Background: an optimization exercise with open tools, aiming at small area, a short achievable clock period and few clock cycles. Do not read the settings as production practice. At most, simulation tests tie the RTL to the original design; equivalence was not proved. Some runs may be left out. An edit can pass the tests and still lose a function that they never use. The RTL of run 3 was laid out without a check of its function.

[flow/design.v]
module ALU (
    input [31:0] A,
    input [31:0] B,
    input [2:0] func,
    input sub_sra,
    input branch_type_op,
    input [4:0] shamt,
    output reg [31:0] Q,
    output reg EQ,
    output reg A_greater_than_equal_B_signed,
    output reg A_greater_than_equal_B_unsigned,
    output reg A_less_than_B_signed,
    output reg A_less_than_B_unsigned
);
always @ (*) begin
    case (func)
        3'b000 : begin
            if (sub_sra)
                Q = $signed(A) - $signed(B);
            else
                Q = A + B;
        end
        3'b001 : Q = A << B[4:0];
        3'b010 : begin
            if ( $signed(A) < $signed(B))
                Q = 32'b1;
            else
                Q = 32'b0;
        end
        3'b011 : begin
            if ( A < B)
                Q = 32'b1;
            else
                Q = 32'b0;
        end
        3'b100 : Q = A ^ B;
        3'b101 : begin
            if (sub_sra)
                Q = $signed(A) >>> B[4:0];
            else
                Q = A >> B[4:0];
        end
        3'b110 : Q = A | B;
        3'b111 : Q = A & B;
        default: Q = 32'b0;
    endcase
    EQ = (A == B);
    A_less_than_B_signed = ($signed(A) < $signed(B));
    A_less_than_B_unsigned = (A < B);
    A_greater_than_equal_B_signed = ($signed(A) >= $signed(B));
    A_greater_than_equal_B_unsigned = (A >= B);
end
endmodule
module registers (
    input clk,
    input rst_n,
    input wr_en,
    input rd_en,
    input [4:0] write_address, address_A, address_B,
    input [31:0] write_data,
    output reg [31:0] data_A, data_B
    );
    reg [31:0] register [31:1];
    always @ ( posedge clk ) begin
        if (wr_en && write_address != 5'd0)
            register[write_address] <= write_data;
    end
    always @ ( posedge clk or negedge rst_n ) begin
        if (!rst_n) begin
            data_A <= 32'b0;
            data_B <= 32'b0;
        end
        else begin
            if (!wr_en && rd_en) begin
                data_A <= (address_A == 5'd0) ? 32'b0 : register[address_A];
                data_B <= (address_B == 5'd0) ? 32'b0 : register[address_B];
            end
        end
    end
endmodule
module program_counter (
    input clk,
    input rst_n,
    input en,
    input pc_int_ext_alu_sel,
    input pc_alu_incr_4_imm_sel,
    input [31:0] ext_alu_in,
    input [31:0] imm_val,
    output reg [31:0] pc,
    output [31:0] pc_alu_out
);
wire [31:0] pc_d_in, adder_A_in;
reg [31:0] ext_alu_in_reg;
assign adder_A_in = pc_alu_incr_4_imm_sel ? imm_val : 32'h4;
assign pc_alu_out = adder_A_in + pc;
assign pc_d_in = pc_int_ext_alu_sel ? ext_alu_in_reg : pc_alu_out;
always @ (posedge clk or negedge rst_n) begin
    if (!rst_n)
        pc <= 32'b0;
    else begin
        if (en)
            pc <= {pc_d_in[31:2], 2'b0};
        else
            pc <= pc;
    end
end
always @ (posedge clk) begin
    ext_alu_in_reg <= ext_alu_in;
end
endmodule
module sign_extender (
    input [31:0] instruction,
    input [2:0] sx_type,
    output reg [31:0] imm_sign_extended
    );
always @ (instruction or sx_type) begin
    case (sx_type)
        3'b000 : imm_sign_extended = 32'b0;
        3'b001 : imm_sign_extended = { {20{instruction[31]}}, instruction[31:25], instruction[11:7] };
        3'b010 : imm_sign_extended = { {20{instruction[31]}}, instruction[31:20] };
        3'b011 : imm_sign_extended = { {20'b0}, instruction[31:20] };
        3'b100 : imm_sign_extended = { instruction[31:12], {12'b0} };
        3'b101 : imm_sign_extended = { {19{instruction[31]}}, instruction[31], instruction[7] , instruction[30:25] , instruction[11:8] , 1'b0};
        3'b110 : imm_sign_extended = { {11{instruction[31]}}, instruction[31], instruction[19:12], instruction[20], instruction[30:21], 1'b0};
        3'b111 : imm_sign_extended = { {27{instruction[31]}}, instruction[24:20] };
        default: imm_sign_extended = 32'b0;
    endcase
end
endmodule
module instruction_register (
	input clk,
	input en,
	input [31:0] D,
	input rst_n,
	output reg [31:0] Q);
	always @ (posedge clk or negedge rst_n) begin
		if (!rst_n)
			Q <= 32'b0;
		else begin
			if (en)
				Q <= D;
			else
				Q <= Q;
		end
	end
endmodule  
module mux_4x1 (
    input [1:0] select,
    input [31:0] A0,
    input [31:0] A1,
    input [31:0] A2,
    input [31:0] A3,
    output reg [31:0] Z
);
always @ (*) begin
    case (select)
        2'b00 : Z = A0;
        2'b01 : Z = A1;
        2'b10 : Z = A2;
        2'b11 : Z = A3;
        default : Z = A0;
    endcase
end
endmodule
module load_store_unit (
    input [2:0] func,
    input [1:0] byte_offset,
    input [31:0] store_data,
    input [31:0] mem_rdata,
    output reg [31:0] mem_wdata,
    output reg [3:0] mem_wstrb,
    output reg [31:0] load_data
);
    reg [31:0] shifted;
    always @ (*) begin
        case (func[1:0])
            2'b00 : begin
                mem_wdata = {4{store_data[7:0]}};
                mem_wstrb = 4'b0001 << byte_offset;
            end
            2'b01 : begin
                mem_wdata = {2{store_data[15:0]}};
                mem_wstrb = byte_offset[1] ? 4'b1100 : 4'b0011;
            end
            default : begin
                mem_wdata = store_data;
                mem_wstrb = 4'b1111;
            end
        endcase
        shifted = mem_rdata >> {byte_offset, 3'b000};
        case (func)
            3'b000 : load_data = {{24{shifted[7]}}, shifted[7:0]};
            3'b001 : load_data = {{16{shifted[15]}}, shifted[15:0]};
            3'b100 : load_data = {24'b0, shifted[7:0]};
            3'b101 : load_data = {16'b0, shifted[15:0]};
            default: load_data = mem_rdata;
        endcase
    end
endmodule
module controller_new (
    input clk,
    input rst_n,
    input [31:0] data_from_instruction_reg,
    input EQ,
    input A_greater_than_equal_B_signed,
    input A_greater_than_equal_B_unsigned,
    input A_less_than_B_signed,
    input A_less_than_B_unsigned,
    input mem_ready,
    output reg sub_sra_out,
    output reg [2:0] ALU_func,
    output reg ALU_pc_adder_select,
    output reg [1:0] write_reg_sel,
    output reg ALU_A_select,
    output reg ALU_B_select,
    output reg mem_en,
    output reg mem_wr_en,
    output reg reg_wr_en,
    output reg reg_rd_en,
    output reg instruction_reg_en,
    output reg pc_en,
    output reg pc_alu_incr_4_imm_sel,
    output reg pc_int_ext_alu_sel,
    output reg [2:0] sx_type,
    output reg run_complete,
    output reg branch_type_op
);
    parameter FETCH  = 3'd0,
              DECODE = 3'd1,
              EXEC   = 3'd2,
              MEM    = 3'd3,
              JUMP   = 3'd4,
              HALT   = 3'd5;
    parameter zero_extend = 0,
              imm_s_extend = 1,
              imm_i_sign_extend = 2,
              imm_i_zero_extend = 3,
              imm_u_extend = 4,
              imm_b_extend = 5,
              imm_j_extend = 6,
              shamt_i_extend = 7;
    parameter OP_R      = 7'b0110011,
              OP_S      = 7'b0100011,
              OP_LOAD   = 7'b0000011,
              OP_IMM    = 7'b0010011,
              OP_B      = 7'b1100011,
              OP_LUI    = 7'b0110111,
              OP_AUIPC  = 7'b0010111,
              OP_JAL    = 7'b1101111,
              OP_JALR   = 7'b1100111,
              OP_SYSTEM = 7'b1110011;
    reg [2:0] state, next_state;
    wire [6:0] opcode;
    wire [2:0] func;
    wire sub_sra_in;
    wire is_ebreak;
    reg branch_taken;
    assign opcode = data_from_instruction_reg[6:0];
    assign func = data_from_instruction_reg[14:12];
    assign sub_sra_in = data_from_instruction_reg[30];
    assign is_ebreak = (data_from_instruction_reg == 32'h00100073);
    always @ (posedge clk or negedge rst_n) begin
        if (!rst_n)
            state <= FETCH;
        else
            state <= next_state;
    end
    always @ (*) begin
        case (func)
            3'b000 : branch_taken = EQ;
            3'b001 : branch_taken = ~EQ;
            3'b100 : branch_taken = A_less_than_B_signed;
            3'b101 : branch_taken = A_greater_than_equal_B_signed;
            3'b110 : branch_taken = A_less_than_B_unsigned;
            3'b111 : branch_taken = A_greater_than_equal_B_unsigned;
            default: branch_taken = 1'b0;
        endcase
    end
    always @ (*) begin
        sub_sra_out = 1'b0;
        ALU_func = 3'b000;
        ALU_A_select = 1'b0;
        ALU_B_select = 1'b0;
        sx_type = zero_extend;
        write_reg_sel = 2'b01;
        branch_type_op = 1'b0;
        case (opcode)
            OP_R : begin
                ALU_func = func;
                sub_sra_out = sub_sra_in;
            end
            OP_IMM : begin
                ALU_func = func;
                ALU_B_select = 1'b1;
                if (func == 3'd1 || func == 3'd5) begin
                    sx_type = shamt_i_extend;
                    sub_sra_out = sub_sra_in;
                end
                else
                    sx_type = imm_i_sign_extend;
            end
            OP_LOAD : begin
                sx_type = imm_i_sign_extend;
                ALU_B_select = 1'b1;
                write_reg_sel = 2'b10;
            end
            OP_S : begin
                sx_type = imm_s_extend;
                ALU_B_select = 1'b1;
            end
            OP_B : begin
                sx_type = imm_b_extend;
                branch_type_op = 1'b1;
            end
            OP_LUI : begin
                sx_type = imm_u_extend;
                write_reg_sel = 2'b11;
            end
            OP_AUIPC : begin
                sx_type = imm_u_extend;
                ALU_A_select = 1'b1;
                ALU_B_select = 1'b1;
            end
            OP_JAL : begin
                sx_type = imm_j_extend;
                ALU_A_select = 1'b1;
                ALU_B_select = 1'b1;
                write_reg_sel = 2'b00;
            end
            OP_JALR : begin
                sx_type = imm_i_sign_extend;
                ALU_B_select = 1'b1;
                write_reg_sel = 2'b00;
            end
            default : ;
        endcase
    end
    always @ (*) begin
        next_state = state;
        ALU_pc_adder_select = 1'b0;
        mem_en = 1'b0;
        mem_wr_en = 1'b0;
        reg_wr_en = 1'b0;
        reg_rd_en = 1'b0;
        instruction_reg_en = 1'b0;
        pc_en = 1'b0;
        pc_alu_incr_4_imm_sel = 1'b0;
        pc_int_ext_alu_sel = 1'b0;
        run_complete = 1'b0;
        case (state)
            FETCH : begin
                mem_en = 1'b1;
                if (mem_ready) begin
                    instruction_reg_en = 1'b1;
                    next_state = DECODE;
                end
            end
            DECODE : begin
                reg_rd_en = 1'b1;
                next_state = EXEC;
            end
            EXEC : begin
                case (opcode)
                    OP_R, OP_IMM, OP_LUI, OP_AUIPC : begin
                        reg_wr_en = 1'b1;
                        pc_en = 1'b1;
                        next_state = FETCH;
                    end
                    OP_B : begin
                        pc_alu_incr_4_imm_sel = branch_taken;
                        pc_en = 1'b1;
                        next_state = FETCH;
                    end
                    OP_JAL, OP_JALR : begin
                        reg_wr_en = 1'b1;
                        next_state = JUMP;
                    end
                    OP_LOAD, OP_S : begin
                        next_state = MEM;
                    end
                    OP_SYSTEM : begin
                        if (is_ebreak)
                            next_state = HALT;
                        else begin
                            pc_en = 1'b1;
                            next_state = FETCH;
                        end
                    end
                    default : begin
                        pc_en = 1'b1;
                        next_state = FETCH;
                    end
                endcase
            end
            MEM : begin
                ALU_pc_adder_select = 1'b1;
                mem_en = 1'b1;
                mem_wr_en = (opcode == OP_S);
                if (mem_ready) begin
                    reg_wr_en = (opcode == OP_LOAD);
                    pc_en = 1'b1;
                    next_state = FETCH;
                end
            end
            JUMP : begin
                pc_int_ext_alu_sel = 1'b1;
                pc_en = 1'b1;
                next_state = FETCH;
            end
            HALT : begin
                run_complete = 1'b1;
            end
            default : next_state = FETCH;
        endcase
    end
endmodule
module riscv_top (
    input clk,
    input rst_n,
    output mem_req,
    output mem_we,
    output [31:0] mem_addr,
    output [31:0] mem_wdata,
    output [3:0] mem_wstrb,
    input mem_ready,
    input [31:0] mem_rdata,
    output run_complete
    );
    wire [31:0] instr_reg_out, pc_out, pc_alu_out, mem_address, ALU_result, sx_imm_val;
    wire [31:0] A_in, B_in, rs1_val, rs2_val, mux_4x1_out, load_data;
    wire [2:0] ALU_func_data;
    wire pc_alu_incr_4_imm_sel, pc_int_ext_alu_sel, EQ, A_less_than_B_signed, A_less_than_B_unsigned;
    wire sub_sra_data, ALU_pc_adder_select, ALU_A_select, ALU_B_select, mem_en, mem_wr_en;
    wire reg_rd_en, reg_wr_en, instruction_reg_en, pc_en;
    wire A_greater_than_equal_B_signed, A_greater_than_equal_B_unsigned, branch_type_op;
    wire [1:0] write_reg_sel;
    wire [2:0] sx_type;
    program_counter pgm_cntr (.clk(clk), .rst_n(rst_n), .en(pc_en), .pc_alu_incr_4_imm_sel(pc_alu_incr_4_imm_sel),
    .pc_int_ext_alu_sel(pc_int_ext_alu_sel), .imm_val(sx_imm_val), .ext_alu_in(ALU_result), .pc(pc_out), .pc_alu_out(pc_alu_out));
    controller_new fsm_controller (.clk(clk), .rst_n(rst_n), .data_from_instruction_reg(instr_reg_out), .EQ(EQ), .A_less_than_B_signed(A_less_than_B_signed),
    .A_less_than_B_unsigned(A_less_than_B_unsigned), .mem_ready(mem_ready), .sub_sra_out(sub_sra_data) , .ALU_func(ALU_func_data),
    .ALU_pc_adder_select(ALU_pc_adder_select), .write_reg_sel(write_reg_sel), .ALU_A_select(ALU_A_select),
    .ALU_B_select(ALU_B_select), .mem_en(mem_en), .mem_wr_en(mem_wr_en),
    .reg_rd_en(reg_rd_en), .reg_wr_en(reg_wr_en), .instruction_reg_en(instruction_reg_en), .pc_en(pc_en), .sx_type(sx_type),
    .pc_alu_incr_4_imm_sel(pc_alu_incr_4_imm_sel), .pc_int_ext_alu_sel(pc_int_ext_alu_sel),
    .run_complete(run_complete),
    .A_greater_than_equal_B_signed(A_greater_than_equal_B_signed), .A_greater_than_equal_B_unsigned(A_greater_than_equal_B_unsigned),
    .branch_type_op(branch_type_op));
    assign mem_address = ALU_pc_adder_select ? ALU_result : pc_out;
    assign mem_req = mem_en;
    assign mem_we = mem_wr_en;
    assign mem_addr = mem_address;
    load_store_unit lsu (.func(instr_reg_out[14:12]), .byte_offset(mem_address[1:0]), .store_data(rs2_val), .mem_rdata(mem_rdata),
    .mem_wdata(mem_wdata), .mem_wstrb(mem_wstrb), .load_data(load_data));
    instruction_register ins_reg (.clk(clk), .rst_n(rst_n), .en(instruction_reg_en), .D(mem_rdata), .Q(instr_reg_out));
    sign_extender sx (.sx_type(sx_type), .instruction(instr_reg_out), .imm_sign_extended(sx_imm_val));
    assign A_in = ALU_A_select ? pc_out : rs1_val;
    assign B_in = ALU_B_select ? sx_imm_val : rs2_val;
    ALU main_ALU (.func(ALU_func_data), .sub_sra(sub_sra_data), .shamt(sx_imm_val[4:0]), .A(A_in), .B(B_in), .Q(ALU_result),
    .EQ(EQ), .A_less_than_B_signed(A_less_than_B_signed), .A_less_than_B_unsigned(A_less_than_B_unsigned),
    .A_greater_than_equal_B_signed(A_greater_than_equal_B_signed), .A_greater_than_equal_B_unsigned(A_greater_than_equal_B_unsigned),
    .branch_type_op(branch_type_op));
    registers Register (.clk(clk), .rst_n(rst_n), .wr_en(reg_wr_en), .rd_en(reg_rd_en), .write_address(instr_reg_out[11:7]),
    .address_A(instr_reg_out[19:15]), .address_B(instr_reg_out[24:20]), .write_data(mux_4x1_out),
    .data_A(rs1_val), .data_B(rs2_val));
    mux_4x1 mux_0 (.select(write_reg_sel), .A0(pc_alu_out), .A1(ALU_result), .A2(load_data), .A3(sx_imm_val), .Z(mux_4x1_out));
endmodule
[flow/run.sh]
#!/bin/bash
# synth_recipe.tcl (not shown) runs the flow's synth.tcl, then flattens the netlist and writes it again
# the make line also repeats each setting of config.mk as NAME=value (left out here)
make -C /OpenROAD-flow-scripts/flow DESIGN_CONFIG=/design/flow/config.mk WORK_HOME=/design/flow/orfs CLKGATE_MAP_FILE= SYNTH_SCRIPT=/design/flow/synth_recipe.tcl finish
[flow/config.mk]
export PLATFORM = sky130hd
export DESIGN_NAME = riscv_top
export DESIGN_NICKNAME = riscv_top
export VERILOG_FILES = /design/flow/design.v
export SDC_FILE = /design/flow/constraint.sdc
export NUM_CORES = 4
export LEC_CHECK = 0
export CAP_MARGIN = 20
export CORE_MARGIN = 2
export CORE_UTILIZATION = 40
export SLEW_MARGIN = 20
[flow/constraint.sdc]
create_clock -name core_clock -period 12.0 [get_ports {clk}]
set_input_delay 2.4000 -clock core_clock [delete_from_list [all_inputs] [get_ports {clk}]]
set_output_delay 2.4000 -clock core_clock [all_outputs]
set_load 0.01 [all_outputs]
### Sizing map, run 1

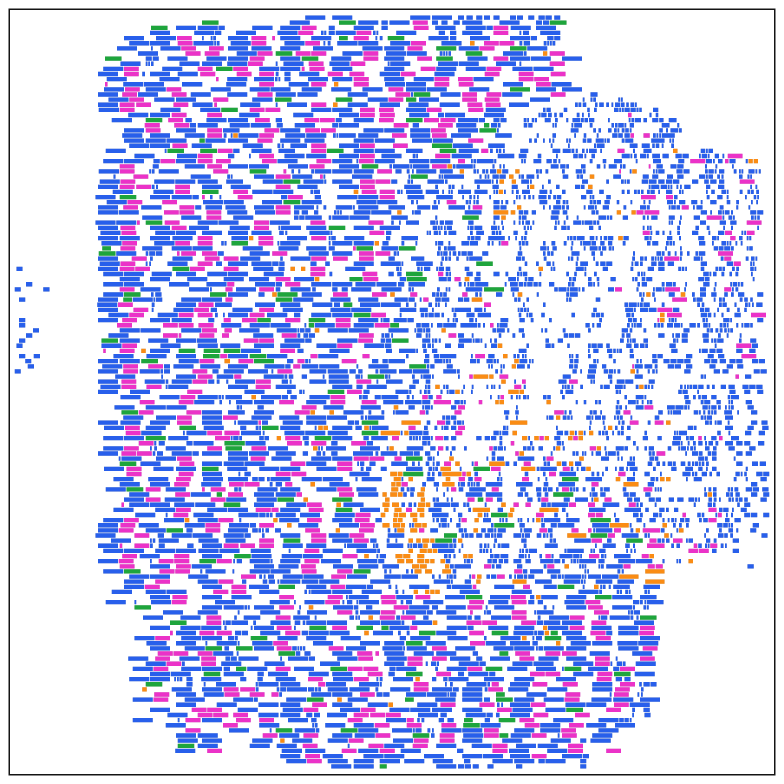
_0 and _1 cells: marked blue, cells 3,739, share 77%. _3 and _4 cells: marked orange, cells 226, share 4.7%. _6 and larger: marked green, cells 152, share 3.1%. _2 cells: marked magenta, cells 714, share 15%.

### Routing congestion, run 1

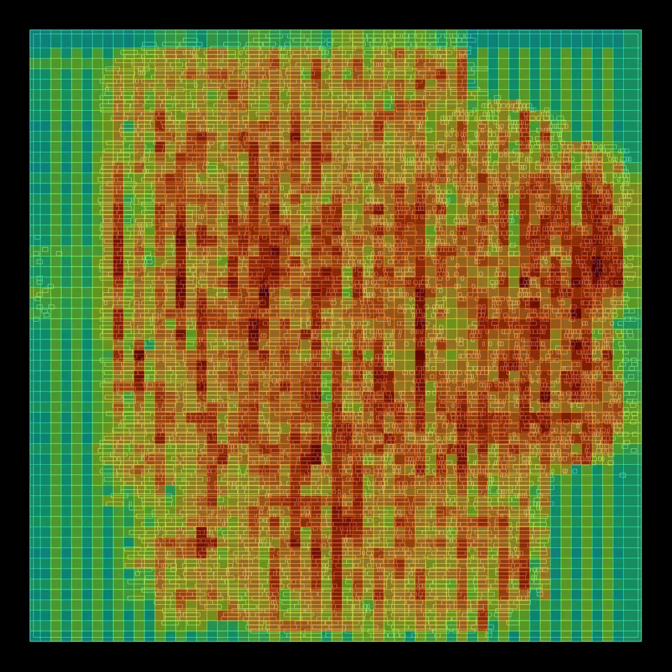
all-layer global routing usage: 29.37%
met2 usage: 45.80%
global route hottest layer: met2
met1 Usage GRT: 40.42%
met3 Usage GRT: 5.589%

### I/O nets highlighted, run 1

The bar under the picture is 100 um long.
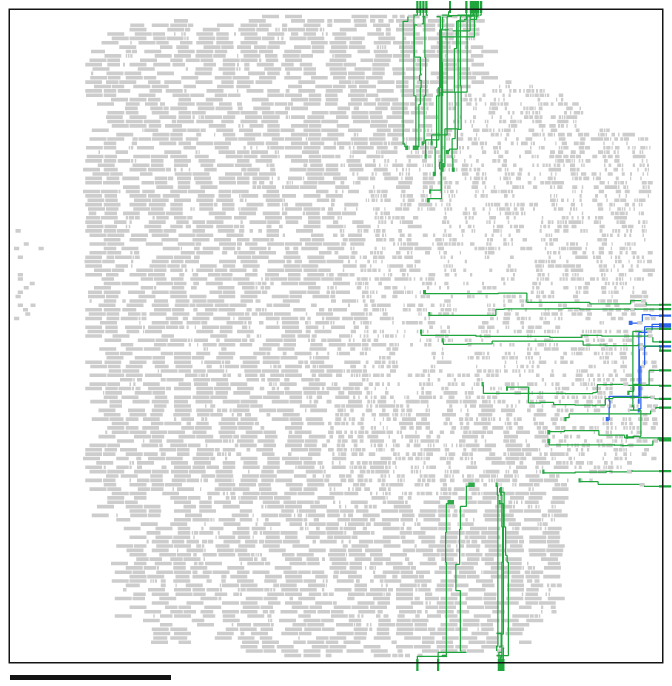
mem_wstrb: marked blue, bits 4, direction output, edge right, end cells 4, buffers 4, wire 215 um. mem_addr: marked green, bits 32, direction output, edge 13 right, 13 top, 6 bottom, end cells 32, buffers 32, wire 3,400 um.

==> impl_metrics.py, run 1 <==
metrics = {
    "drt": {
        "drc_errors": 0,
        "wl_met1_um": 96910,
    },
    "worst_setup_path": {
        "critPathLaunch": "ins_reg.Q[5]",
        "critPathLaunchType": "flip-flop",
        "reg2reg_to": "Register.register[19][31]",
        "crit_buf_inv": 5,
    },
    "global_routing": {
        "grt_max_degree": 105,
        "grt_pass1_wl_um": 340100,
    },
    "synth": {
        "synthAdderAreaFrac_pct": 2.542,
        "synth-edff-count": 992,
        "synth-simple-area-share_pct": 6.663,
        "syn_area_mm2": 0.06439,
    },
    "hold_path": {
        "hold_path_class": "reg2reg",
    },
    "cells_and_area": {
        "largest_register_ffs": 992,
        "layout.non_clock_buffers": 276,
        "multi_input_cells": 3070,
        "fillers": 14150,
        "n_antenna_cell": 3,
        "nClkBuffers": 152,
    },
    "floorplanning": {
        "die_h_um": 405.2,
        "io_pins": 106,
    },
    "status": {
        "status": "no timing/DRC/antenna violations",
    },
    "clock_network": {
        "cts-root-buf": "clkbuf_16",
    },
    "place": {
        "placed_area_mm2": 0.06847,
    },
}
Testbench counts for the RTL of run 1, summed over its fixed seeds: cycles 53,967.
### Ports around the boundary, run 1

The bar under the picture is 100 um long. Pins as bars across the die edge, other pins in grey.
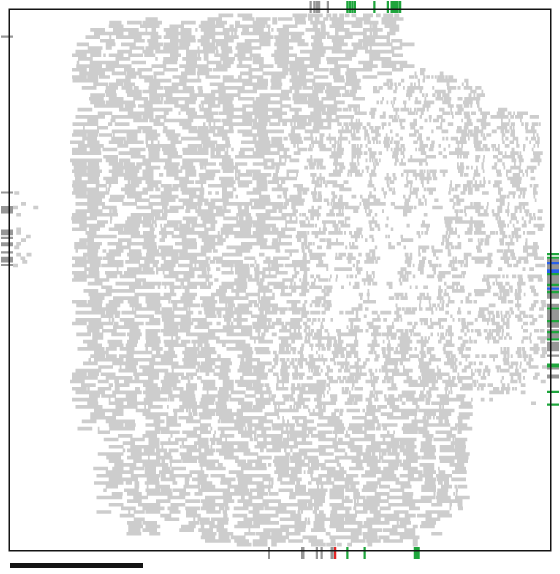

--- run 2 (changed files replaced; the others as in run 1) ---
==> flow/design.v <==
module ALU (
    input [31:0] A,
    input [31:0] B,
    input [31:0] imm,
    input use_imm,
    input [2:0] func,
    input alt,
    output reg [31:0] Q,
    output [31:0] sum,
    output reg taken
);
    wire [31:0] op2 = use_imm ? imm : B;
    wire sub = alt & (func == 3'b000);
    assign sum = A + (sub ? ~op2 : op2) + {31'd0, sub};
    wire eq = (A == op2);
    wire ltu = (A < op2);
    wire lt = (A[31] ^ op2[31]) ? A[31] : ltu;
    always @ (*) begin
        case (func)
            3'b000 : Q = sum;
            3'b001 : Q = A << op2[4:0];
            3'b010 : Q = {31'd0, lt};
            3'b011 : Q = {31'd0, ltu};
            3'b100 : Q = A ^ op2;
            3'b101 : begin
                if (alt)
                    Q = $signed(A) >>> op2[4:0];
                else
                    Q = A >> op2[4:0];
            end
            3'b110 : Q = A | op2;
            default: Q = A & op2;
        endcase
        case (func)
            3'b000 : taken = eq;
            3'b001 : taken = ~eq;
            3'b100 : taken = lt;
            3'b101 : taken = ~lt;
            3'b110 : taken = ltu;
            3'b111 : taken = ~ltu;
            default: taken = 1'b0;
        endcase
    end
endmodule
module registers (
    input clk,
    input we,
    input [4:0] wa,
    input [31:0] wd,
    input [4:0] ra1, ra2,
    output [31:0] rd1, rd2
    );
    reg [31:0] register [31:1];
    always @ (posedge clk) begin
        if (we && wa != 5'd0)
            register[wa] <= wd;
    end
    assign rd1 = (ra1 == 5'd0) ? 32'b0 : register[ra1];
    assign rd2 = (ra2 == 5'd0) ? 32'b0 : register[ra2];
endmodule
module sign_extender (
    input [31:0] instruction,
    output is_load, is_store, is_branch, is_jal, is_jalr, is_lui, is_auipc, is_opimm, is_op, is_ebreak,
    output reg [31:0] imm
    );
    wire [31:0] i = instruction;
    wire [4:0] op = i[6:2];
    assign is_load   = (op == 5'b00000);
    assign is_store  = (op == 5'b01000);
    assign is_branch = (op == 5'b11000);
    assign is_jal    = (op == 5'b11011);
    assign is_jalr   = (op == 5'b11001);
    assign is_lui    = (op == 5'b01101);
    assign is_auipc  = (op == 5'b00101);
    assign is_opimm  = (op == 5'b00100);
    assign is_op     = (op == 5'b01100);
    assign is_ebreak = (i == 32'h00100073);
    always @ (*) begin
        if (is_store)
            imm = {{20{i[31]}}, i[31:25], i[11:7]};
        else if (is_branch)
            imm = {{19{i[31]}}, i[31], i[7], i[30:25], i[11:8], 1'b0};
        else if (is_lui | is_auipc)
            imm = {i[31:12], 12'b0};
        else if (is_jal)
            imm = {{11{i[31]}}, i[31], i[19:12], i[20], i[30:21], 1'b0};
        else
            imm = {{20{i[31]}}, i[31:20]};
    end
endmodule
module load_store_unit (
    input [2:0] func,
    input [1:0] byte_offset,
    input [31:0] store_data,
    input [31:0] mem_rdata,
    output reg [31:0] mem_wdata,
    output reg [3:0] mem_wstrb,
    output reg [31:0] load_data
);
    reg [31:0] shifted;
    always @ (*) begin
        case (func[1:0])
            2'b00 : begin
                mem_wdata = {4{store_data[7:0]}};
                mem_wstrb = 4'b0001 << byte_offset;
            end
            2'b01 : begin
                mem_wdata = {2{store_data[15:0]}};
                mem_wstrb = byte_offset[1] ? 4'b1100 : 4'b0011;
            end
            default : begin
                mem_wdata = store_data;
                mem_wstrb = 4'b1111;
            end
        endcase
        shifted = mem_rdata >> {byte_offset, 3'b000};
        case (func)
            3'b000 : load_data = {{24{shifted[7]}}, shifted[7:0]};
            3'b001 : load_data = {{16{shifted[15]}}, shifted[15:0]};
            3'b100 : load_data = {24'b0, shifted[7:0]};
            3'b101 : load_data = {16'b0, shifted[15:0]};
            default: load_data = mem_rdata;
        endcase
    end
endmodule
module riscv_top (
    input clk,
    input rst_n,
    output mem_req,
    output mem_we,
    output [31:0] mem_addr,
    output [31:0] mem_wdata,
    output [3:0] mem_wstrb,
    input mem_ready,
    input [31:0] mem_rdata,
    output run_complete
    );
    reg        ex_valid;
    reg        halted;
    reg [31:0] ex_a, ex_b, ex_imm;
    reg [29:0] ex_pc;        
    reg [29:0] npc;          
    reg [4:0]  ex_rd;
    reg [2:0]  ex_f3;
    reg        ex_wr, ex_alt, ex_useimm;
    reg        ex_load, ex_store, ex_branch, ex_jal, ex_jalr, ex_lui, ex_auipc, ex_ebreak, ex_pcres;
    wire [31:0] alu_q, sum;
    wire        taken;
    ALU alu (.A(ex_a), .B(ex_b), .imm(ex_imm), .use_imm(ex_useimm), .func(ex_f3), .alt(ex_alt),
             .Q(alu_q), .sum(sum), .taken(taken));
    wire [31:0] pct = {ex_pc & {30{~ex_lui}}, 2'b00} + ex_imm;
    wire [31:0] link = {npc, 2'b00};
    wire ex_mem = ex_valid & (ex_load | ex_store);
    wire redirect_pc = ex_valid & (ex_jal | (ex_branch & taken));
    wire redirect_r = ex_valid & ex_jalr;
    wire ebreak_now = ex_valid & ex_ebreak;
    assign run_complete = halted | ebreak_now;
    wire fetching = ~halted & ~ex_mem & ~ebreak_now;
    wire [31:0] fa = ex_mem      ? sum :
                     redirect_r  ? {sum[31:2], 2'b00} :
                     redirect_pc ? {pct[31:2], 2'b00} :
                                   link;
    assign mem_req = ~run_complete;
    assign mem_we = ex_mem & ex_store;
    assign mem_addr = fa;
    wire [31:0] load_data;
    load_store_unit lsu (.func(ex_f3), .byte_offset(sum[1:0]), .store_data(ex_b), .mem_rdata(mem_rdata),
                         .mem_wdata(mem_wdata), .mem_wstrb(mem_wstrb), .load_data(load_data));
    wire [31:0] res_nl = (ex_jal | ex_jalr) ? link : ex_pcres ? pct : alu_q;
    wire [31:0] wdata = ex_load ? load_data : res_nl;
    wire        rf_we = ex_valid & ex_wr & (~ex_load | mem_ready);
    wire [31:0] ins = mem_rdata;
    wire [4:0]  rs1 = ins[19:15], rs2 = ins[24:20];
    wire [31:0] r1, r2;
    registers rf (.clk(clk), .we(rf_we), .wa(ex_rd), .wd(wdata), .ra1(rs1), .ra2(rs2), .rd1(r1), .rd2(r2));
    wire byp_ok = ex_valid & ex_wr;
    wire [31:0] a_in = (byp_ok & (rs1 == ex_rd)) ? res_nl : r1;
    wire [31:0] b_in = (byp_ok & (rs2 == ex_rd)) ? res_nl : r2;
    wire d_load, d_store, d_branch, d_jal, d_jalr, d_lui, d_auipc, d_opimm, d_op, d_ebreak;
    wire [31:0] d_imm;
    sign_extender dec (.instruction(ins), .is_load(d_load), .is_store(d_store), .is_branch(d_branch),
                       .is_jal(d_jal), .is_jalr(d_jalr), .is_lui(d_lui), .is_auipc(d_auipc),
                       .is_opimm(d_opimm), .is_op(d_op), .is_ebreak(d_ebreak), .imm(d_imm));
    wire d_wr = (d_load | d_jal | d_jalr | d_lui | d_auipc | d_opimm | d_op) & (ins[11:7] != 5'd0);
    always @ (posedge clk or negedge rst_n) begin
        if (!rst_n) begin
            ex_valid <= 1'b0;
            halted <= 1'b0;
            npc <= 30'd0;
        end
        else begin
            if (ebreak_now)
                halted <= 1'b1;
            if (fetching) begin
                ex_valid <= mem_ready;
                npc <= mem_ready ? fa[31:2] + 30'd1 : fa[31:2];
            end
            else if (ex_mem & mem_ready)
                ex_valid <= 1'b0;
        end
    end
    always @ (posedge clk) begin
        if (fetching & mem_ready) begin
            ex_a <= a_in;
            ex_b <= b_in;
            ex_imm <= d_imm;
            ex_pc <= fa[31:2];
            ex_rd <= ins[11:7];
            ex_f3 <= ins[14:12];
            ex_wr <= d_wr;
            ex_alt <= ins[30] & (d_op | (d_opimm & ins[14:12] == 3'b101));
            ex_useimm <= ~(d_op | d_branch);
            ex_load <= d_load;
            ex_store <= d_store;
            ex_branch <= d_branch;
            ex_jal <= d_jal;
            ex_jalr <= d_jalr;
            ex_lui <= d_lui;
            ex_auipc <= d_auipc;
            ex_pcres <= d_lui | d_auipc;
            ex_ebreak <= d_ebreak;
        end
    end
endmodule
### Ports around the boundary, run 2

The bar under the picture is 100 um long. Pins as bars across the die edge, other pins in grey.
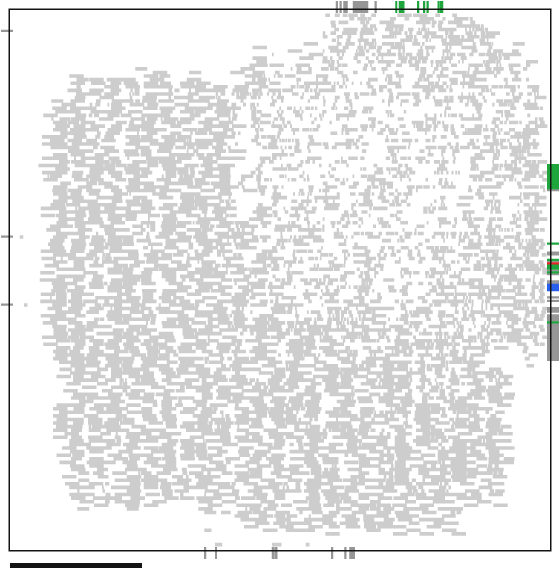
mem_wstrb: marked blue, pins 4, direction output, edge right. run_complete: marked red, pins 1, direction output, edge right. mem_addr: marked green, pins 32, direction output, edge 21 right, 11 top.
All pins by edge: 64 right, 28 top, 11 bottom, 3 left.

### Routing congestion, run 2

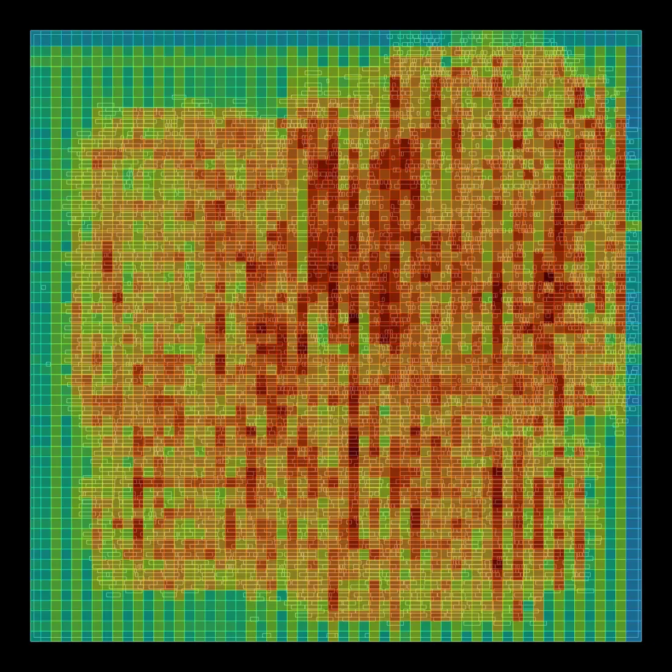
Util after Layout: 45.31%
met3 Usage GRT: 5.570%

### I/O nets highlighted, run 2

The bar under the picture is 100 um long.
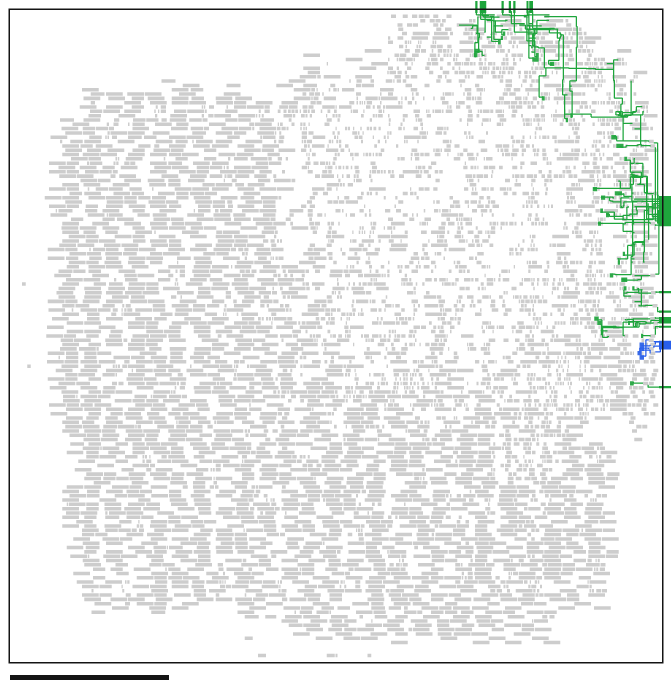
mem_wstrb: marked blue, bits 4, direction output, edge right, end cells 4, buffers 4, wire 63.9 um. mem_addr: marked green, bits 32, direction output, edge 21 right, 11 top, end cells 32, buffers 32, wire 2,120 um.

==> run 2 against run 1 <==
Against the previous run:
- maximum frequency increased by 23%
- core utilization up 0.15 points
- non-clock buffer count down 19
- clock skew fell by 3.7 ps
- critical path depth decreased by 12
- global-route usage down 0.47 points
- first-iteration DRC count rose by 5.6%
- sequential cell count is 18 higher
- critical path type unchanged
- largest cell class unchanged
- highest routed layer unchanged
==> impl_metrics.py, run 2 <==
metrics = {
    "cells_and_area": {
        "largest_register_ffs": 992,
        "layout.non_clock_buffers": 257,
        "multi_input_cells": 3020,
        "fillers": 14390,
        "n_antenna_cell": 5,
        "nClkBuffers": 169,
    },
    "clock_network": {
        "cts-root-buf": "clkbuf_16",
    },
    "drt": {
        "wl_met1_um": 101500,
        "drc_errors": 0,
        "top_layer_used": "met5",
    },
    "floorplanning": {
        "io_pins": 106,
        "die_h_um": 410.6,
    },
    "global_routing": {
        "grt_pass1_wl_um": 345200,
        "grt_max_degree": 145,
        "gr-usage-met1_pct": 41.41,
        "grt_usage_pct": 28.90,
        "grt_pass1_vias": 44370,
        "grt.busiest_layer": "met2",
        "use_met2_pct": 43.14,
    },
    "synth": {
        "synth-simple-area-share_pct": 6.330,
        "synthAdderAreaFrac_pct": 3.031,
        "synth-edff-count": 1137,
    },
    "worst_setup_path": {
        "cpPeakStageDelay_ps": 700,
        "critPathLaunchType": "flip-flop",
        "crit_buf_inv": 3,
        "r2r_cells": 16,
        "critPathLaunch": "ex_useimm",
        "reg2reg_to": "npc[28]",
    },
    "hold_path": {
        "hold_path_class": "reg2reg",
    },
    "status": {
        "status": "no timing/DRC/antenna violations",
    },
    "place": {
        "placed_area_mm2": 0.07024,
    },
}
Testbench counts for the RTL of run 2, summed over its fixed seeds: cycles 20,570.
### Sizing map, run 2

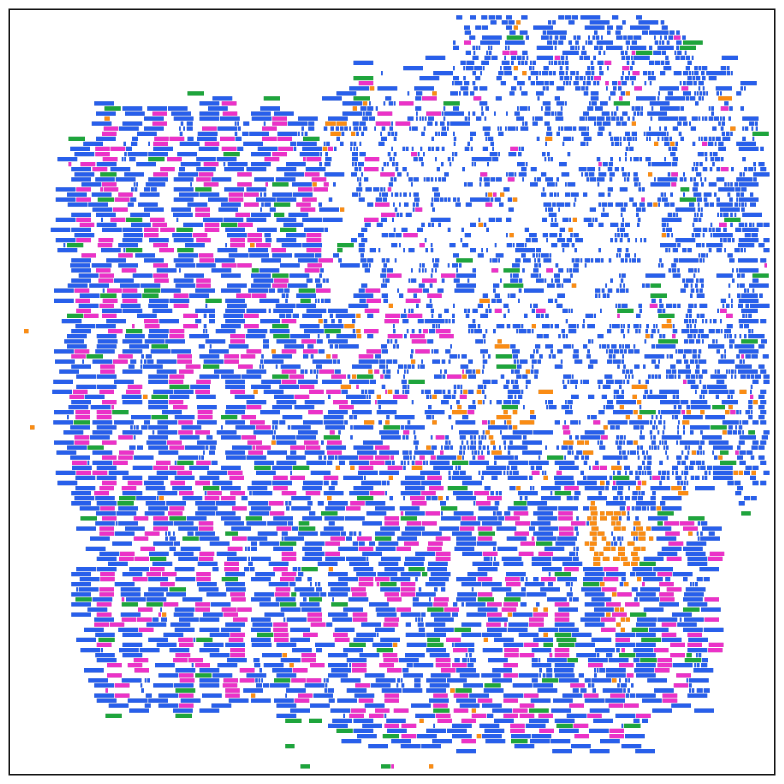

## Run 3: files that changed since run 2, shown whole
==> flow/design.v <==
module ALU (
    input [31:0] A,
    input [31:0] B,
    input [2:0] func,
    input alt,
    output reg [31:0] Q,
    output reg taken
);
    wire sub = alt & (func == 3'b000);
    wire [31:0] sum = A + (sub ? ~B : B) + {31'd0, sub};
    wire eq = (A == B);
    wire ltu = (A < B);
    wire lt = (A[31] ^ B[31]) ? A[31] : ltu;
    always @ (*) begin
        case (func)
            3'b000 : Q = sum;
            3'b001 : Q = A << B[4:0];
            3'b010 : Q = {31'd0, lt};
            3'b011 : Q = {31'd0, ltu};
            3'b100 : Q = A ^ B;
            3'b101 : begin
                if (alt)
                    Q = $signed(A) >>> B[4:0];
                else
                    Q = A >> B[4:0];
            end
            3'b110 : Q = A | B;
            default: Q = A & B;
        endcase
        case (func)
            3'b000 : taken = eq;
            3'b001 : taken = ~eq;
            3'b100 : taken = lt;
            3'b101 : taken = ~lt;
            3'b110 : taken = ltu;
            3'b111 : taken = ~ltu;
            default: taken = 1'b0;
        endcase
    end
endmodule
module registers (
    input clk,
    input we,
    input [4:0] wa,
    input [31:0] wd,
    input [4:0] ra1, ra2,
    output reg [31:0] rd1, rd2
    );
    reg [31:0] register [31:1];
    always @ (posedge clk) begin
        if (we && wa != 5'd0)
            register[wa] <= wd;
    end
    integer k;
    always @ (*) begin
        rd1 = 32'b0;
        rd2 = 32'b0;
        for (k = 1; k < 32; k = k + 1) begin
            rd1 = rd1 | (register[k] & {32{ra1 == k}});
            rd2 = rd2 | (register[k] & {32{ra2 == k}});
        end
    end
endmodule
module sign_extender (
    input [31:0] instruction,
    output is_load, is_store, is_branch, is_jal, is_jalr, is_lui, is_auipc, is_opimm, is_op, is_ebreak,
    output reg [31:0] imm
    );
    wire [31:0] i = instruction;
    wire [4:0] op = i[6:2];
    assign is_load   = (op == 5'b00000);
    assign is_store  = (op == 5'b01000);
    assign is_branch = (op == 5'b11000);
    assign is_jal    = (op == 5'b11011);
    assign is_jalr   = (op == 5'b11001);
    assign is_lui    = (op == 5'b01101);
    assign is_auipc  = (op == 5'b00101);
    assign is_opimm  = (op == 5'b00100);
    assign is_op     = (op == 5'b01100);
    assign is_ebreak = (i == 32'h00100073);
    always @ (*) begin
        if (is_store)
            imm = {{20{i[31]}}, i[31:25], i[11:7]};
        else if (is_branch)
            imm = {{19{i[31]}}, i[31], i[7], i[30:25], i[11:8], 1'b0};
        else if (is_lui | is_auipc)
            imm = {i[31:12], 12'b0};
        else if (is_jal)
            imm = {{11{i[31]}}, i[31], i[19:12], i[20], i[30:21], 1'b0};
        else
            imm = {{20{i[31]}}, i[31:20]};
    end
endmodule
module load_store_unit (
    input [2:0] func,
    input [1:0] byte_offset,
    input [31:0] store_data,
    input [31:0] mem_rdata,
    output reg [31:0] mem_wdata,
    output reg [3:0] mem_wstrb,
    output reg [31:0] load_data
);
    reg [31:0] shifted;
    always @ (*) begin
        case (func[1:0])
            2'b00 : begin
                mem_wdata = {4{store_data[7:0]}};
                mem_wstrb = 4'b0001 << byte_offset;
            end
            2'b01 : begin
                mem_wdata = {2{store_data[15:0]}};
                mem_wstrb = byte_offset[1] ? 4'b1100 : 4'b0011;
            end
            default : begin
                mem_wdata = store_data;
                mem_wstrb = 4'b1111;
            end
        endcase
        shifted = mem_rdata >> {byte_offset, 3'b000};
        case (func)
            3'b000 : load_data = {{24{shifted[7]}}, shifted[7:0]};
            3'b001 : load_data = {{16{shifted[15]}}, shifted[15:0]};
            3'b100 : load_data = {24'b0, shifted[7:0]};
            3'b101 : load_data = {16'b0, shifted[15:0]};
            default: load_data = mem_rdata;
        endcase
    end
endmodule
module riscv_top (
    input clk,
    input rst_n,
    output mem_req,
    output mem_we,
    output [31:0] mem_addr,
    output [31:0] mem_wdata,
    output [3:0] mem_wstrb,
    input mem_ready,
    input [31:0] mem_rdata,
    output run_complete
    );
    reg        halted;
    reg [31:0] ex_a;         
    reg [31:0] ex_b;         
    reg [31:0] ex_imm;       
    reg [29:0] npc;          
    reg [4:0]  ex_rd;
    reg [2:0]  ex_f3;
    reg        ex_alt;
    reg        ex_wr, ex_ld, ex_st, ex_br, ex_jal, ex_jalr, ex_imres, ex_eb;
    wire [31:0] alu_q;
    wire        taken;
    ALU alu (.A(ex_a), .B(ex_b), .func(ex_f3), .alt(ex_alt), .Q(alu_q), .taken(taken));
    wire [31:0] agu = ex_a + ex_imm;
    wire [31:0] link = {npc, 2'b00};
    wire ex_mem = ex_ld | ex_st;
    assign run_complete = halted | ex_eb;
    wire fetching = ~halted & ~ex_mem & ~ex_eb;
    wire [31:0] fa = (ex_mem | ex_jalr) ? agu :
                     (ex_jal | (ex_br & taken)) ? ex_imm :
                     link;
    assign mem_req = ~run_complete;
    assign mem_we = ex_st;
    assign mem_addr = {fa[31:2], ex_mem ? fa[1:0] : 2'b00};
    wire [31:0] load_data;
    load_store_unit lsu (.func(ex_f3), .byte_offset(agu[1:0]), .store_data(ex_b), .mem_rdata(mem_rdata),
                         .mem_wdata(mem_wdata), .mem_wstrb(mem_wstrb), .load_data(load_data));
    wire [31:0] res_nl = (ex_jal | ex_jalr) ? link : ex_imres ? ex_imm : alu_q;
    wire [31:0] wdata = ex_ld ? load_data : res_nl;
    wire        rf_we = ex_wr & (~ex_ld | mem_ready);
    wire [31:0] ins = mem_rdata;
    wire [4:0]  rs1 = ins[19:15], rs2 = ins[24:20];
    wire [31:0] r1, r2;
    registers rf (.clk(clk), .we(rf_we), .wa(ex_rd), .wd(wdata), .ra1(rs1), .ra2(rs2), .rd1(r1), .rd2(r2));
    wire d_load, d_store, d_branch, d_jal, d_jalr, d_lui, d_auipc, d_opimm, d_op, d_ebreak;
    wire [31:0] d_imm;
    sign_extender dec (.instruction(ins), .is_load(d_load), .is_store(d_store), .is_branch(d_branch),
                       .is_jal(d_jal), .is_jalr(d_jalr), .is_lui(d_lui), .is_auipc(d_auipc),
                       .is_opimm(d_opimm), .is_op(d_op), .is_ebreak(d_ebreak), .imm(d_imm));
    wire [31:0] a_in = (ex_wr & (rs1 == ex_rd)) ? res_nl : r1;
    wire [31:0] b_rs = (ex_wr & (rs2 == ex_rd)) ? res_nl : r2;
    wire [31:0] b_in = d_opimm ? d_imm : b_rs;
    wire [31:0] pcrel = {fa[31:2], 2'b00} + d_imm;
    wire [31:0] imm_in = (d_branch | d_jal | d_auipc) ? pcrel : d_imm;
    wire d_wr = (d_load | d_jal | d_jalr | d_lui | d_auipc | d_opimm | d_op) & (ins[11:7] != 5'd0);
    wire take = fetching & mem_ready;    
    wire hold = ex_mem & ~mem_ready;     
    always @ (posedge clk or negedge rst_n) begin
        if (!rst_n) begin
            halted <= 1'b0;
            npc <= 30'd0;
            ex_wr <= 1'b0;
            ex_ld <= 1'b0;
            ex_st <= 1'b0;
            ex_br <= 1'b0;
            ex_jal <= 1'b0;
            ex_jalr <= 1'b0;
            ex_eb <= 1'b0;
        end
        else begin
            if (ex_eb)
                halted <= 1'b1;
            if (fetching)
                npc <= mem_ready ? fa[31:2] + 30'd1 : fa[31:2];
            if (!hold) begin
                ex_wr <= take & d_wr;
                ex_ld <= take & d_load;
                ex_st <= take & d_store;
                ex_br <= take & d_branch;
                ex_jal <= take & d_jal;
                ex_jalr <= take & d_jalr;
                ex_eb <= take & d_ebreak;
            end
        end
    end
    always @ (posedge clk) begin
        if (take) begin
            ex_a <= a_in;
            ex_b <= b_in;
            ex_imm <= imm_in;
            ex_rd <= ins[11:7];
            ex_f3 <= ins[14:12];
            ex_alt <= ins[30] & (d_op | (d_opimm & ins[14:12] == 3'b101));
            ex_imres <= d_lui | d_auipc;
        end
    end
endmodule
==> flow/config.mk <==
export PLATFORM = sky130hd
export DESIGN_NAME = riscv_top
export DESIGN_NICKNAME = riscv_top
export VERILOG_FILES = /design/flow/design.v
export SDC_FILE = /design/flow/constraint.sdc
export NUM_CORES = 4
export LEC_CHECK = 0
export ABC_CLOCK_PERIOD_IN_PS = 5000
export CAP_MARGIN = 20
export CORE_MARGIN = 2
export CORE_UTILIZATION = 40
export SETUP_SLACK_MARGIN = 5
export SLEW_MARGIN = 20
### Sizing map, run 3

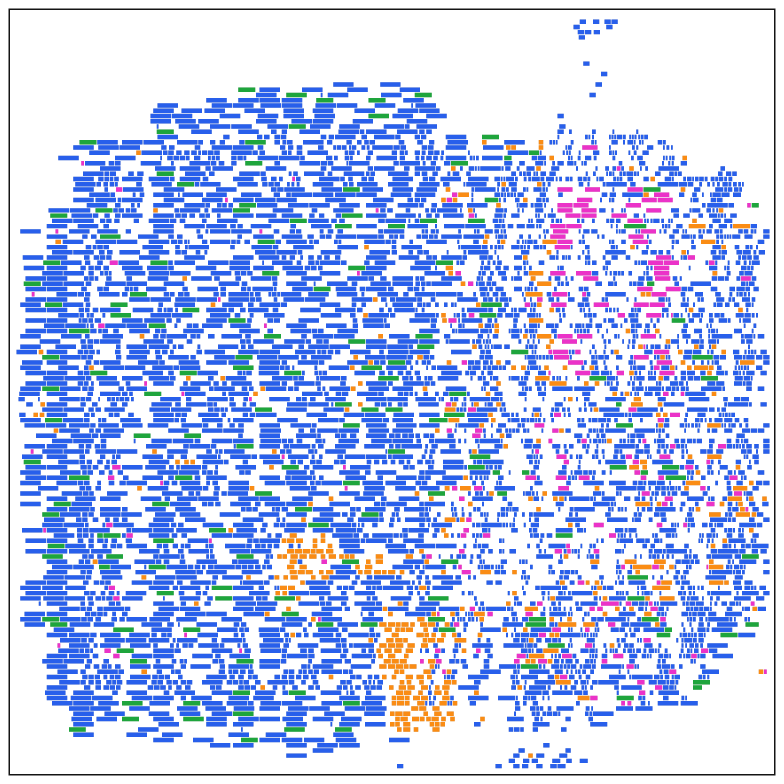
_2 cells: marked magenta, cells 225, share 4.1%. _3 and _4 cells: marked orange, cells 459, share 8.4%. _6 and larger: marked green, cells 166, share 3.0%. _0 and _1 cells: marked blue, cells 4,618, share 84%.

### Ports around the boundary, run 3

The bar under the picture is 100 um long. Pins as bars across the die edge, other pins in grey.
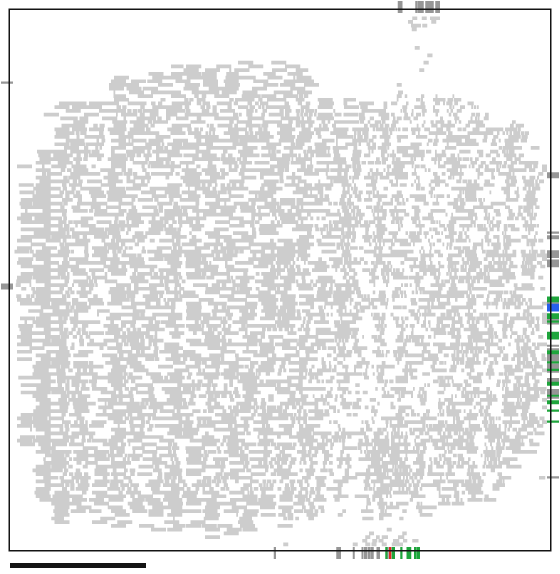
mem_wstrb: marked blue, pins 4, direction output, edge right. mem_addr: marked green, pins 32, direction output, edge 22 right, 10 bottom. run_complete: marked red, pins 1, direction output, edge bottom.
All pins by edge: 60 right, 25 bottom, 17 top, 4 left.

==> run 3 against run 2 <==
Against the previous run:
- final area shrank 3.5%
- synthesized cell count grew 12%
- worst setup slack gained 2100 ps
- die area shrank 6.8%
- still clean
- via count grew 26%
- clock skew grew 59 ps
- wire length grew 33%
- maximum frequency grew 30%
- largest cell class unchanged
- hold slack lost 55 ps
==> impl_metrics.py, run 3 <==
metrics = {
    "status": {
        "status": "no timing/DRC/antenna violations",
    },
    "worst_setup_path": {
        "critPathMaxFanout": 13,
        "r2r_cells": 19,
        "path_class": "reg2out",
        "crit_buf_inv": 4,
        "reg2reg_to": "rf.register[2][25]",
        "critPathLaunch": "ex_a[22]",
        "cpPeakStageDelay_ps": 580,
        "critPathLaunchType": "flip-flop",
        "crit_end": "mem_addr[31]",
    },
    "clock_network": {
        "cts-root-buf": "clkbuf_16",
        "cts_buffers": 117,
        "cts_htree_levels": 3,
        "cts.repair.resized": 103,
    },
    "cells_and_area": {
        "largest_register_ffs": 992,
        "nClkBuffers": 126,
        "fin_util_pct": 47.22,
        "n_antenna_cell": 17,
        "multi_input_cells": 3567,
        "final_common_cell": "edfxtp_1",
        "layout.non_clock_buffers": 421,
        "fillers": 13680,
    },
    "synth": {
        "synth-simple-area-share_pct": 9.633,
        "seq_area_frac_synth_pct": 55.09,
        "syn_area_mm2": 0.06158,
        "synthAdderAreaFrac_pct": 3.917,
        "synth-edff-count": 1098,
    },
    "drt": {
        "drc_errors": 0,
        "vias_per_cell": 7.670,
        "wl_um": 326700,
        "wl_met1_um": 105800,
        "top_layer_used": "met5",
    },
    "place": {
        "placed_area_mm2": 0.06615,
        "dpl.hpwl_um": 194700,
    },
    "hold_path": {
        "hold_path_class": "reg2reg",
    },
    "sta": {
        "fmaxAchievable_mhz": 143.1,
        "min_period_ps": 6989,
        "setup_ws_ps": 5011,
        "fin_crit_sh_pct": 58.24,
    },
    "floorplanning": {
        "io_pins": 106,
        "nWellTaps": 2030,
        "die_h_um": 396.4,
    },
    "global_routing": {
        "grt_pass1_wl_um": 436900,
        "grt_usage_pct": 39.97,
        "grt_pass1_vias": 53070,
        "gr-usage-met1_pct": 47.40,
        "grt_max_degree": 122,
        "grt.busiest_layer": "met2",
        "grt_use_met3_pct": 18.38,
        "use_met2_pct": 56.49,
    },
}
### I/O nets highlighted, run 3

The bar under the picture is 100 um long.
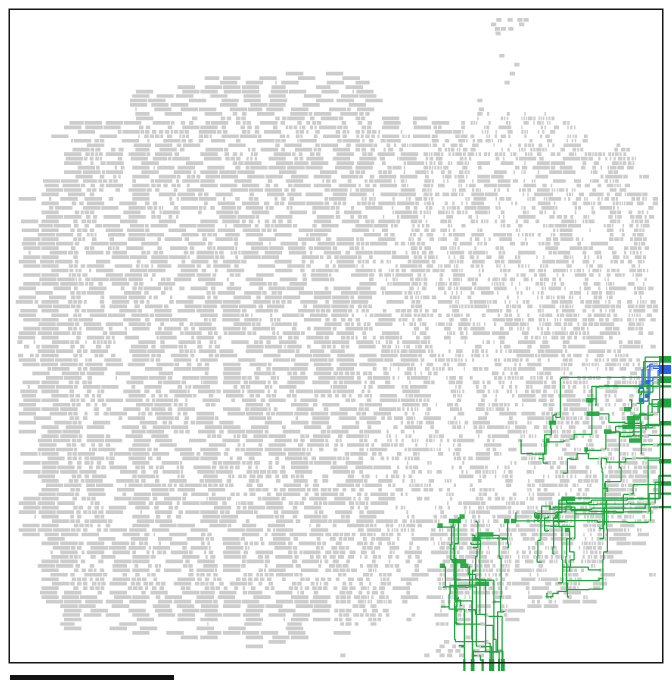
mem_addr: marked green, bits 32, direction output, edge 22 right, 10 bottom, end cells 32, buffers 33, wire 3,080 um. mem_wstrb: marked blue, bits 4, direction output, edge right, end cells 4, buffers 4, wire 87.1 um.

### Routing congestion, run 3

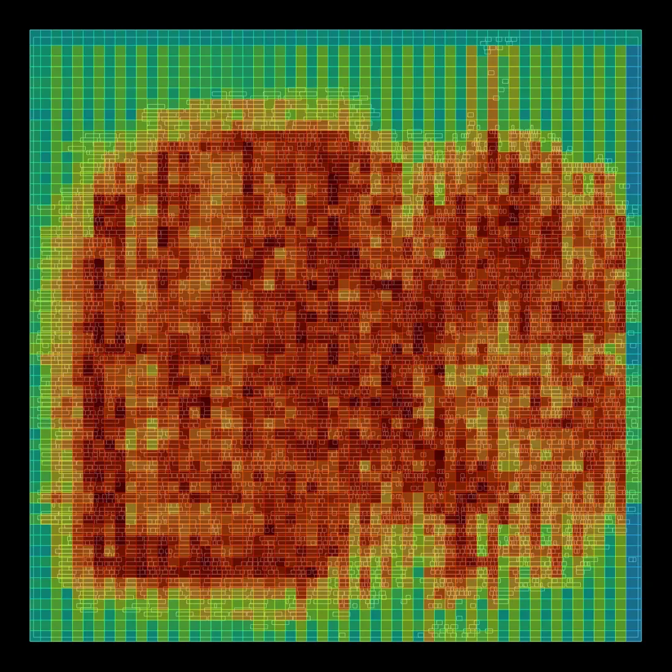

==> run 4: a larger rewrite; changed files in full <==
==> flow/design.v <==
module ALU (
    input [31:0] A,
    input [31:0] B,
    input [2:0] func,
    input alt,
    output reg [31:0] Q
);
    wire sub = (alt & (func == 3'b000)) | (func[2:1] == 2'b01);
    wire [31:0] sum;
    wire co;
    fast_add #(32) add (.a(A), .b(sub ? ~B : B), .cin(sub), .s(sum), .cout(co));
    wire ltu = ~co;
    wire lt = (A[31] ^ B[31]) ? A[31] : sum[31];
    reg [31:0] a_rev, sh_rev;
    wire left = ~func[2];
    wire [31:0] sh_in = left ? a_rev : A;
    wire [32:0] sh_ext = {alt & A[31] & func[2], sh_in};
    wire [32:0] sh_out = $signed(sh_ext) >>> B[4:0];
    integer k;
    always @ (*) begin
        for (k = 0; k < 32; k = k + 1) begin
            a_rev[k] = A[31-k];
            sh_rev[k] = sh_out[31-k];
        end
    end
    always @ (*) begin
        case (func)
            3'b000 : Q = sum;
            3'b001 : Q = sh_rev;
            3'b010 : Q = {31'd0, lt};
            3'b011 : Q = {31'd0, ltu};
            3'b100 : Q = A ^ B;
            3'b101 : Q = sh_out[31:0];
            3'b110 : Q = A | B;
            default: Q = A & B;
        endcase
    end
endmodule
module registers (
    input clk,
    input we,
    input [4:0] wa,
    input [31:0] wd,
    input [4:0] ra1, ra2,
    output reg [31:0] rd1, rd2
    );
    reg [31:0] register [31:1];
    always @ (posedge clk) begin
        if (we && wa != 5'd0)
            register[wa] <= wd;
    end
    integer k;
    always @ (*) begin
        rd1 = 32'b0;
        rd2 = 32'b0;
        for (k = 1; k < 32; k = k + 1) begin
            rd1 = rd1 | (register[k] & {32{ra1 == k}});
            rd2 = rd2 | (register[k] & {32{ra2 == k}});
        end
    end
endmodule
module fast_add #(parameter W = 32, parameter L = 5) (
    input [W-1:0] a,
    input [W-1:0] b,
    input cin,
    output [W-1:0] s,
    output cout
);
    wire [W-1:0] g [0:L];
    wire [W-1:0] p [0:L];
    wire [W-1:0] x = a ^ b;
    assign g[0] = {a[W-1:1] & b[W-1:1], (a[0] & b[0]) | (x[0] & cin)};
    assign p[0] = x;
    genvar l, i;
    generate
        for (l = 0; l < L; l = l + 1) begin : lvl
            for (i = 0; i < W; i = i + 1) begin : bitpos
                if (i >= (1 << l)) begin : comb
                    assign g[l+1][i] = g[l][i] | (p[l][i] & g[l][i - (1 << l)]);
                    assign p[l+1][i] = p[l][i] & p[l][i - (1 << l)];
                end
                else begin : pass
                    assign g[l+1][i] = g[l][i];
                    assign p[l+1][i] = p[l][i];
                end
            end
        end
    endgenerate
    assign s = x ^ {g[L][W-2:0], cin};
    assign cout = g[L][W-1];
endmodule
module fast_inc #(parameter W = 30) (
    input [W-1:0] a,
    output [W-1:0] s
);
    genvar i;
    generate
        for (i = 0; i < W; i = i + 1) begin : bitpos
            if (i == 0) begin : lsb
                assign s[0] = ~a[0];
            end
            else begin : upper
                assign s[i] = a[i] ^ (&a[i-1:0]);
            end
        end
    endgenerate
endmodule
module sign_extender (
    input [31:0] instruction,
    output is_load, is_store, is_branch, is_jal, is_jalr, is_lui, is_auipc, is_opimm, is_op, is_ebreak,
    output reg [31:0] imm
    );
    wire [31:0] i = instruction;
    wire [4:0] op = i[6:2];
    assign is_load   = (op == 5'b00000);
    assign is_store  = (op == 5'b01000);
    assign is_branch = (op == 5'b11000);
    assign is_jal    = (op == 5'b11011);
    assign is_jalr   = (op == 5'b11001);
    assign is_lui    = (op == 5'b01101);
    assign is_auipc  = (op == 5'b00101);
    assign is_opimm  = (op == 5'b00100);
    assign is_op     = (op == 5'b01100);
    assign is_ebreak = (i == 32'h00100073);
    always @ (*) begin
        if (is_store)
            imm = {{20{i[31]}}, i[31:25], i[11:7]};
        else if (is_branch)
            imm = {{19{i[31]}}, i[31], i[7], i[30:25], i[11:8], 1'b0};
        else if (is_lui | is_auipc)
            imm = {i[31:12], 12'b0};
        else if (is_jal)
            imm = {{11{i[31]}}, i[31], i[19:12], i[20], i[30:21], 1'b0};
        else
            imm = {{20{i[31]}}, i[31:20]};
    end
endmodule
module load_store_unit (
    input [2:0] func,
    input [1:0] byte_offset,
    input [31:0] store_data,
    input [31:0] mem_rdata,
    output reg [31:0] mem_wdata,
    output reg [3:0] mem_wstrb,
    output reg [31:0] load_data
);
    reg [31:0] shifted;
    always @ (*) begin
        case (func[1:0])
            2'b00 : begin
                mem_wdata = {4{store_data[7:0]}};
                mem_wstrb = 4'b0001 << byte_offset;
            end
            2'b01 : begin
                mem_wdata = {2{store_data[15:0]}};
                mem_wstrb = byte_offset[1] ? 4'b1100 : 4'b0011;
            end
            default : begin
                mem_wdata = store_data;
                mem_wstrb = 4'b1111;
            end
        endcase
        shifted = mem_rdata >> {byte_offset, 3'b000};
        case (func)
            3'b000 : load_data = {{24{shifted[7]}}, shifted[7:0]};
            3'b001 : load_data = {{16{shifted[15]}}, shifted[15:0]};
            3'b100 : load_data = {24'b0, shifted[7:0]};
            3'b101 : load_data = {16'b0, shifted[15:0]};
            default: load_data = mem_rdata;
        endcase
    end
endmodule
module riscv_top (
    input clk,
    input rst_n,
    output mem_req,
    output mem_we,
    output [31:0] mem_addr,
    output [31:0] mem_wdata,
    output [3:0] mem_wstrb,
    input mem_ready,
    input [31:0] mem_rdata,
    output run_complete
    );
    reg        halted;
    reg [31:0] ex_a;         
    reg [31:0] ex_b;         
    reg [31:0] ex_t;         
    reg [29:0] npc;          
    reg [4:0]  ex_rd;
    reg [2:0]  ex_f3;
    reg        ex_alt, ex_imres, ex_link;
    reg        ex_wr, ex_ld, ex_st, ex_jump, ex_eb;
    wire [31:0] alu_q;
    ALU alu (.A(ex_a), .B(ex_b), .func(ex_f3), .alt(ex_alt), .Q(alu_q));
    wire [31:0] link = {npc, 2'b00};
    wire ex_mem = ex_ld | ex_st;
    assign run_complete = halted | ex_eb;
    wire fetching = ~halted & ~ex_mem & ~ex_eb;
    wire [31:0] fa = (ex_mem | ex_jump) ? ex_t : link;
    assign mem_req = ~run_complete;
    assign mem_we = ex_st;
    assign mem_addr = {fa[31:2], ex_mem ? fa[1:0] : 2'b00};
    wire [31:0] load_data;
    load_store_unit lsu (.func(ex_f3), .byte_offset(ex_t[1:0]), .store_data(ex_b), .mem_rdata(mem_rdata),
                         .mem_wdata(mem_wdata), .mem_wstrb(mem_wstrb), .load_data(load_data));
    wire [31:0] res_nl = ex_link ? link : ex_imres ? ex_t : alu_q;
    wire [31:0] wdata = ex_ld ? load_data : res_nl;
    wire        rf_we = ex_wr & (~ex_ld | mem_ready);
    wire [31:0] ins = mem_rdata;
    wire [4:0]  rs1 = ins[19:15], rs2 = ins[24:20];
    wire [31:0] r1, r2;
    registers rf (.clk(clk), .we(rf_we), .wa(ex_rd), .wd(wdata), .ra1(rs1), .ra2(rs2), .rd1(r1), .rd2(r2));
    wire d_load, d_store, d_branch, d_jal, d_jalr, d_lui, d_auipc, d_opimm, d_op, d_ebreak;
    wire [31:0] d_imm;
    sign_extender dec (.instruction(ins), .is_load(d_load), .is_store(d_store), .is_branch(d_branch),
                       .is_jal(d_jal), .is_jalr(d_jalr), .is_lui(d_lui), .is_auipc(d_auipc),
                       .is_opimm(d_opimm), .is_op(d_op), .is_ebreak(d_ebreak), .imm(d_imm));
    wire [31:0] a_in = (ex_wr & (rs1 == ex_rd)) ? res_nl : r1;
    wire [31:0] b_rs = (ex_wr & (rs2 == ex_rd)) ? res_nl : r2;
    wire [31:0] b_in = d_opimm ? d_imm : b_rs;
    wire d_pcrel = d_branch | d_jal | d_auipc;
    wire [31:0] t_base = d_pcrel ? {fa[31:2], 2'b00} : (a_in & {32{~d_lui}});
    wire [31:0] t_in;
    wire t_co;
    fast_add #(32) t_add (.a(t_base), .b(d_imm), .cin(1'b0), .s(t_in), .cout(t_co));
    wire br_eq = (a_in == b_rs);
    wire [31:0] br_diff;
    wire br_nb;
    fast_add #(32) br_cmp (.a(a_in), .b(~b_rs), .cin(1'b1), .s(br_diff), .cout(br_nb));
    wire br_ltu = ~br_nb;
    wire br_lt = (a_in[31] ^ b_rs[31]) ? a_in[31] : br_ltu;
    reg  br_taken;
    always @ (*) begin
        case (ins[14:12])
            3'b000 : br_taken = br_eq;
            3'b001 : br_taken = ~br_eq;
            3'b100 : br_taken = br_lt;
            3'b101 : br_taken = ~br_lt;
            3'b110 : br_taken = br_ltu;
            3'b111 : br_taken = ~br_ltu;
            default: br_taken = 1'b0;
        endcase
    end
    wire d_wr = (d_load | d_jal | d_jalr | d_lui | d_auipc | d_opimm | d_op) & (ins[11:7] != 5'd0);
    wire d_jump = d_jal | d_jalr | (d_branch & br_taken);
    wire [29:0] fa_inc;
    fast_inc #(30) npc_inc (.a(fa[31:2]), .s(fa_inc));
    wire take = fetching & mem_ready;    
    wire hold = ex_mem & ~mem_ready;     
    always @ (posedge clk or negedge rst_n) begin
        if (!rst_n) begin
            halted <= 1'b0;
            npc <= 30'd0;
            ex_wr <= 1'b0;
            ex_ld <= 1'b0;
            ex_st <= 1'b0;
            ex_jump <= 1'b0;
            ex_eb <= 1'b0;
        end
        else begin
            if (ex_eb)
                halted <= 1'b1;
            if (fetching)
                npc <= mem_ready ? fa_inc : fa[31:2];
            if (!hold) begin
                ex_wr <= take & d_wr;
                ex_ld <= take & d_load;
                ex_st <= take & d_store;
                ex_jump <= take & d_jump;
                ex_eb <= take & d_ebreak;
            end
        end
    end
    always @ (posedge clk) begin
        if (take) begin
            ex_a <= a_in;
            ex_b <= b_in;
            ex_t <= t_in;
            ex_rd <= ins[11:7];
            ex_f3 <= ins[14:12];
            ex_alt <= ins[30] & (d_op | (d_opimm & ins[14:12] == 3'b101));
            ex_imres <= d_lui | d_auipc;
            ex_link <= d_jal | d_jalr;
        end
    end
endmodule
==> flow/config.mk <==
export PLATFORM = sky130hd
export DESIGN_NAME = riscv_top
export DESIGN_NICKNAME = riscv_top
export VERILOG_FILES = /design/flow/design.v
export SDC_FILE = /design/flow/constraint.sdc
export NUM_CORES = 4
export LEC_CHECK = 0
export CAP_MARGIN = 20
export CORE_MARGIN = 2
export CORE_UTILIZATION = 40
export SETUP_SLACK_MARGIN = 5
export SLEW_MARGIN = 20
### Routing congestion, run 4

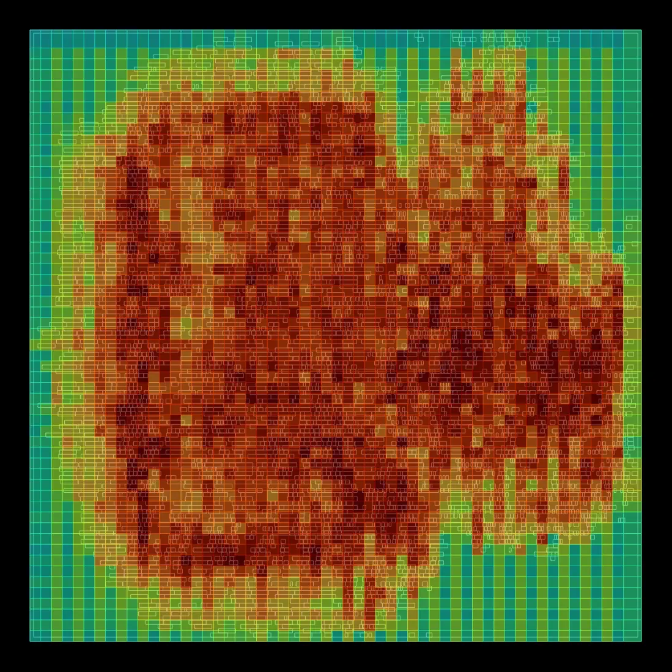
all-layer global routing usage: 41.10%
met3 Usage GRT: 18.27%
Util after Layout: 47.81%
met2 usage: 58.17%

### Wiring by layer, run 4

The bar under the picture is 100 um long. Only two layers are drawn.
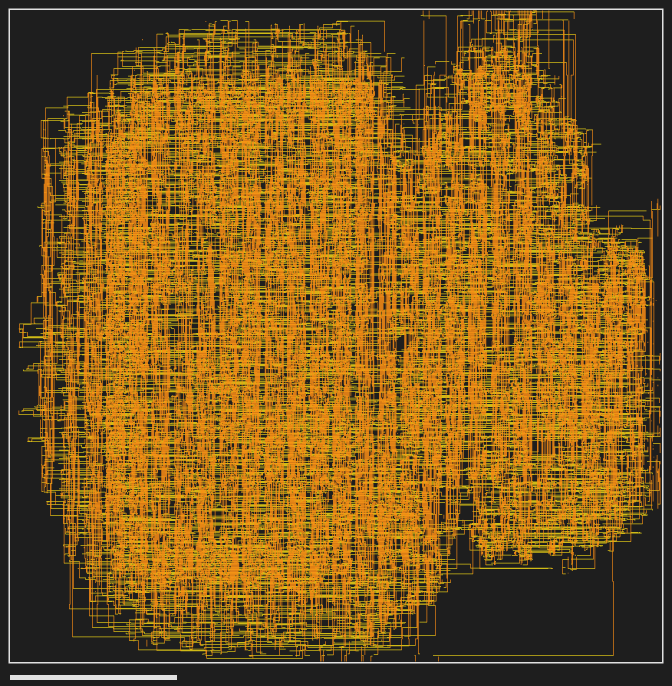
metal 2: marked orange, wire length 131 mm. metal 1: marked yellow, wire length 105 mm.

==> run 4 against run 3 <==
Against the previous run:
- global-route usage is 1.1 points higher
- cell count shrank 1.7%
- largest cell class unchanged
- synthesized cell count is 1.7% lower
- clock skew is 54 ps lower
- wire length is essentially flat
- clock-buffer cell count increased by 11
- register-to-register slack better by 30 ps
==> impl_metrics.py, run 4 <==
metrics = {
    "status": {
        "status": "no timing/DRC/antenna violations",
    },
    "worst_setup_path": {
        "crit_end": "ex_t[29]",
        "critPathMaxFanout": 19,
        "crit_buf_inv": 6,
        "critPathLaunch": "mem_rdata[18]",
        "reg2reg_to": "ex_t[30]",
        "r2r_cells": 22,
    },
    "cells_and_area": {
        "final_common_cell": "edfxtp_1",
        "fillers": 13210,
        "multi_input_cells": 3449,
        "n_antenna_cell": 14,
        "layout.non_clock_buffers": 484,
    },
    "synth": {
        "synth-simple-area-share_pct": 10.27,
        "syn_area_mm2": 0.05991,
        "seq_area_frac_synth_pct": 56.59,
    },
    "place": {
        "dpl.hpwl_um": 198300,
    },
    "clock_network": {
        "cts_htree_levels": 3,
        "cts-root-buf": "clkbuf_16",
        "cts_buffers": 117,
    },
    "drt": {
        "drc_errors": 0,
        "top_layer_used": "met5",
        "vias_per_cell": 7.628,
    },
    "sta": {
        "fmaxAchievable_mhz": 141.3,
        "setup_ws_ps": 4921,
    },
    "hold_path": {
        "hold_path_class": "reg2reg",
    },
    "global_routing": {
        "grt.busiest_layer": "met2",
        "grt_pass1_vias": 51470,
    },
    "floorplanning": {
        "io_pins": 106,
    },
}
Testbench counts for the RTL of run 4, summed over its fixed seeds: cycles 20,570.
### I/O nets highlighted, run 4

The bar under the picture is 100 um long.
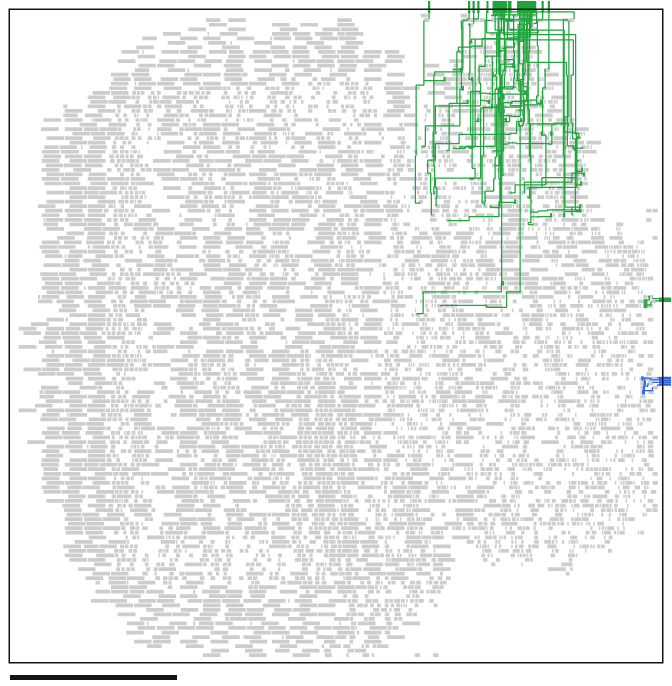
mem_wstrb: marked blue, bits 4, direction output, edge right, end cells 4, buffers 4, wire 36.0 um. mem_addr: marked green, bits 32, direction output, edge 30 top, 2 right, end cells 32, buffers 32, wire 4,700 um.

--- run 5 (diff from run 4) ---
--- a/flow/config.mk
+++ b/flow/config.mk
@@ -9,4 +9,7 @@
 export CORE_MARGIN = 2
 export CORE_UTILIZATION = 40
+export CTS_BUF_LIST = sky130_fd_sc_hd__clkbuf_16
+export CTS_CLUSTER_DIAMETER = 100
+export CTS_CLUSTER_SIZE = 20
 export SETUP_SLACK_MARGIN = 5
 export SLEW_MARGIN = 20
==> run 5 against run 4 <==
Against the previous run:
- still clean on timing, DRC and antenna
- synthesized cell count unchanged
- hold slack improved by 4.8 ps
- critical path depth decreased by 1
- wire length about the same
- sequential share of layout area increased by 1.3 points
- final area decreased by 2.7%
- clock-buffer cell count decreased by 68
- global-route usage decreased by 0.28 points
- core utilization decreased by 1.3 points
- via count decreased by 0.30%
==> impl_metrics.py, run 5 <==
metrics = {
    "cells_and_area": {
        "n_antenna_cell": 16,
        "multi_input_cells": 3449,
        "final_common_cell": "edfxtp_1",
        "largest_register_ffs": 992,
        "layout.non_clock_buffers": 491,
    },
    "clock_network": {
        "cts_htree_levels": 3,
        "cts_buffers": 68,
        "cts-root-buf": "clkbuf_16",
        "cts.repair.resized": 197,
    },
    "worst_setup_path": {
        "crit_buf_inv": 5,
        "critPathLaunch": "mem_rdata[24]",
        "crit_end": "ex_jump",
        "r2r_cells": 27,
        "critPathLaunchType": "input pin",
    },
    "sta": {
        "setup_ws_ps": 4903,
        "fin_crit_sh_pct": 59.14,
    },
    "floorplanning": {
        "nWellTaps": 1944,
        "die_h_um": 391.0,
        "io_pins": 106,
    },
    "global_routing": {
        "grt.busiest_layer": "met2",
        "grt_max_degree": 74,
        "grt_pass1_vias": 50910,
        "grt_usage_pct": 40.82,
        "grt_pass1_wl_um": 429200,
    },
    "place": {
        "dpl.hpwl_um": 198300,
    },
    "hold_path": {
        "hold_path_class": "reg2reg",
    },
    "drt": {
        "top_layer_used": "met5",
        "drc_errors": 0,
        "vias_per_cell": 7.727,
        "wl_um": 326300,
        "wl_met1_um": 104400,
    },
    "synth": {
        "synth-edff-count": 1099,
        "seq_area_frac_synth_pct": 56.59,
        "synth-simple-area-share_pct": 10.27,
    },
    "status": {
        "status": "no timing/DRC/antenna violations",
    },
}
### Routing congestion, run 5

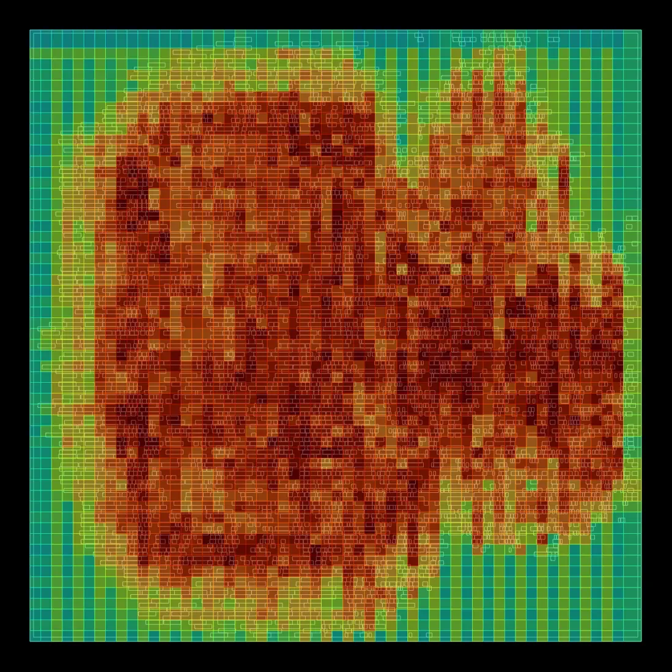
Util after Layout: 46.55%
met3 Usage GRT: 17.86%
met1 Usage GRT: 47.95%

### Wiring by layer, run 5

The bar under the picture is 100 um long. Only two layers are drawn.
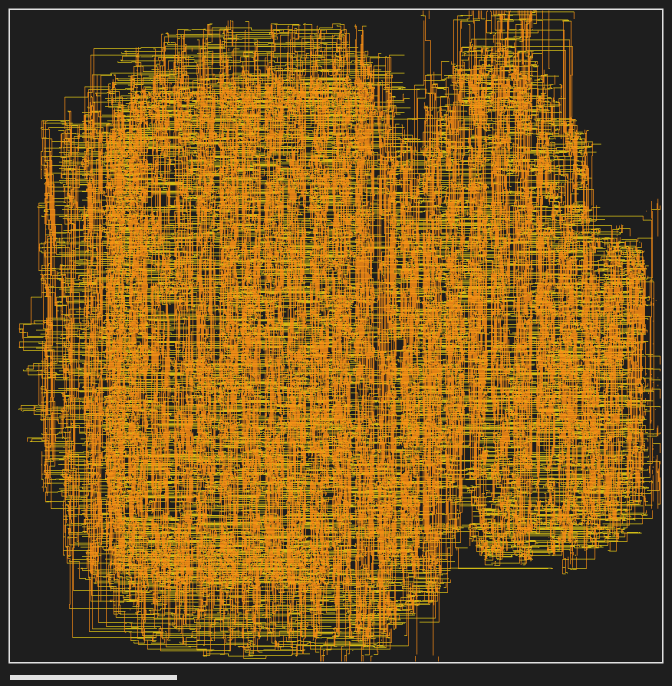
metal 1: marked yellow, wire length 104 mm. metal 2: marked orange, wire length 130 mm.

### Ports around the boundary, run 5

The bar under the picture is 100 um long. Pins as bars across the die edge, other pins in grey.
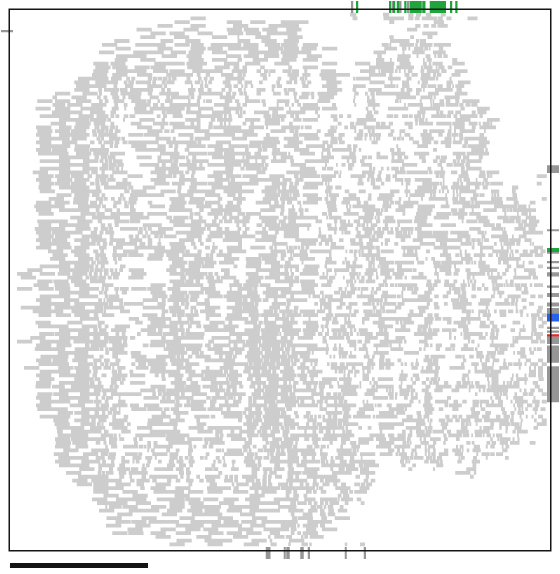
mem_wstrb: marked blue, pins 4, direction output, edge right. run_complete: marked red, pins 1, direction output, edge right. mem_addr: marked green, pins 32, direction output, edge 30 top, 2 right.
All pins by edge: 59 right, 35 top, 11 bottom, 1 left.

### Sizing map, run 5

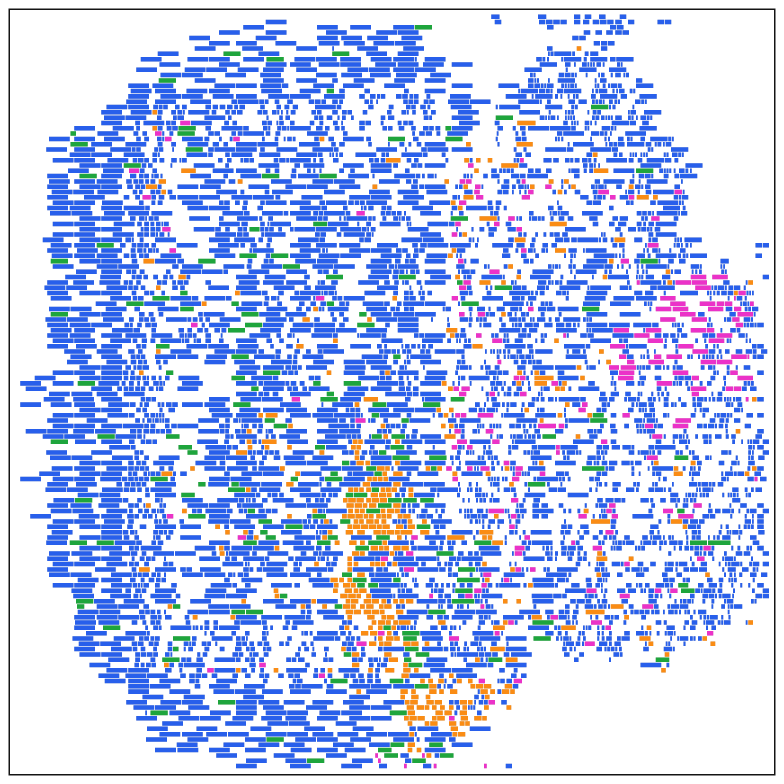

--- run 6 (diff from run 5) ---
--- a/flow/design.v
+++ b/flow/design.v
@@ -4,12 +4,12 @@
     input [2:0] func,
     input alt,
+    input sub,               
     output reg [31:0] Q
 );
-    wire sub = (alt & (func == 3'b000)) | (func[2:1] == 2'b01);
     wire [31:0] sum;
     wire co;
-    fast_add #(32) add (.a(A), .b(sub ? ~B : B), .cin(sub), .s(sum), .cout(co));
+    fast_add #(32) add (.a(A), .b(B), .cin(sub), .s(sum), .cout(co));
     wire ltu = ~co;
-    wire lt = (A[31] ^ B[31]) ? A[31] : sum[31];
+    wire lt = (A[31] ^ ~B[31]) ? A[31] : sum[31];
     reg [31:0] a_rev, sh_rev;
     wire left = ~func[2];
@@ -184,27 +184,23 @@
     );
     reg        halted;
+    reg [31:0] addr;         
     reg [31:0] ex_a;         
     reg [31:0] ex_b;         
-    reg [31:0] ex_t;         
-    reg [29:0] npc;          
     reg [4:0]  ex_rd;
     reg [2:0]  ex_f3;
-    reg        ex_alt, ex_imres, ex_link;
-    reg        ex_wr, ex_ld, ex_st, ex_jump, ex_eb;
+    reg        ex_alt, ex_sub;
+    reg        ex_wr, ex_ld, ex_st, ex_eb;
     wire [31:0] alu_q;
-    ALU alu (.A(ex_a), .B(ex_b), .func(ex_f3), .alt(ex_alt), .Q(alu_q));
-    wire [31:0] link = {npc, 2'b00};
+    ALU alu (.A(ex_a), .B(ex_b), .func(ex_f3), .alt(ex_alt), .sub(ex_sub), .Q(alu_q));
     wire ex_mem = ex_ld | ex_st;
     assign run_complete = halted | ex_eb;
     wire fetching = ~halted & ~ex_mem & ~ex_eb;
-    wire [31:0] fa = (ex_mem | ex_jump) ? ex_t : link;
     assign mem_req = ~run_complete;
     assign mem_we = ex_st;
-    assign mem_addr = {fa[31:2], ex_mem ? fa[1:0] : 2'b00};
+    assign mem_addr = addr;
     wire [31:0] load_data;
-    load_store_unit lsu (.func(ex_f3), .byte_offset(ex_t[1:0]), .store_data(ex_b), .mem_rdata(mem_rdata),
+    load_store_unit lsu (.func(ex_f3), .byte_offset(addr[1:0]), .store_data(ex_b), .mem_rdata(mem_rdata),
                          .mem_wdata(mem_wdata), .mem_wstrb(mem_wstrb), .load_data(load_data));
-    wire [31:0] res_nl = ex_link ? link : ex_imres ? ex_t : alu_q;
-    wire [31:0] wdata = ex_ld ? load_data : res_nl;
+    wire [31:0] wdata = ex_ld ? load_data : alu_q;
     wire        rf_we = ex_wr & (~ex_ld | mem_ready);
     wire [31:0] ins = mem_rdata;
@@ -217,18 +213,20 @@
                        .is_jal(d_jal), .is_jalr(d_jalr), .is_lui(d_lui), .is_auipc(d_auipc),
                        .is_opimm(d_opimm), .is_op(d_op), .is_ebreak(d_ebreak), .imm(d_imm));
-    wire [31:0] a_in = (ex_wr & (rs1 == ex_rd)) ? res_nl : r1;
-    wire [31:0] b_rs = (ex_wr & (rs2 == ex_rd)) ? res_nl : r2;
-    wire [31:0] b_in = d_opimm ? d_imm : b_rs;
+    wire [31:0] a_rs = (ex_wr & (rs1 == ex_rd)) ? alu_q : r1;
+    wire [31:0] b_rs = (ex_wr & (rs2 == ex_rd)) ? alu_q : r2;
+    wire [29:0] pc_inc;
+    fast_inc #(30) pc_add4 (.a(addr[31:2]), .s(pc_inc));
+    wire [31:0] pc4 = {pc_inc, 2'b00};
     wire d_pcrel = d_branch | d_jal | d_auipc;
-    wire [31:0] t_base = d_pcrel ? {fa[31:2], 2'b00} : (a_in & {32{~d_lui}});
-    wire [31:0] t_in;
+    wire [31:0] t_base = d_pcrel ? addr : a_rs;
+    wire [31:0] t_sum;
     wire t_co;
-    fast_add #(32) t_add (.a(t_base), .b(d_imm), .cin(1'b0), .s(t_in), .cout(t_co));
-    wire br_eq = (a_in == b_rs);
+    fast_add #(32) t_add (.a(t_base), .b(d_imm), .cin(1'b0), .s(t_sum), .cout(t_co));
+    wire br_eq = (a_rs == b_rs);
     wire [31:0] br_diff;
     wire br_nb;
-    fast_add #(32) br_cmp (.a(a_in), .b(~b_rs), .cin(1'b1), .s(br_diff), .cout(br_nb));
+    fast_add #(32) br_cmp (.a(a_rs), .b(~b_rs), .cin(1'b1), .s(br_diff), .cout(br_nb));
     wire br_ltu = ~br_nb;
-    wire br_lt = (a_in[31] ^ b_rs[31]) ? a_in[31] : br_ltu;
+    wire br_lt = (a_rs[31] ^ b_rs[31]) ? a_rs[31] : br_ltu;
     reg  br_taken;
     always @ (*) begin
@@ -243,18 +241,24 @@
         endcase
     end
+    wire d_mem = d_load | d_store;
+    wire d_jump = d_jal | d_jalr;
+    wire d_next_sum = d_mem | d_jump | (d_branch & br_taken);
+    wire [31:0] next_addr = d_next_sum ? {t_sum[31:1], t_sum[0] & ~d_jalr} : pc4;
+    wire [31:0] a_in = (d_mem | d_jump) ? pc4 : d_lui ? 32'd0 : d_auipc ? addr : a_rs;
+    wire        d_alu = d_op | d_opimm;
+    wire        d_sub = (d_op & ins[14:12] == 3'b000 & ins[30]) | (d_alu & ins[14:13] == 2'b01);
+    wire [31:0] b_val = (d_opimm | d_lui | d_auipc) ? d_imm : d_jump ? 32'd0 : b_rs;
+    wire [31:0] b_in = b_val ^ {32{d_sub}};
     wire d_wr = (d_load | d_jal | d_jalr | d_lui | d_auipc | d_opimm | d_op) & (ins[11:7] != 5'd0);
-    wire d_jump = d_jal | d_jalr | (d_branch & br_taken);
-    wire [29:0] fa_inc;
-    fast_inc #(30) npc_inc (.a(fa[31:2]), .s(fa_inc));
     wire take = fetching & mem_ready;    
+    wire done = ex_mem & mem_ready;      
     wire hold = ex_mem & ~mem_ready;     
     always @ (posedge clk or negedge rst_n) begin
         if (!rst_n) begin
             halted <= 1'b0;
-            npc <= 30'd0;
+            addr <= 32'd0;
             ex_wr <= 1'b0;
             ex_ld <= 1'b0;
             ex_st <= 1'b0;
-            ex_jump <= 1'b0;
             ex_eb <= 1'b0;
         end
@@ -262,11 +266,12 @@
             if (ex_eb)
                 halted <= 1'b1;
-            if (fetching)
-                npc <= mem_ready ? fa_inc : fa[31:2];
+            if (take)
+                addr <= next_addr;
+            else if (done)
+                addr <= ex_a;
             if (!hold) begin
                 ex_wr <= take & d_wr;
                 ex_ld <= take & d_load;
                 ex_st <= take & d_store;
-                ex_jump <= take & d_jump;
                 ex_eb <= take & d_ebreak;
             end
@@ -277,11 +282,9 @@
             ex_a <= a_in;
             ex_b <= b_in;
-            ex_t <= t_in;
             ex_rd <= ins[11:7];
-            ex_f3 <= ins[14:12];
+            ex_f3 <= (d_alu | d_mem) ? ins[14:12] : 3'b000;
             ex_alt <= ins[30] & (d_op | (d_opimm & ins[14:12] == 3'b101));
-            ex_imres <= d_lui | d_auipc;
-            ex_link <= d_jal | d_jalr;
-        end
-    end
-endmodule
+            ex_sub <= d_sub;
+        end
+    end
+endmodule
### Sizing map, run 6

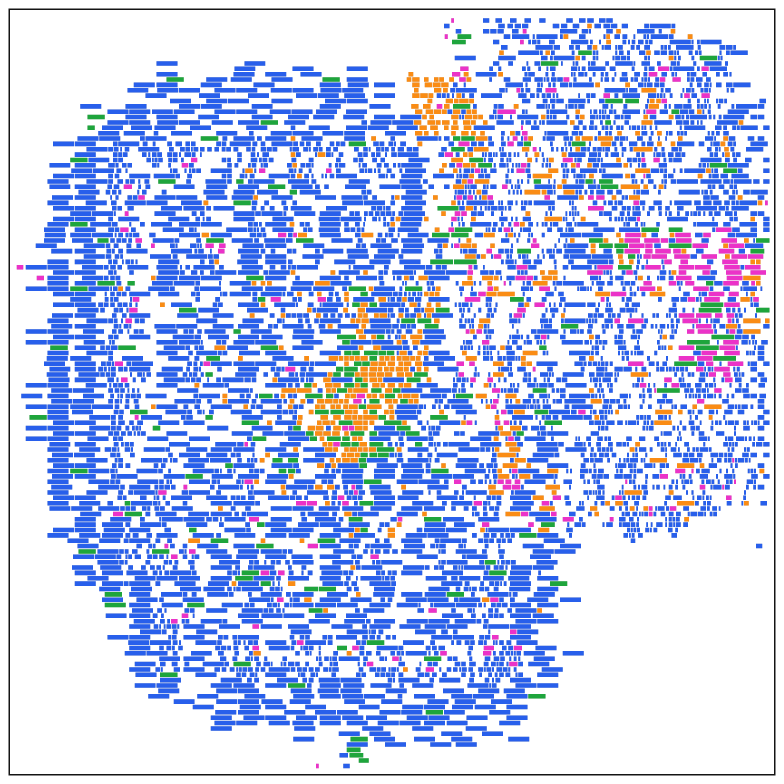
_6 and larger: marked green, cells 209, share 3.8%. _2 cells: marked magenta, cells 284, share 5.2%. _3 and _4 cells: marked orange, cells 563, share 10%. _0 and _1 cells: marked blue, cells 4,373, share 81%.

### Wiring by layer, run 6

The bar under the picture is 100 um long. Only two layers are drawn.
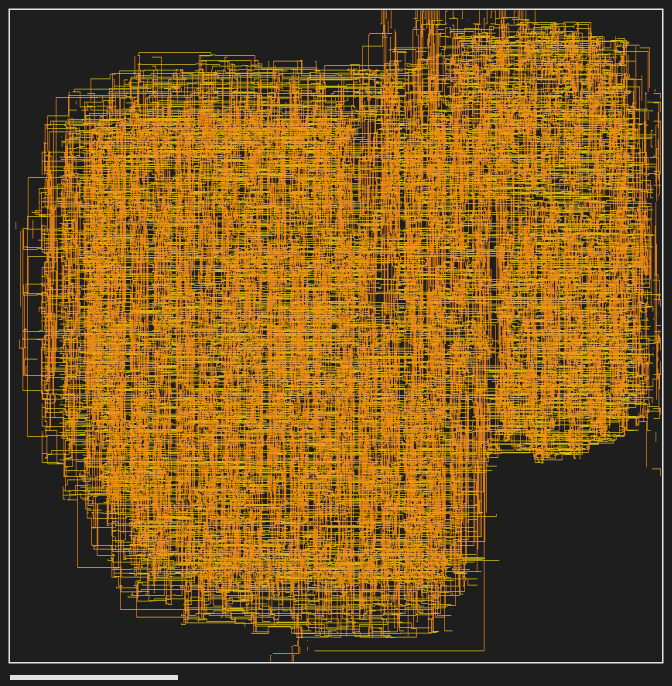
metal 1: marked yellow, wire length 101 mm. metal 2: marked orange, wire length 124 mm.

==> run 6 against run 5 <==
Against the previous run:
- still clean on timing, DRC and antenna
- synthesized cell count increased by 0.23%
- maximum frequency decreased by 0.73%
- first-iteration DRC count increased by 6.1%
- worst setup slack got worse by 52 ps
- critical path type unchanged
- critical endpoint is now addr[20]
- largest cell class unchanged
==> impl_metrics.py, run 6 <==
metrics = {
    "status": {
        "status": "no timing/DRC/antenna violations",
    },
    "synth": {
        "synth-edff-count": 1066,
        "synthAdderAreaFrac_pct": 2.943,
        "seq_area_frac_synth_pct": 55.98,
    },
    "sta": {
        "fmaxAchievable_mhz": 139.9,
        "setup_ws_ps": 4851,
        "fin_crit_sh_pct": 59.57,
    },
    "cells_and_area": {
        "nClkBuffers": 68,
        "fin_util_pct": 48.01,
        "layout.non_clock_buffers": 597,
        "largest_register_ffs": 992,
        "multi_input_cells": 3501,
        "n_antenna_cell": 8,
    },
    "global_routing": {
        "grt_max_degree": 64,
        "grt_use_met3_pct": 18.88,
        "grt_pass1_vias": 51910,
        "use_met2_pct": 55.96,
        "gr-usage-met1_pct": 48.53,
    },
    "clock_network": {
        "cts.repair.resized": 312,
        "cts-root-buf": "clkbuf_16",
    },
    "worst_setup_path": {
        "critPathLaunchType": "input pin",
        "cpPeakStageDelay_ps": 630,
        "critPathMaxFanout": 23,
        "crit_end": "addr[20]",
    },
    "drt": {
        "wl_met1_um": 101400,
        "drc_errors": 0,
    },
    "floorplanning": {
        "nWellTaps": 1917,
        "die_h_um": 387.5,
    },
    "place": {
        "placed_area_mm2": 0.06319,
    },
    "hold_path": {
        "hold_path_class": "reg2reg",
    },
}
Testbench counts for the RTL of run 6, summed over its fixed seeds: cycles 20,570.
### I/O nets highlighted, run 6

The bar under the picture is 100 um long.
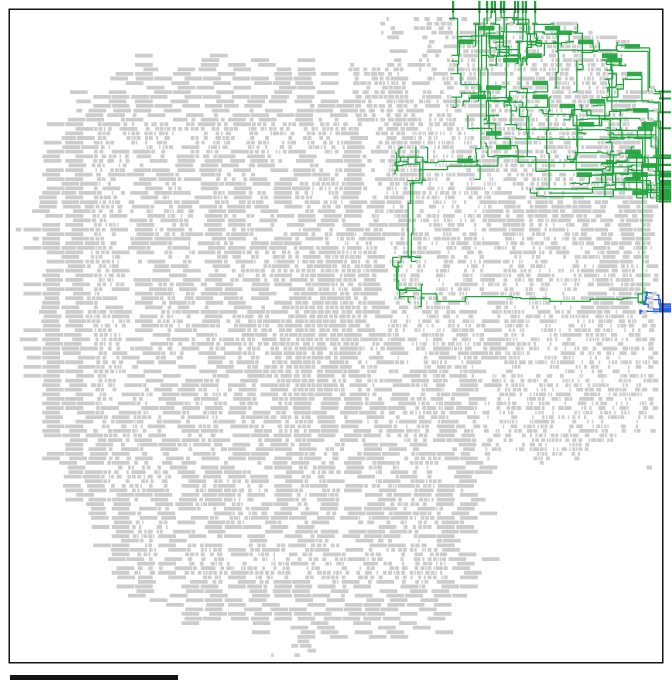
mem_addr: marked green, bits 32, direction output, edge 20 right, 12 top, end cells 32, buffers 34, wire 4,310 um. mem_wstrb: marked blue, bits 4, direction output, edge right, end cells 4, buffers 4, wire 39.4 um.

--- run 7 (diff from run 6) ---
--- a/flow/config.mk
+++ b/flow/config.mk
@@ -9,7 +9,4 @@
 export CORE_MARGIN = 2
 export CORE_UTILIZATION = 40
-export CTS_BUF_LIST = sky130_fd_sc_hd__clkbuf_16
-export CTS_CLUSTER_DIAMETER = 100
-export CTS_CLUSTER_SIZE = 20
 export SETUP_SLACK_MARGIN = 5
 export SLEW_MARGIN = 20
### Routing congestion, run 7

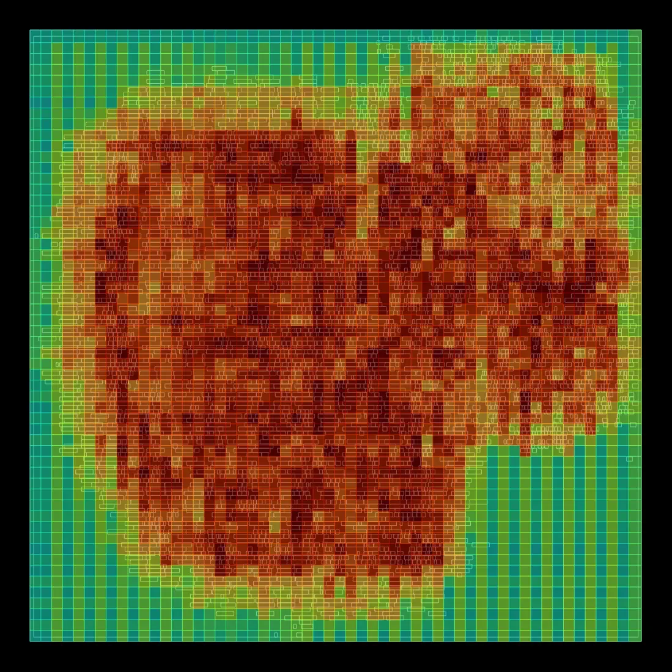
all-layer global routing usage: 40.65%
met1 Usage GRT: 48.61%
met2 usage: 55.70%
drt wl/cell: 42.49 um

### Ports around the boundary, run 7

The bar under the picture is 100 um long. Pins as bars across the die edge, other pins in grey.
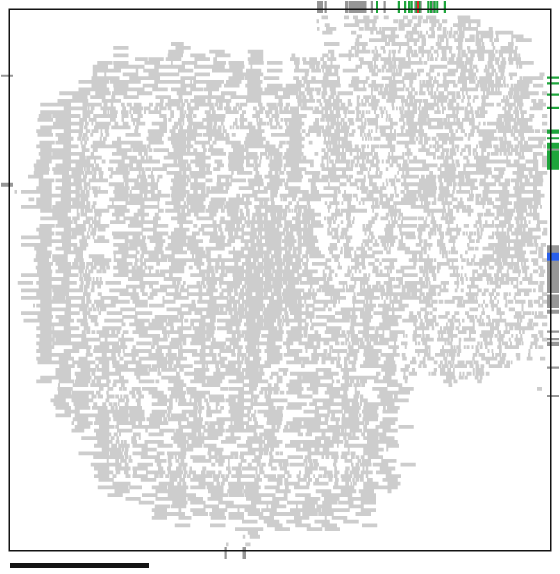
mem_addr: marked green, pins 32, direction output, edge 20 right, 12 top. run_complete: marked red, pins 1, direction output, edge top. mem_wstrb: marked blue, pins 4, direction output, edge right.
All pins by edge: 61 right, 39 top, 3 left, 3 bottom.

### I/O nets highlighted, run 7

The bar under the picture is 100 um long.
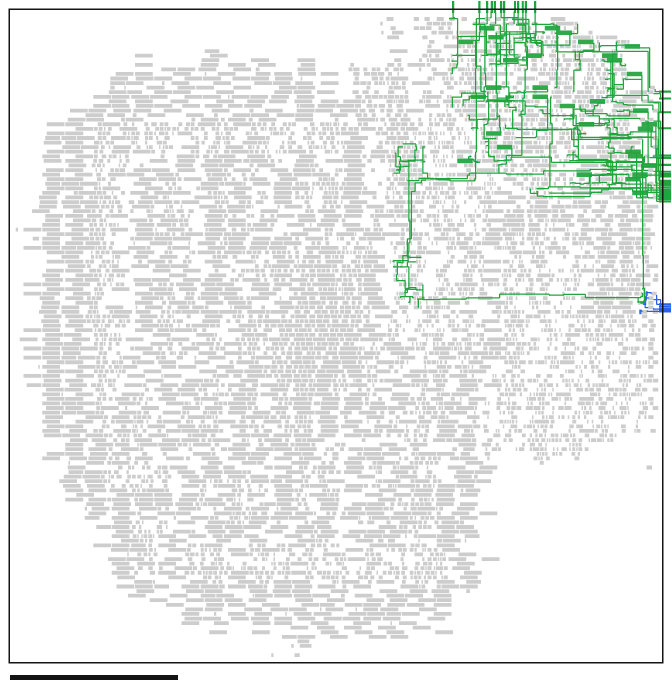
mem_wstrb: marked blue, bits 4, direction output, edge right, end cells 4, buffers 4, wire 39.4 um. mem_addr: marked green, bits 32, direction output, edge 20 right, 12 top, end cells 32, buffers 34, wire 4,290 um.

==> run 7 against run 6 <==
Against the previous run:
- synthesized cell count did not move
- worst setup slack improved by 120 ps
- non-clock buffer count fell by 1
- hold slack got worse by 1.1 ps
- via count rose by 0.78%
- critical path type unchanged
- largest cell class unchanged
==> impl_metrics.py, run 7 <==
metrics = {
    "global_routing": {
        "grt.busiest_layer": "met2",
        "grt_pass1_wl_um": 426700,
        "grt_pass1_vias": 52250,
        "grt_use_met3_pct": 19.35,
    },
    "sta": {
        "fin_crit_sh_pct": 58.60,
        "fmaxAchievable_mhz": 142.2,
        "setup_ws_ps": 4967,
        "fin_tns_setup_ps": 0,
        "min_period_ps": 7033,
    },
    "cells_and_area": {
        "layout.non_clock_buffers": 596,
        "n_antenna_cell": 12,
        "nClkBuffers": 126,
        "fillers": 12740,
        "multi_input_cells": 3501,
        "fin_util_pct": 49.23,
        "largest_register_ffs": 992,
    },
    "hold_path": {
        "holdPathStages": 1,
        "hold_path_class": "reg2reg",
    },
    "worst_setup_path": {
        "crit_end": "addr[27]",
        "cpPeakStageDelay_ps": 630,
        "r2r_cells": 22,
        "critPathLaunch": "mem_rdata[22]",
        "critPathLaunchType": "input pin",
        "path_class": "in2reg",
        "reg2reg_to": "addr[28]",
    },
    "synth": {
        "synthAdderAreaFrac_pct": 2.943,
        "synth-edff-count": 1066,
        "syn_area_mm2": 0.05883,
        "synth-simple-area-share_pct": 10.69,
        "synth_area_leader_cell": "edfxtp_1",
        "seq_area_frac_synth_pct": 55.98,
    },
    "status": {
        "status": "no timing/DRC/antenna violations",
    },
    "drt": {
        "vias_per_cell": 7.646,
        "drc_errors": 0,
        "top_layer_used": "met5",
        "wl_um": 317700,
    },
    "floorplanning": {
        "io_pins": 106,
        "nWellTaps": 1917,
    },
    "place": {
        "dpl.hpwl_um": 184200,
        "placed_area_mm2": 0.06319,
    },
    "clock_network": {
        "cts_buffers": 114,
        "cts.repair.resized": 299,
        "clock_path_buffers": 3,
    },
}

==> layout pictures side by side <==
Wiring by layer.
The bar under the picture is 100 um long. Only two layers are drawn.
image #1
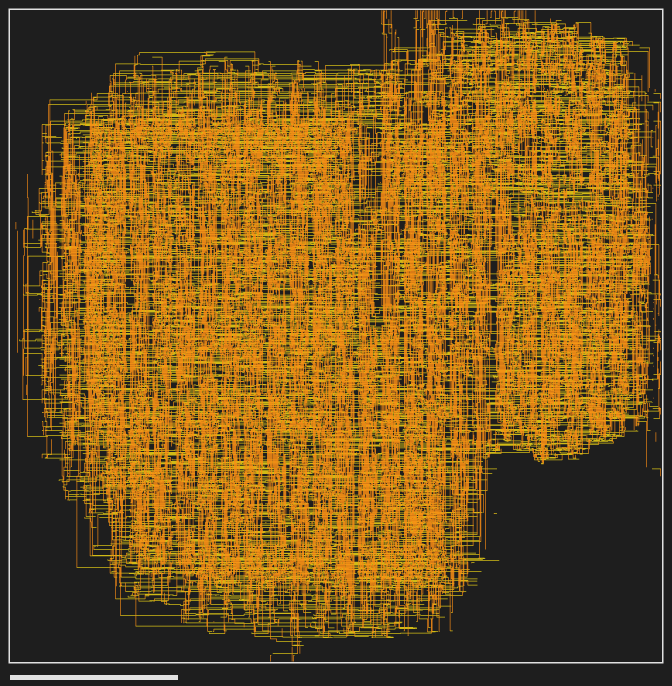
image #2
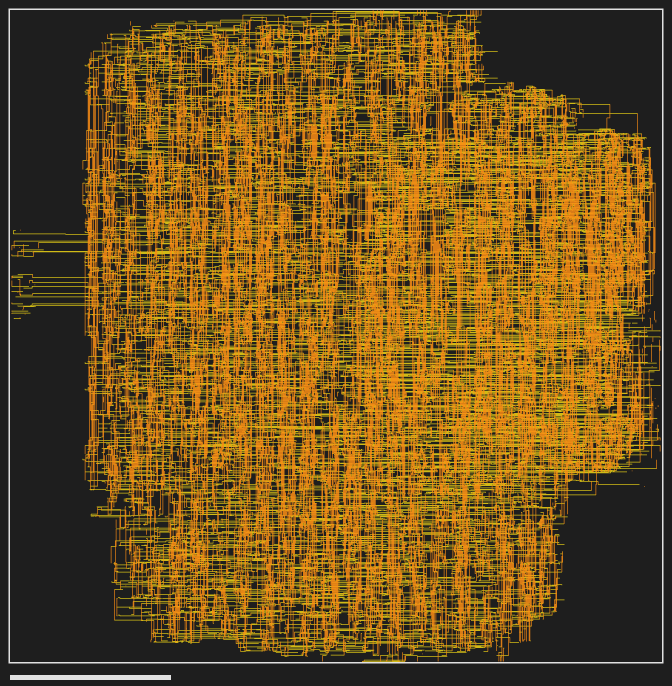
image #3
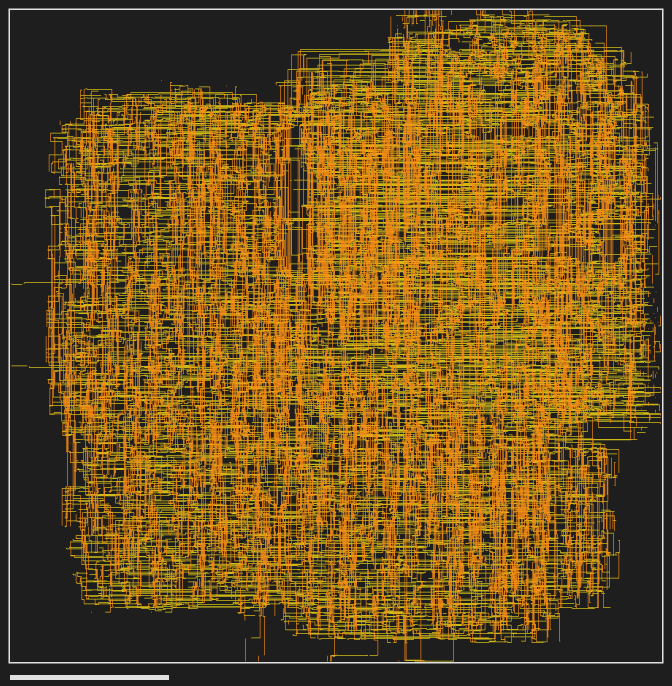
image #4
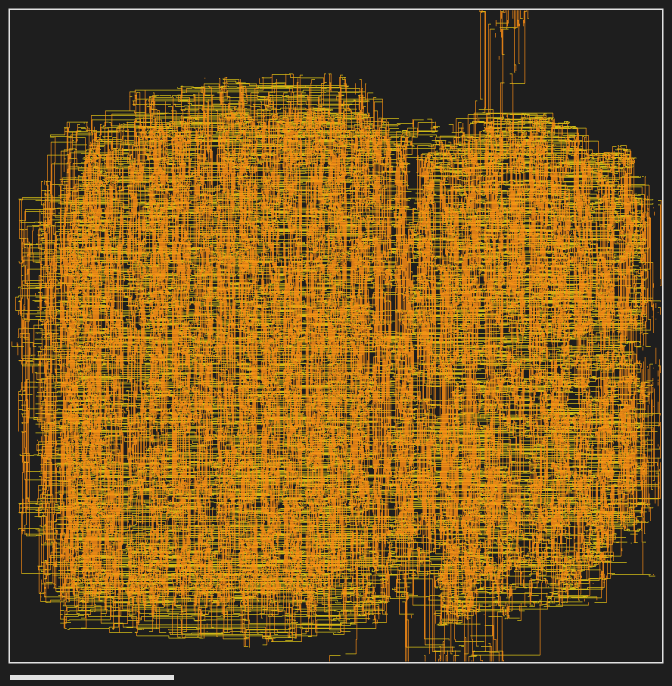
| picture | from |
|---|---|
| image #4 | run 3 |
| image #1 | run 7 |
| image #2 | run 1 |
| image #3 | run 2 |

Key to image #1:
metal 2: marked orange, wire length 123 mm. metal 1: marked yellow, wire length 102 mm.

afterwards: timing with drivers on the ports:
How much do the figures lean on ideal ports? The routed layouts below were timed once more, with nothing changed but the port constraints.
Step 1 assumes that a clkbuf_16 drives the clock port and a buf_2 every other input.
Step 2 adds t to the input delays and takes it off the output delays; t is the mean of the earliest and latest rising clock arrival at the registers after step 1. Input paths then give back, and output paths get back, about the clock's delay inside the block.
Three values: ideal, step 1, step 2; two values: the first two.
run | t, ns | setup WS [ns] | hold slack, ns | worst register clock-pin slew, ns | worst slew at a driven data input, ns
run 1 | 0.816 | 0.781 / 0.697 / 1.401 | 0.479 / 0.479 / 0.479 | 0.08 / 0.08 | 0.10
run 2 | 0.856 | 2.908 / 2.821 / 3.677 | 0.513 / 0.513 / 0.513 | 0.06 / 0.06 | 0.06
run 3 | 0.855 | 5.011 / 4.934 / 4.210 | 0.458 / 0.458 / 0.458 | 0.08 / 0.08 | 0.09
run 4 | 0.847 | 4.921 / 4.976 / 4.129 | 0.472 / 0.472 / 0.472 | 0.07 / 0.07 | 0.15
run 5 | 0.792 | 4.903 / 4.952 / 4.168 | 0.476 / 0.476 / 0.476 | 0.10 / 0.10 | 0.15
run 6 | 0.809 | 4.851 / 4.907 / 4.098 | 0.463 / 0.463 / 0.463 | 0.10 / 0.10 | 0.07
run 7 | 0.838 | 4.967 / 5.013 / 4.175 | 0.462 / 0.462 / 0.462 | 0.07 / 0.07 | 0.07
After both steps every run listed still meets setup and hold. For run 3, which loses most, drivers alone change the setup slack by -0.077 ns; drivers and shift together by -0.801 ns.
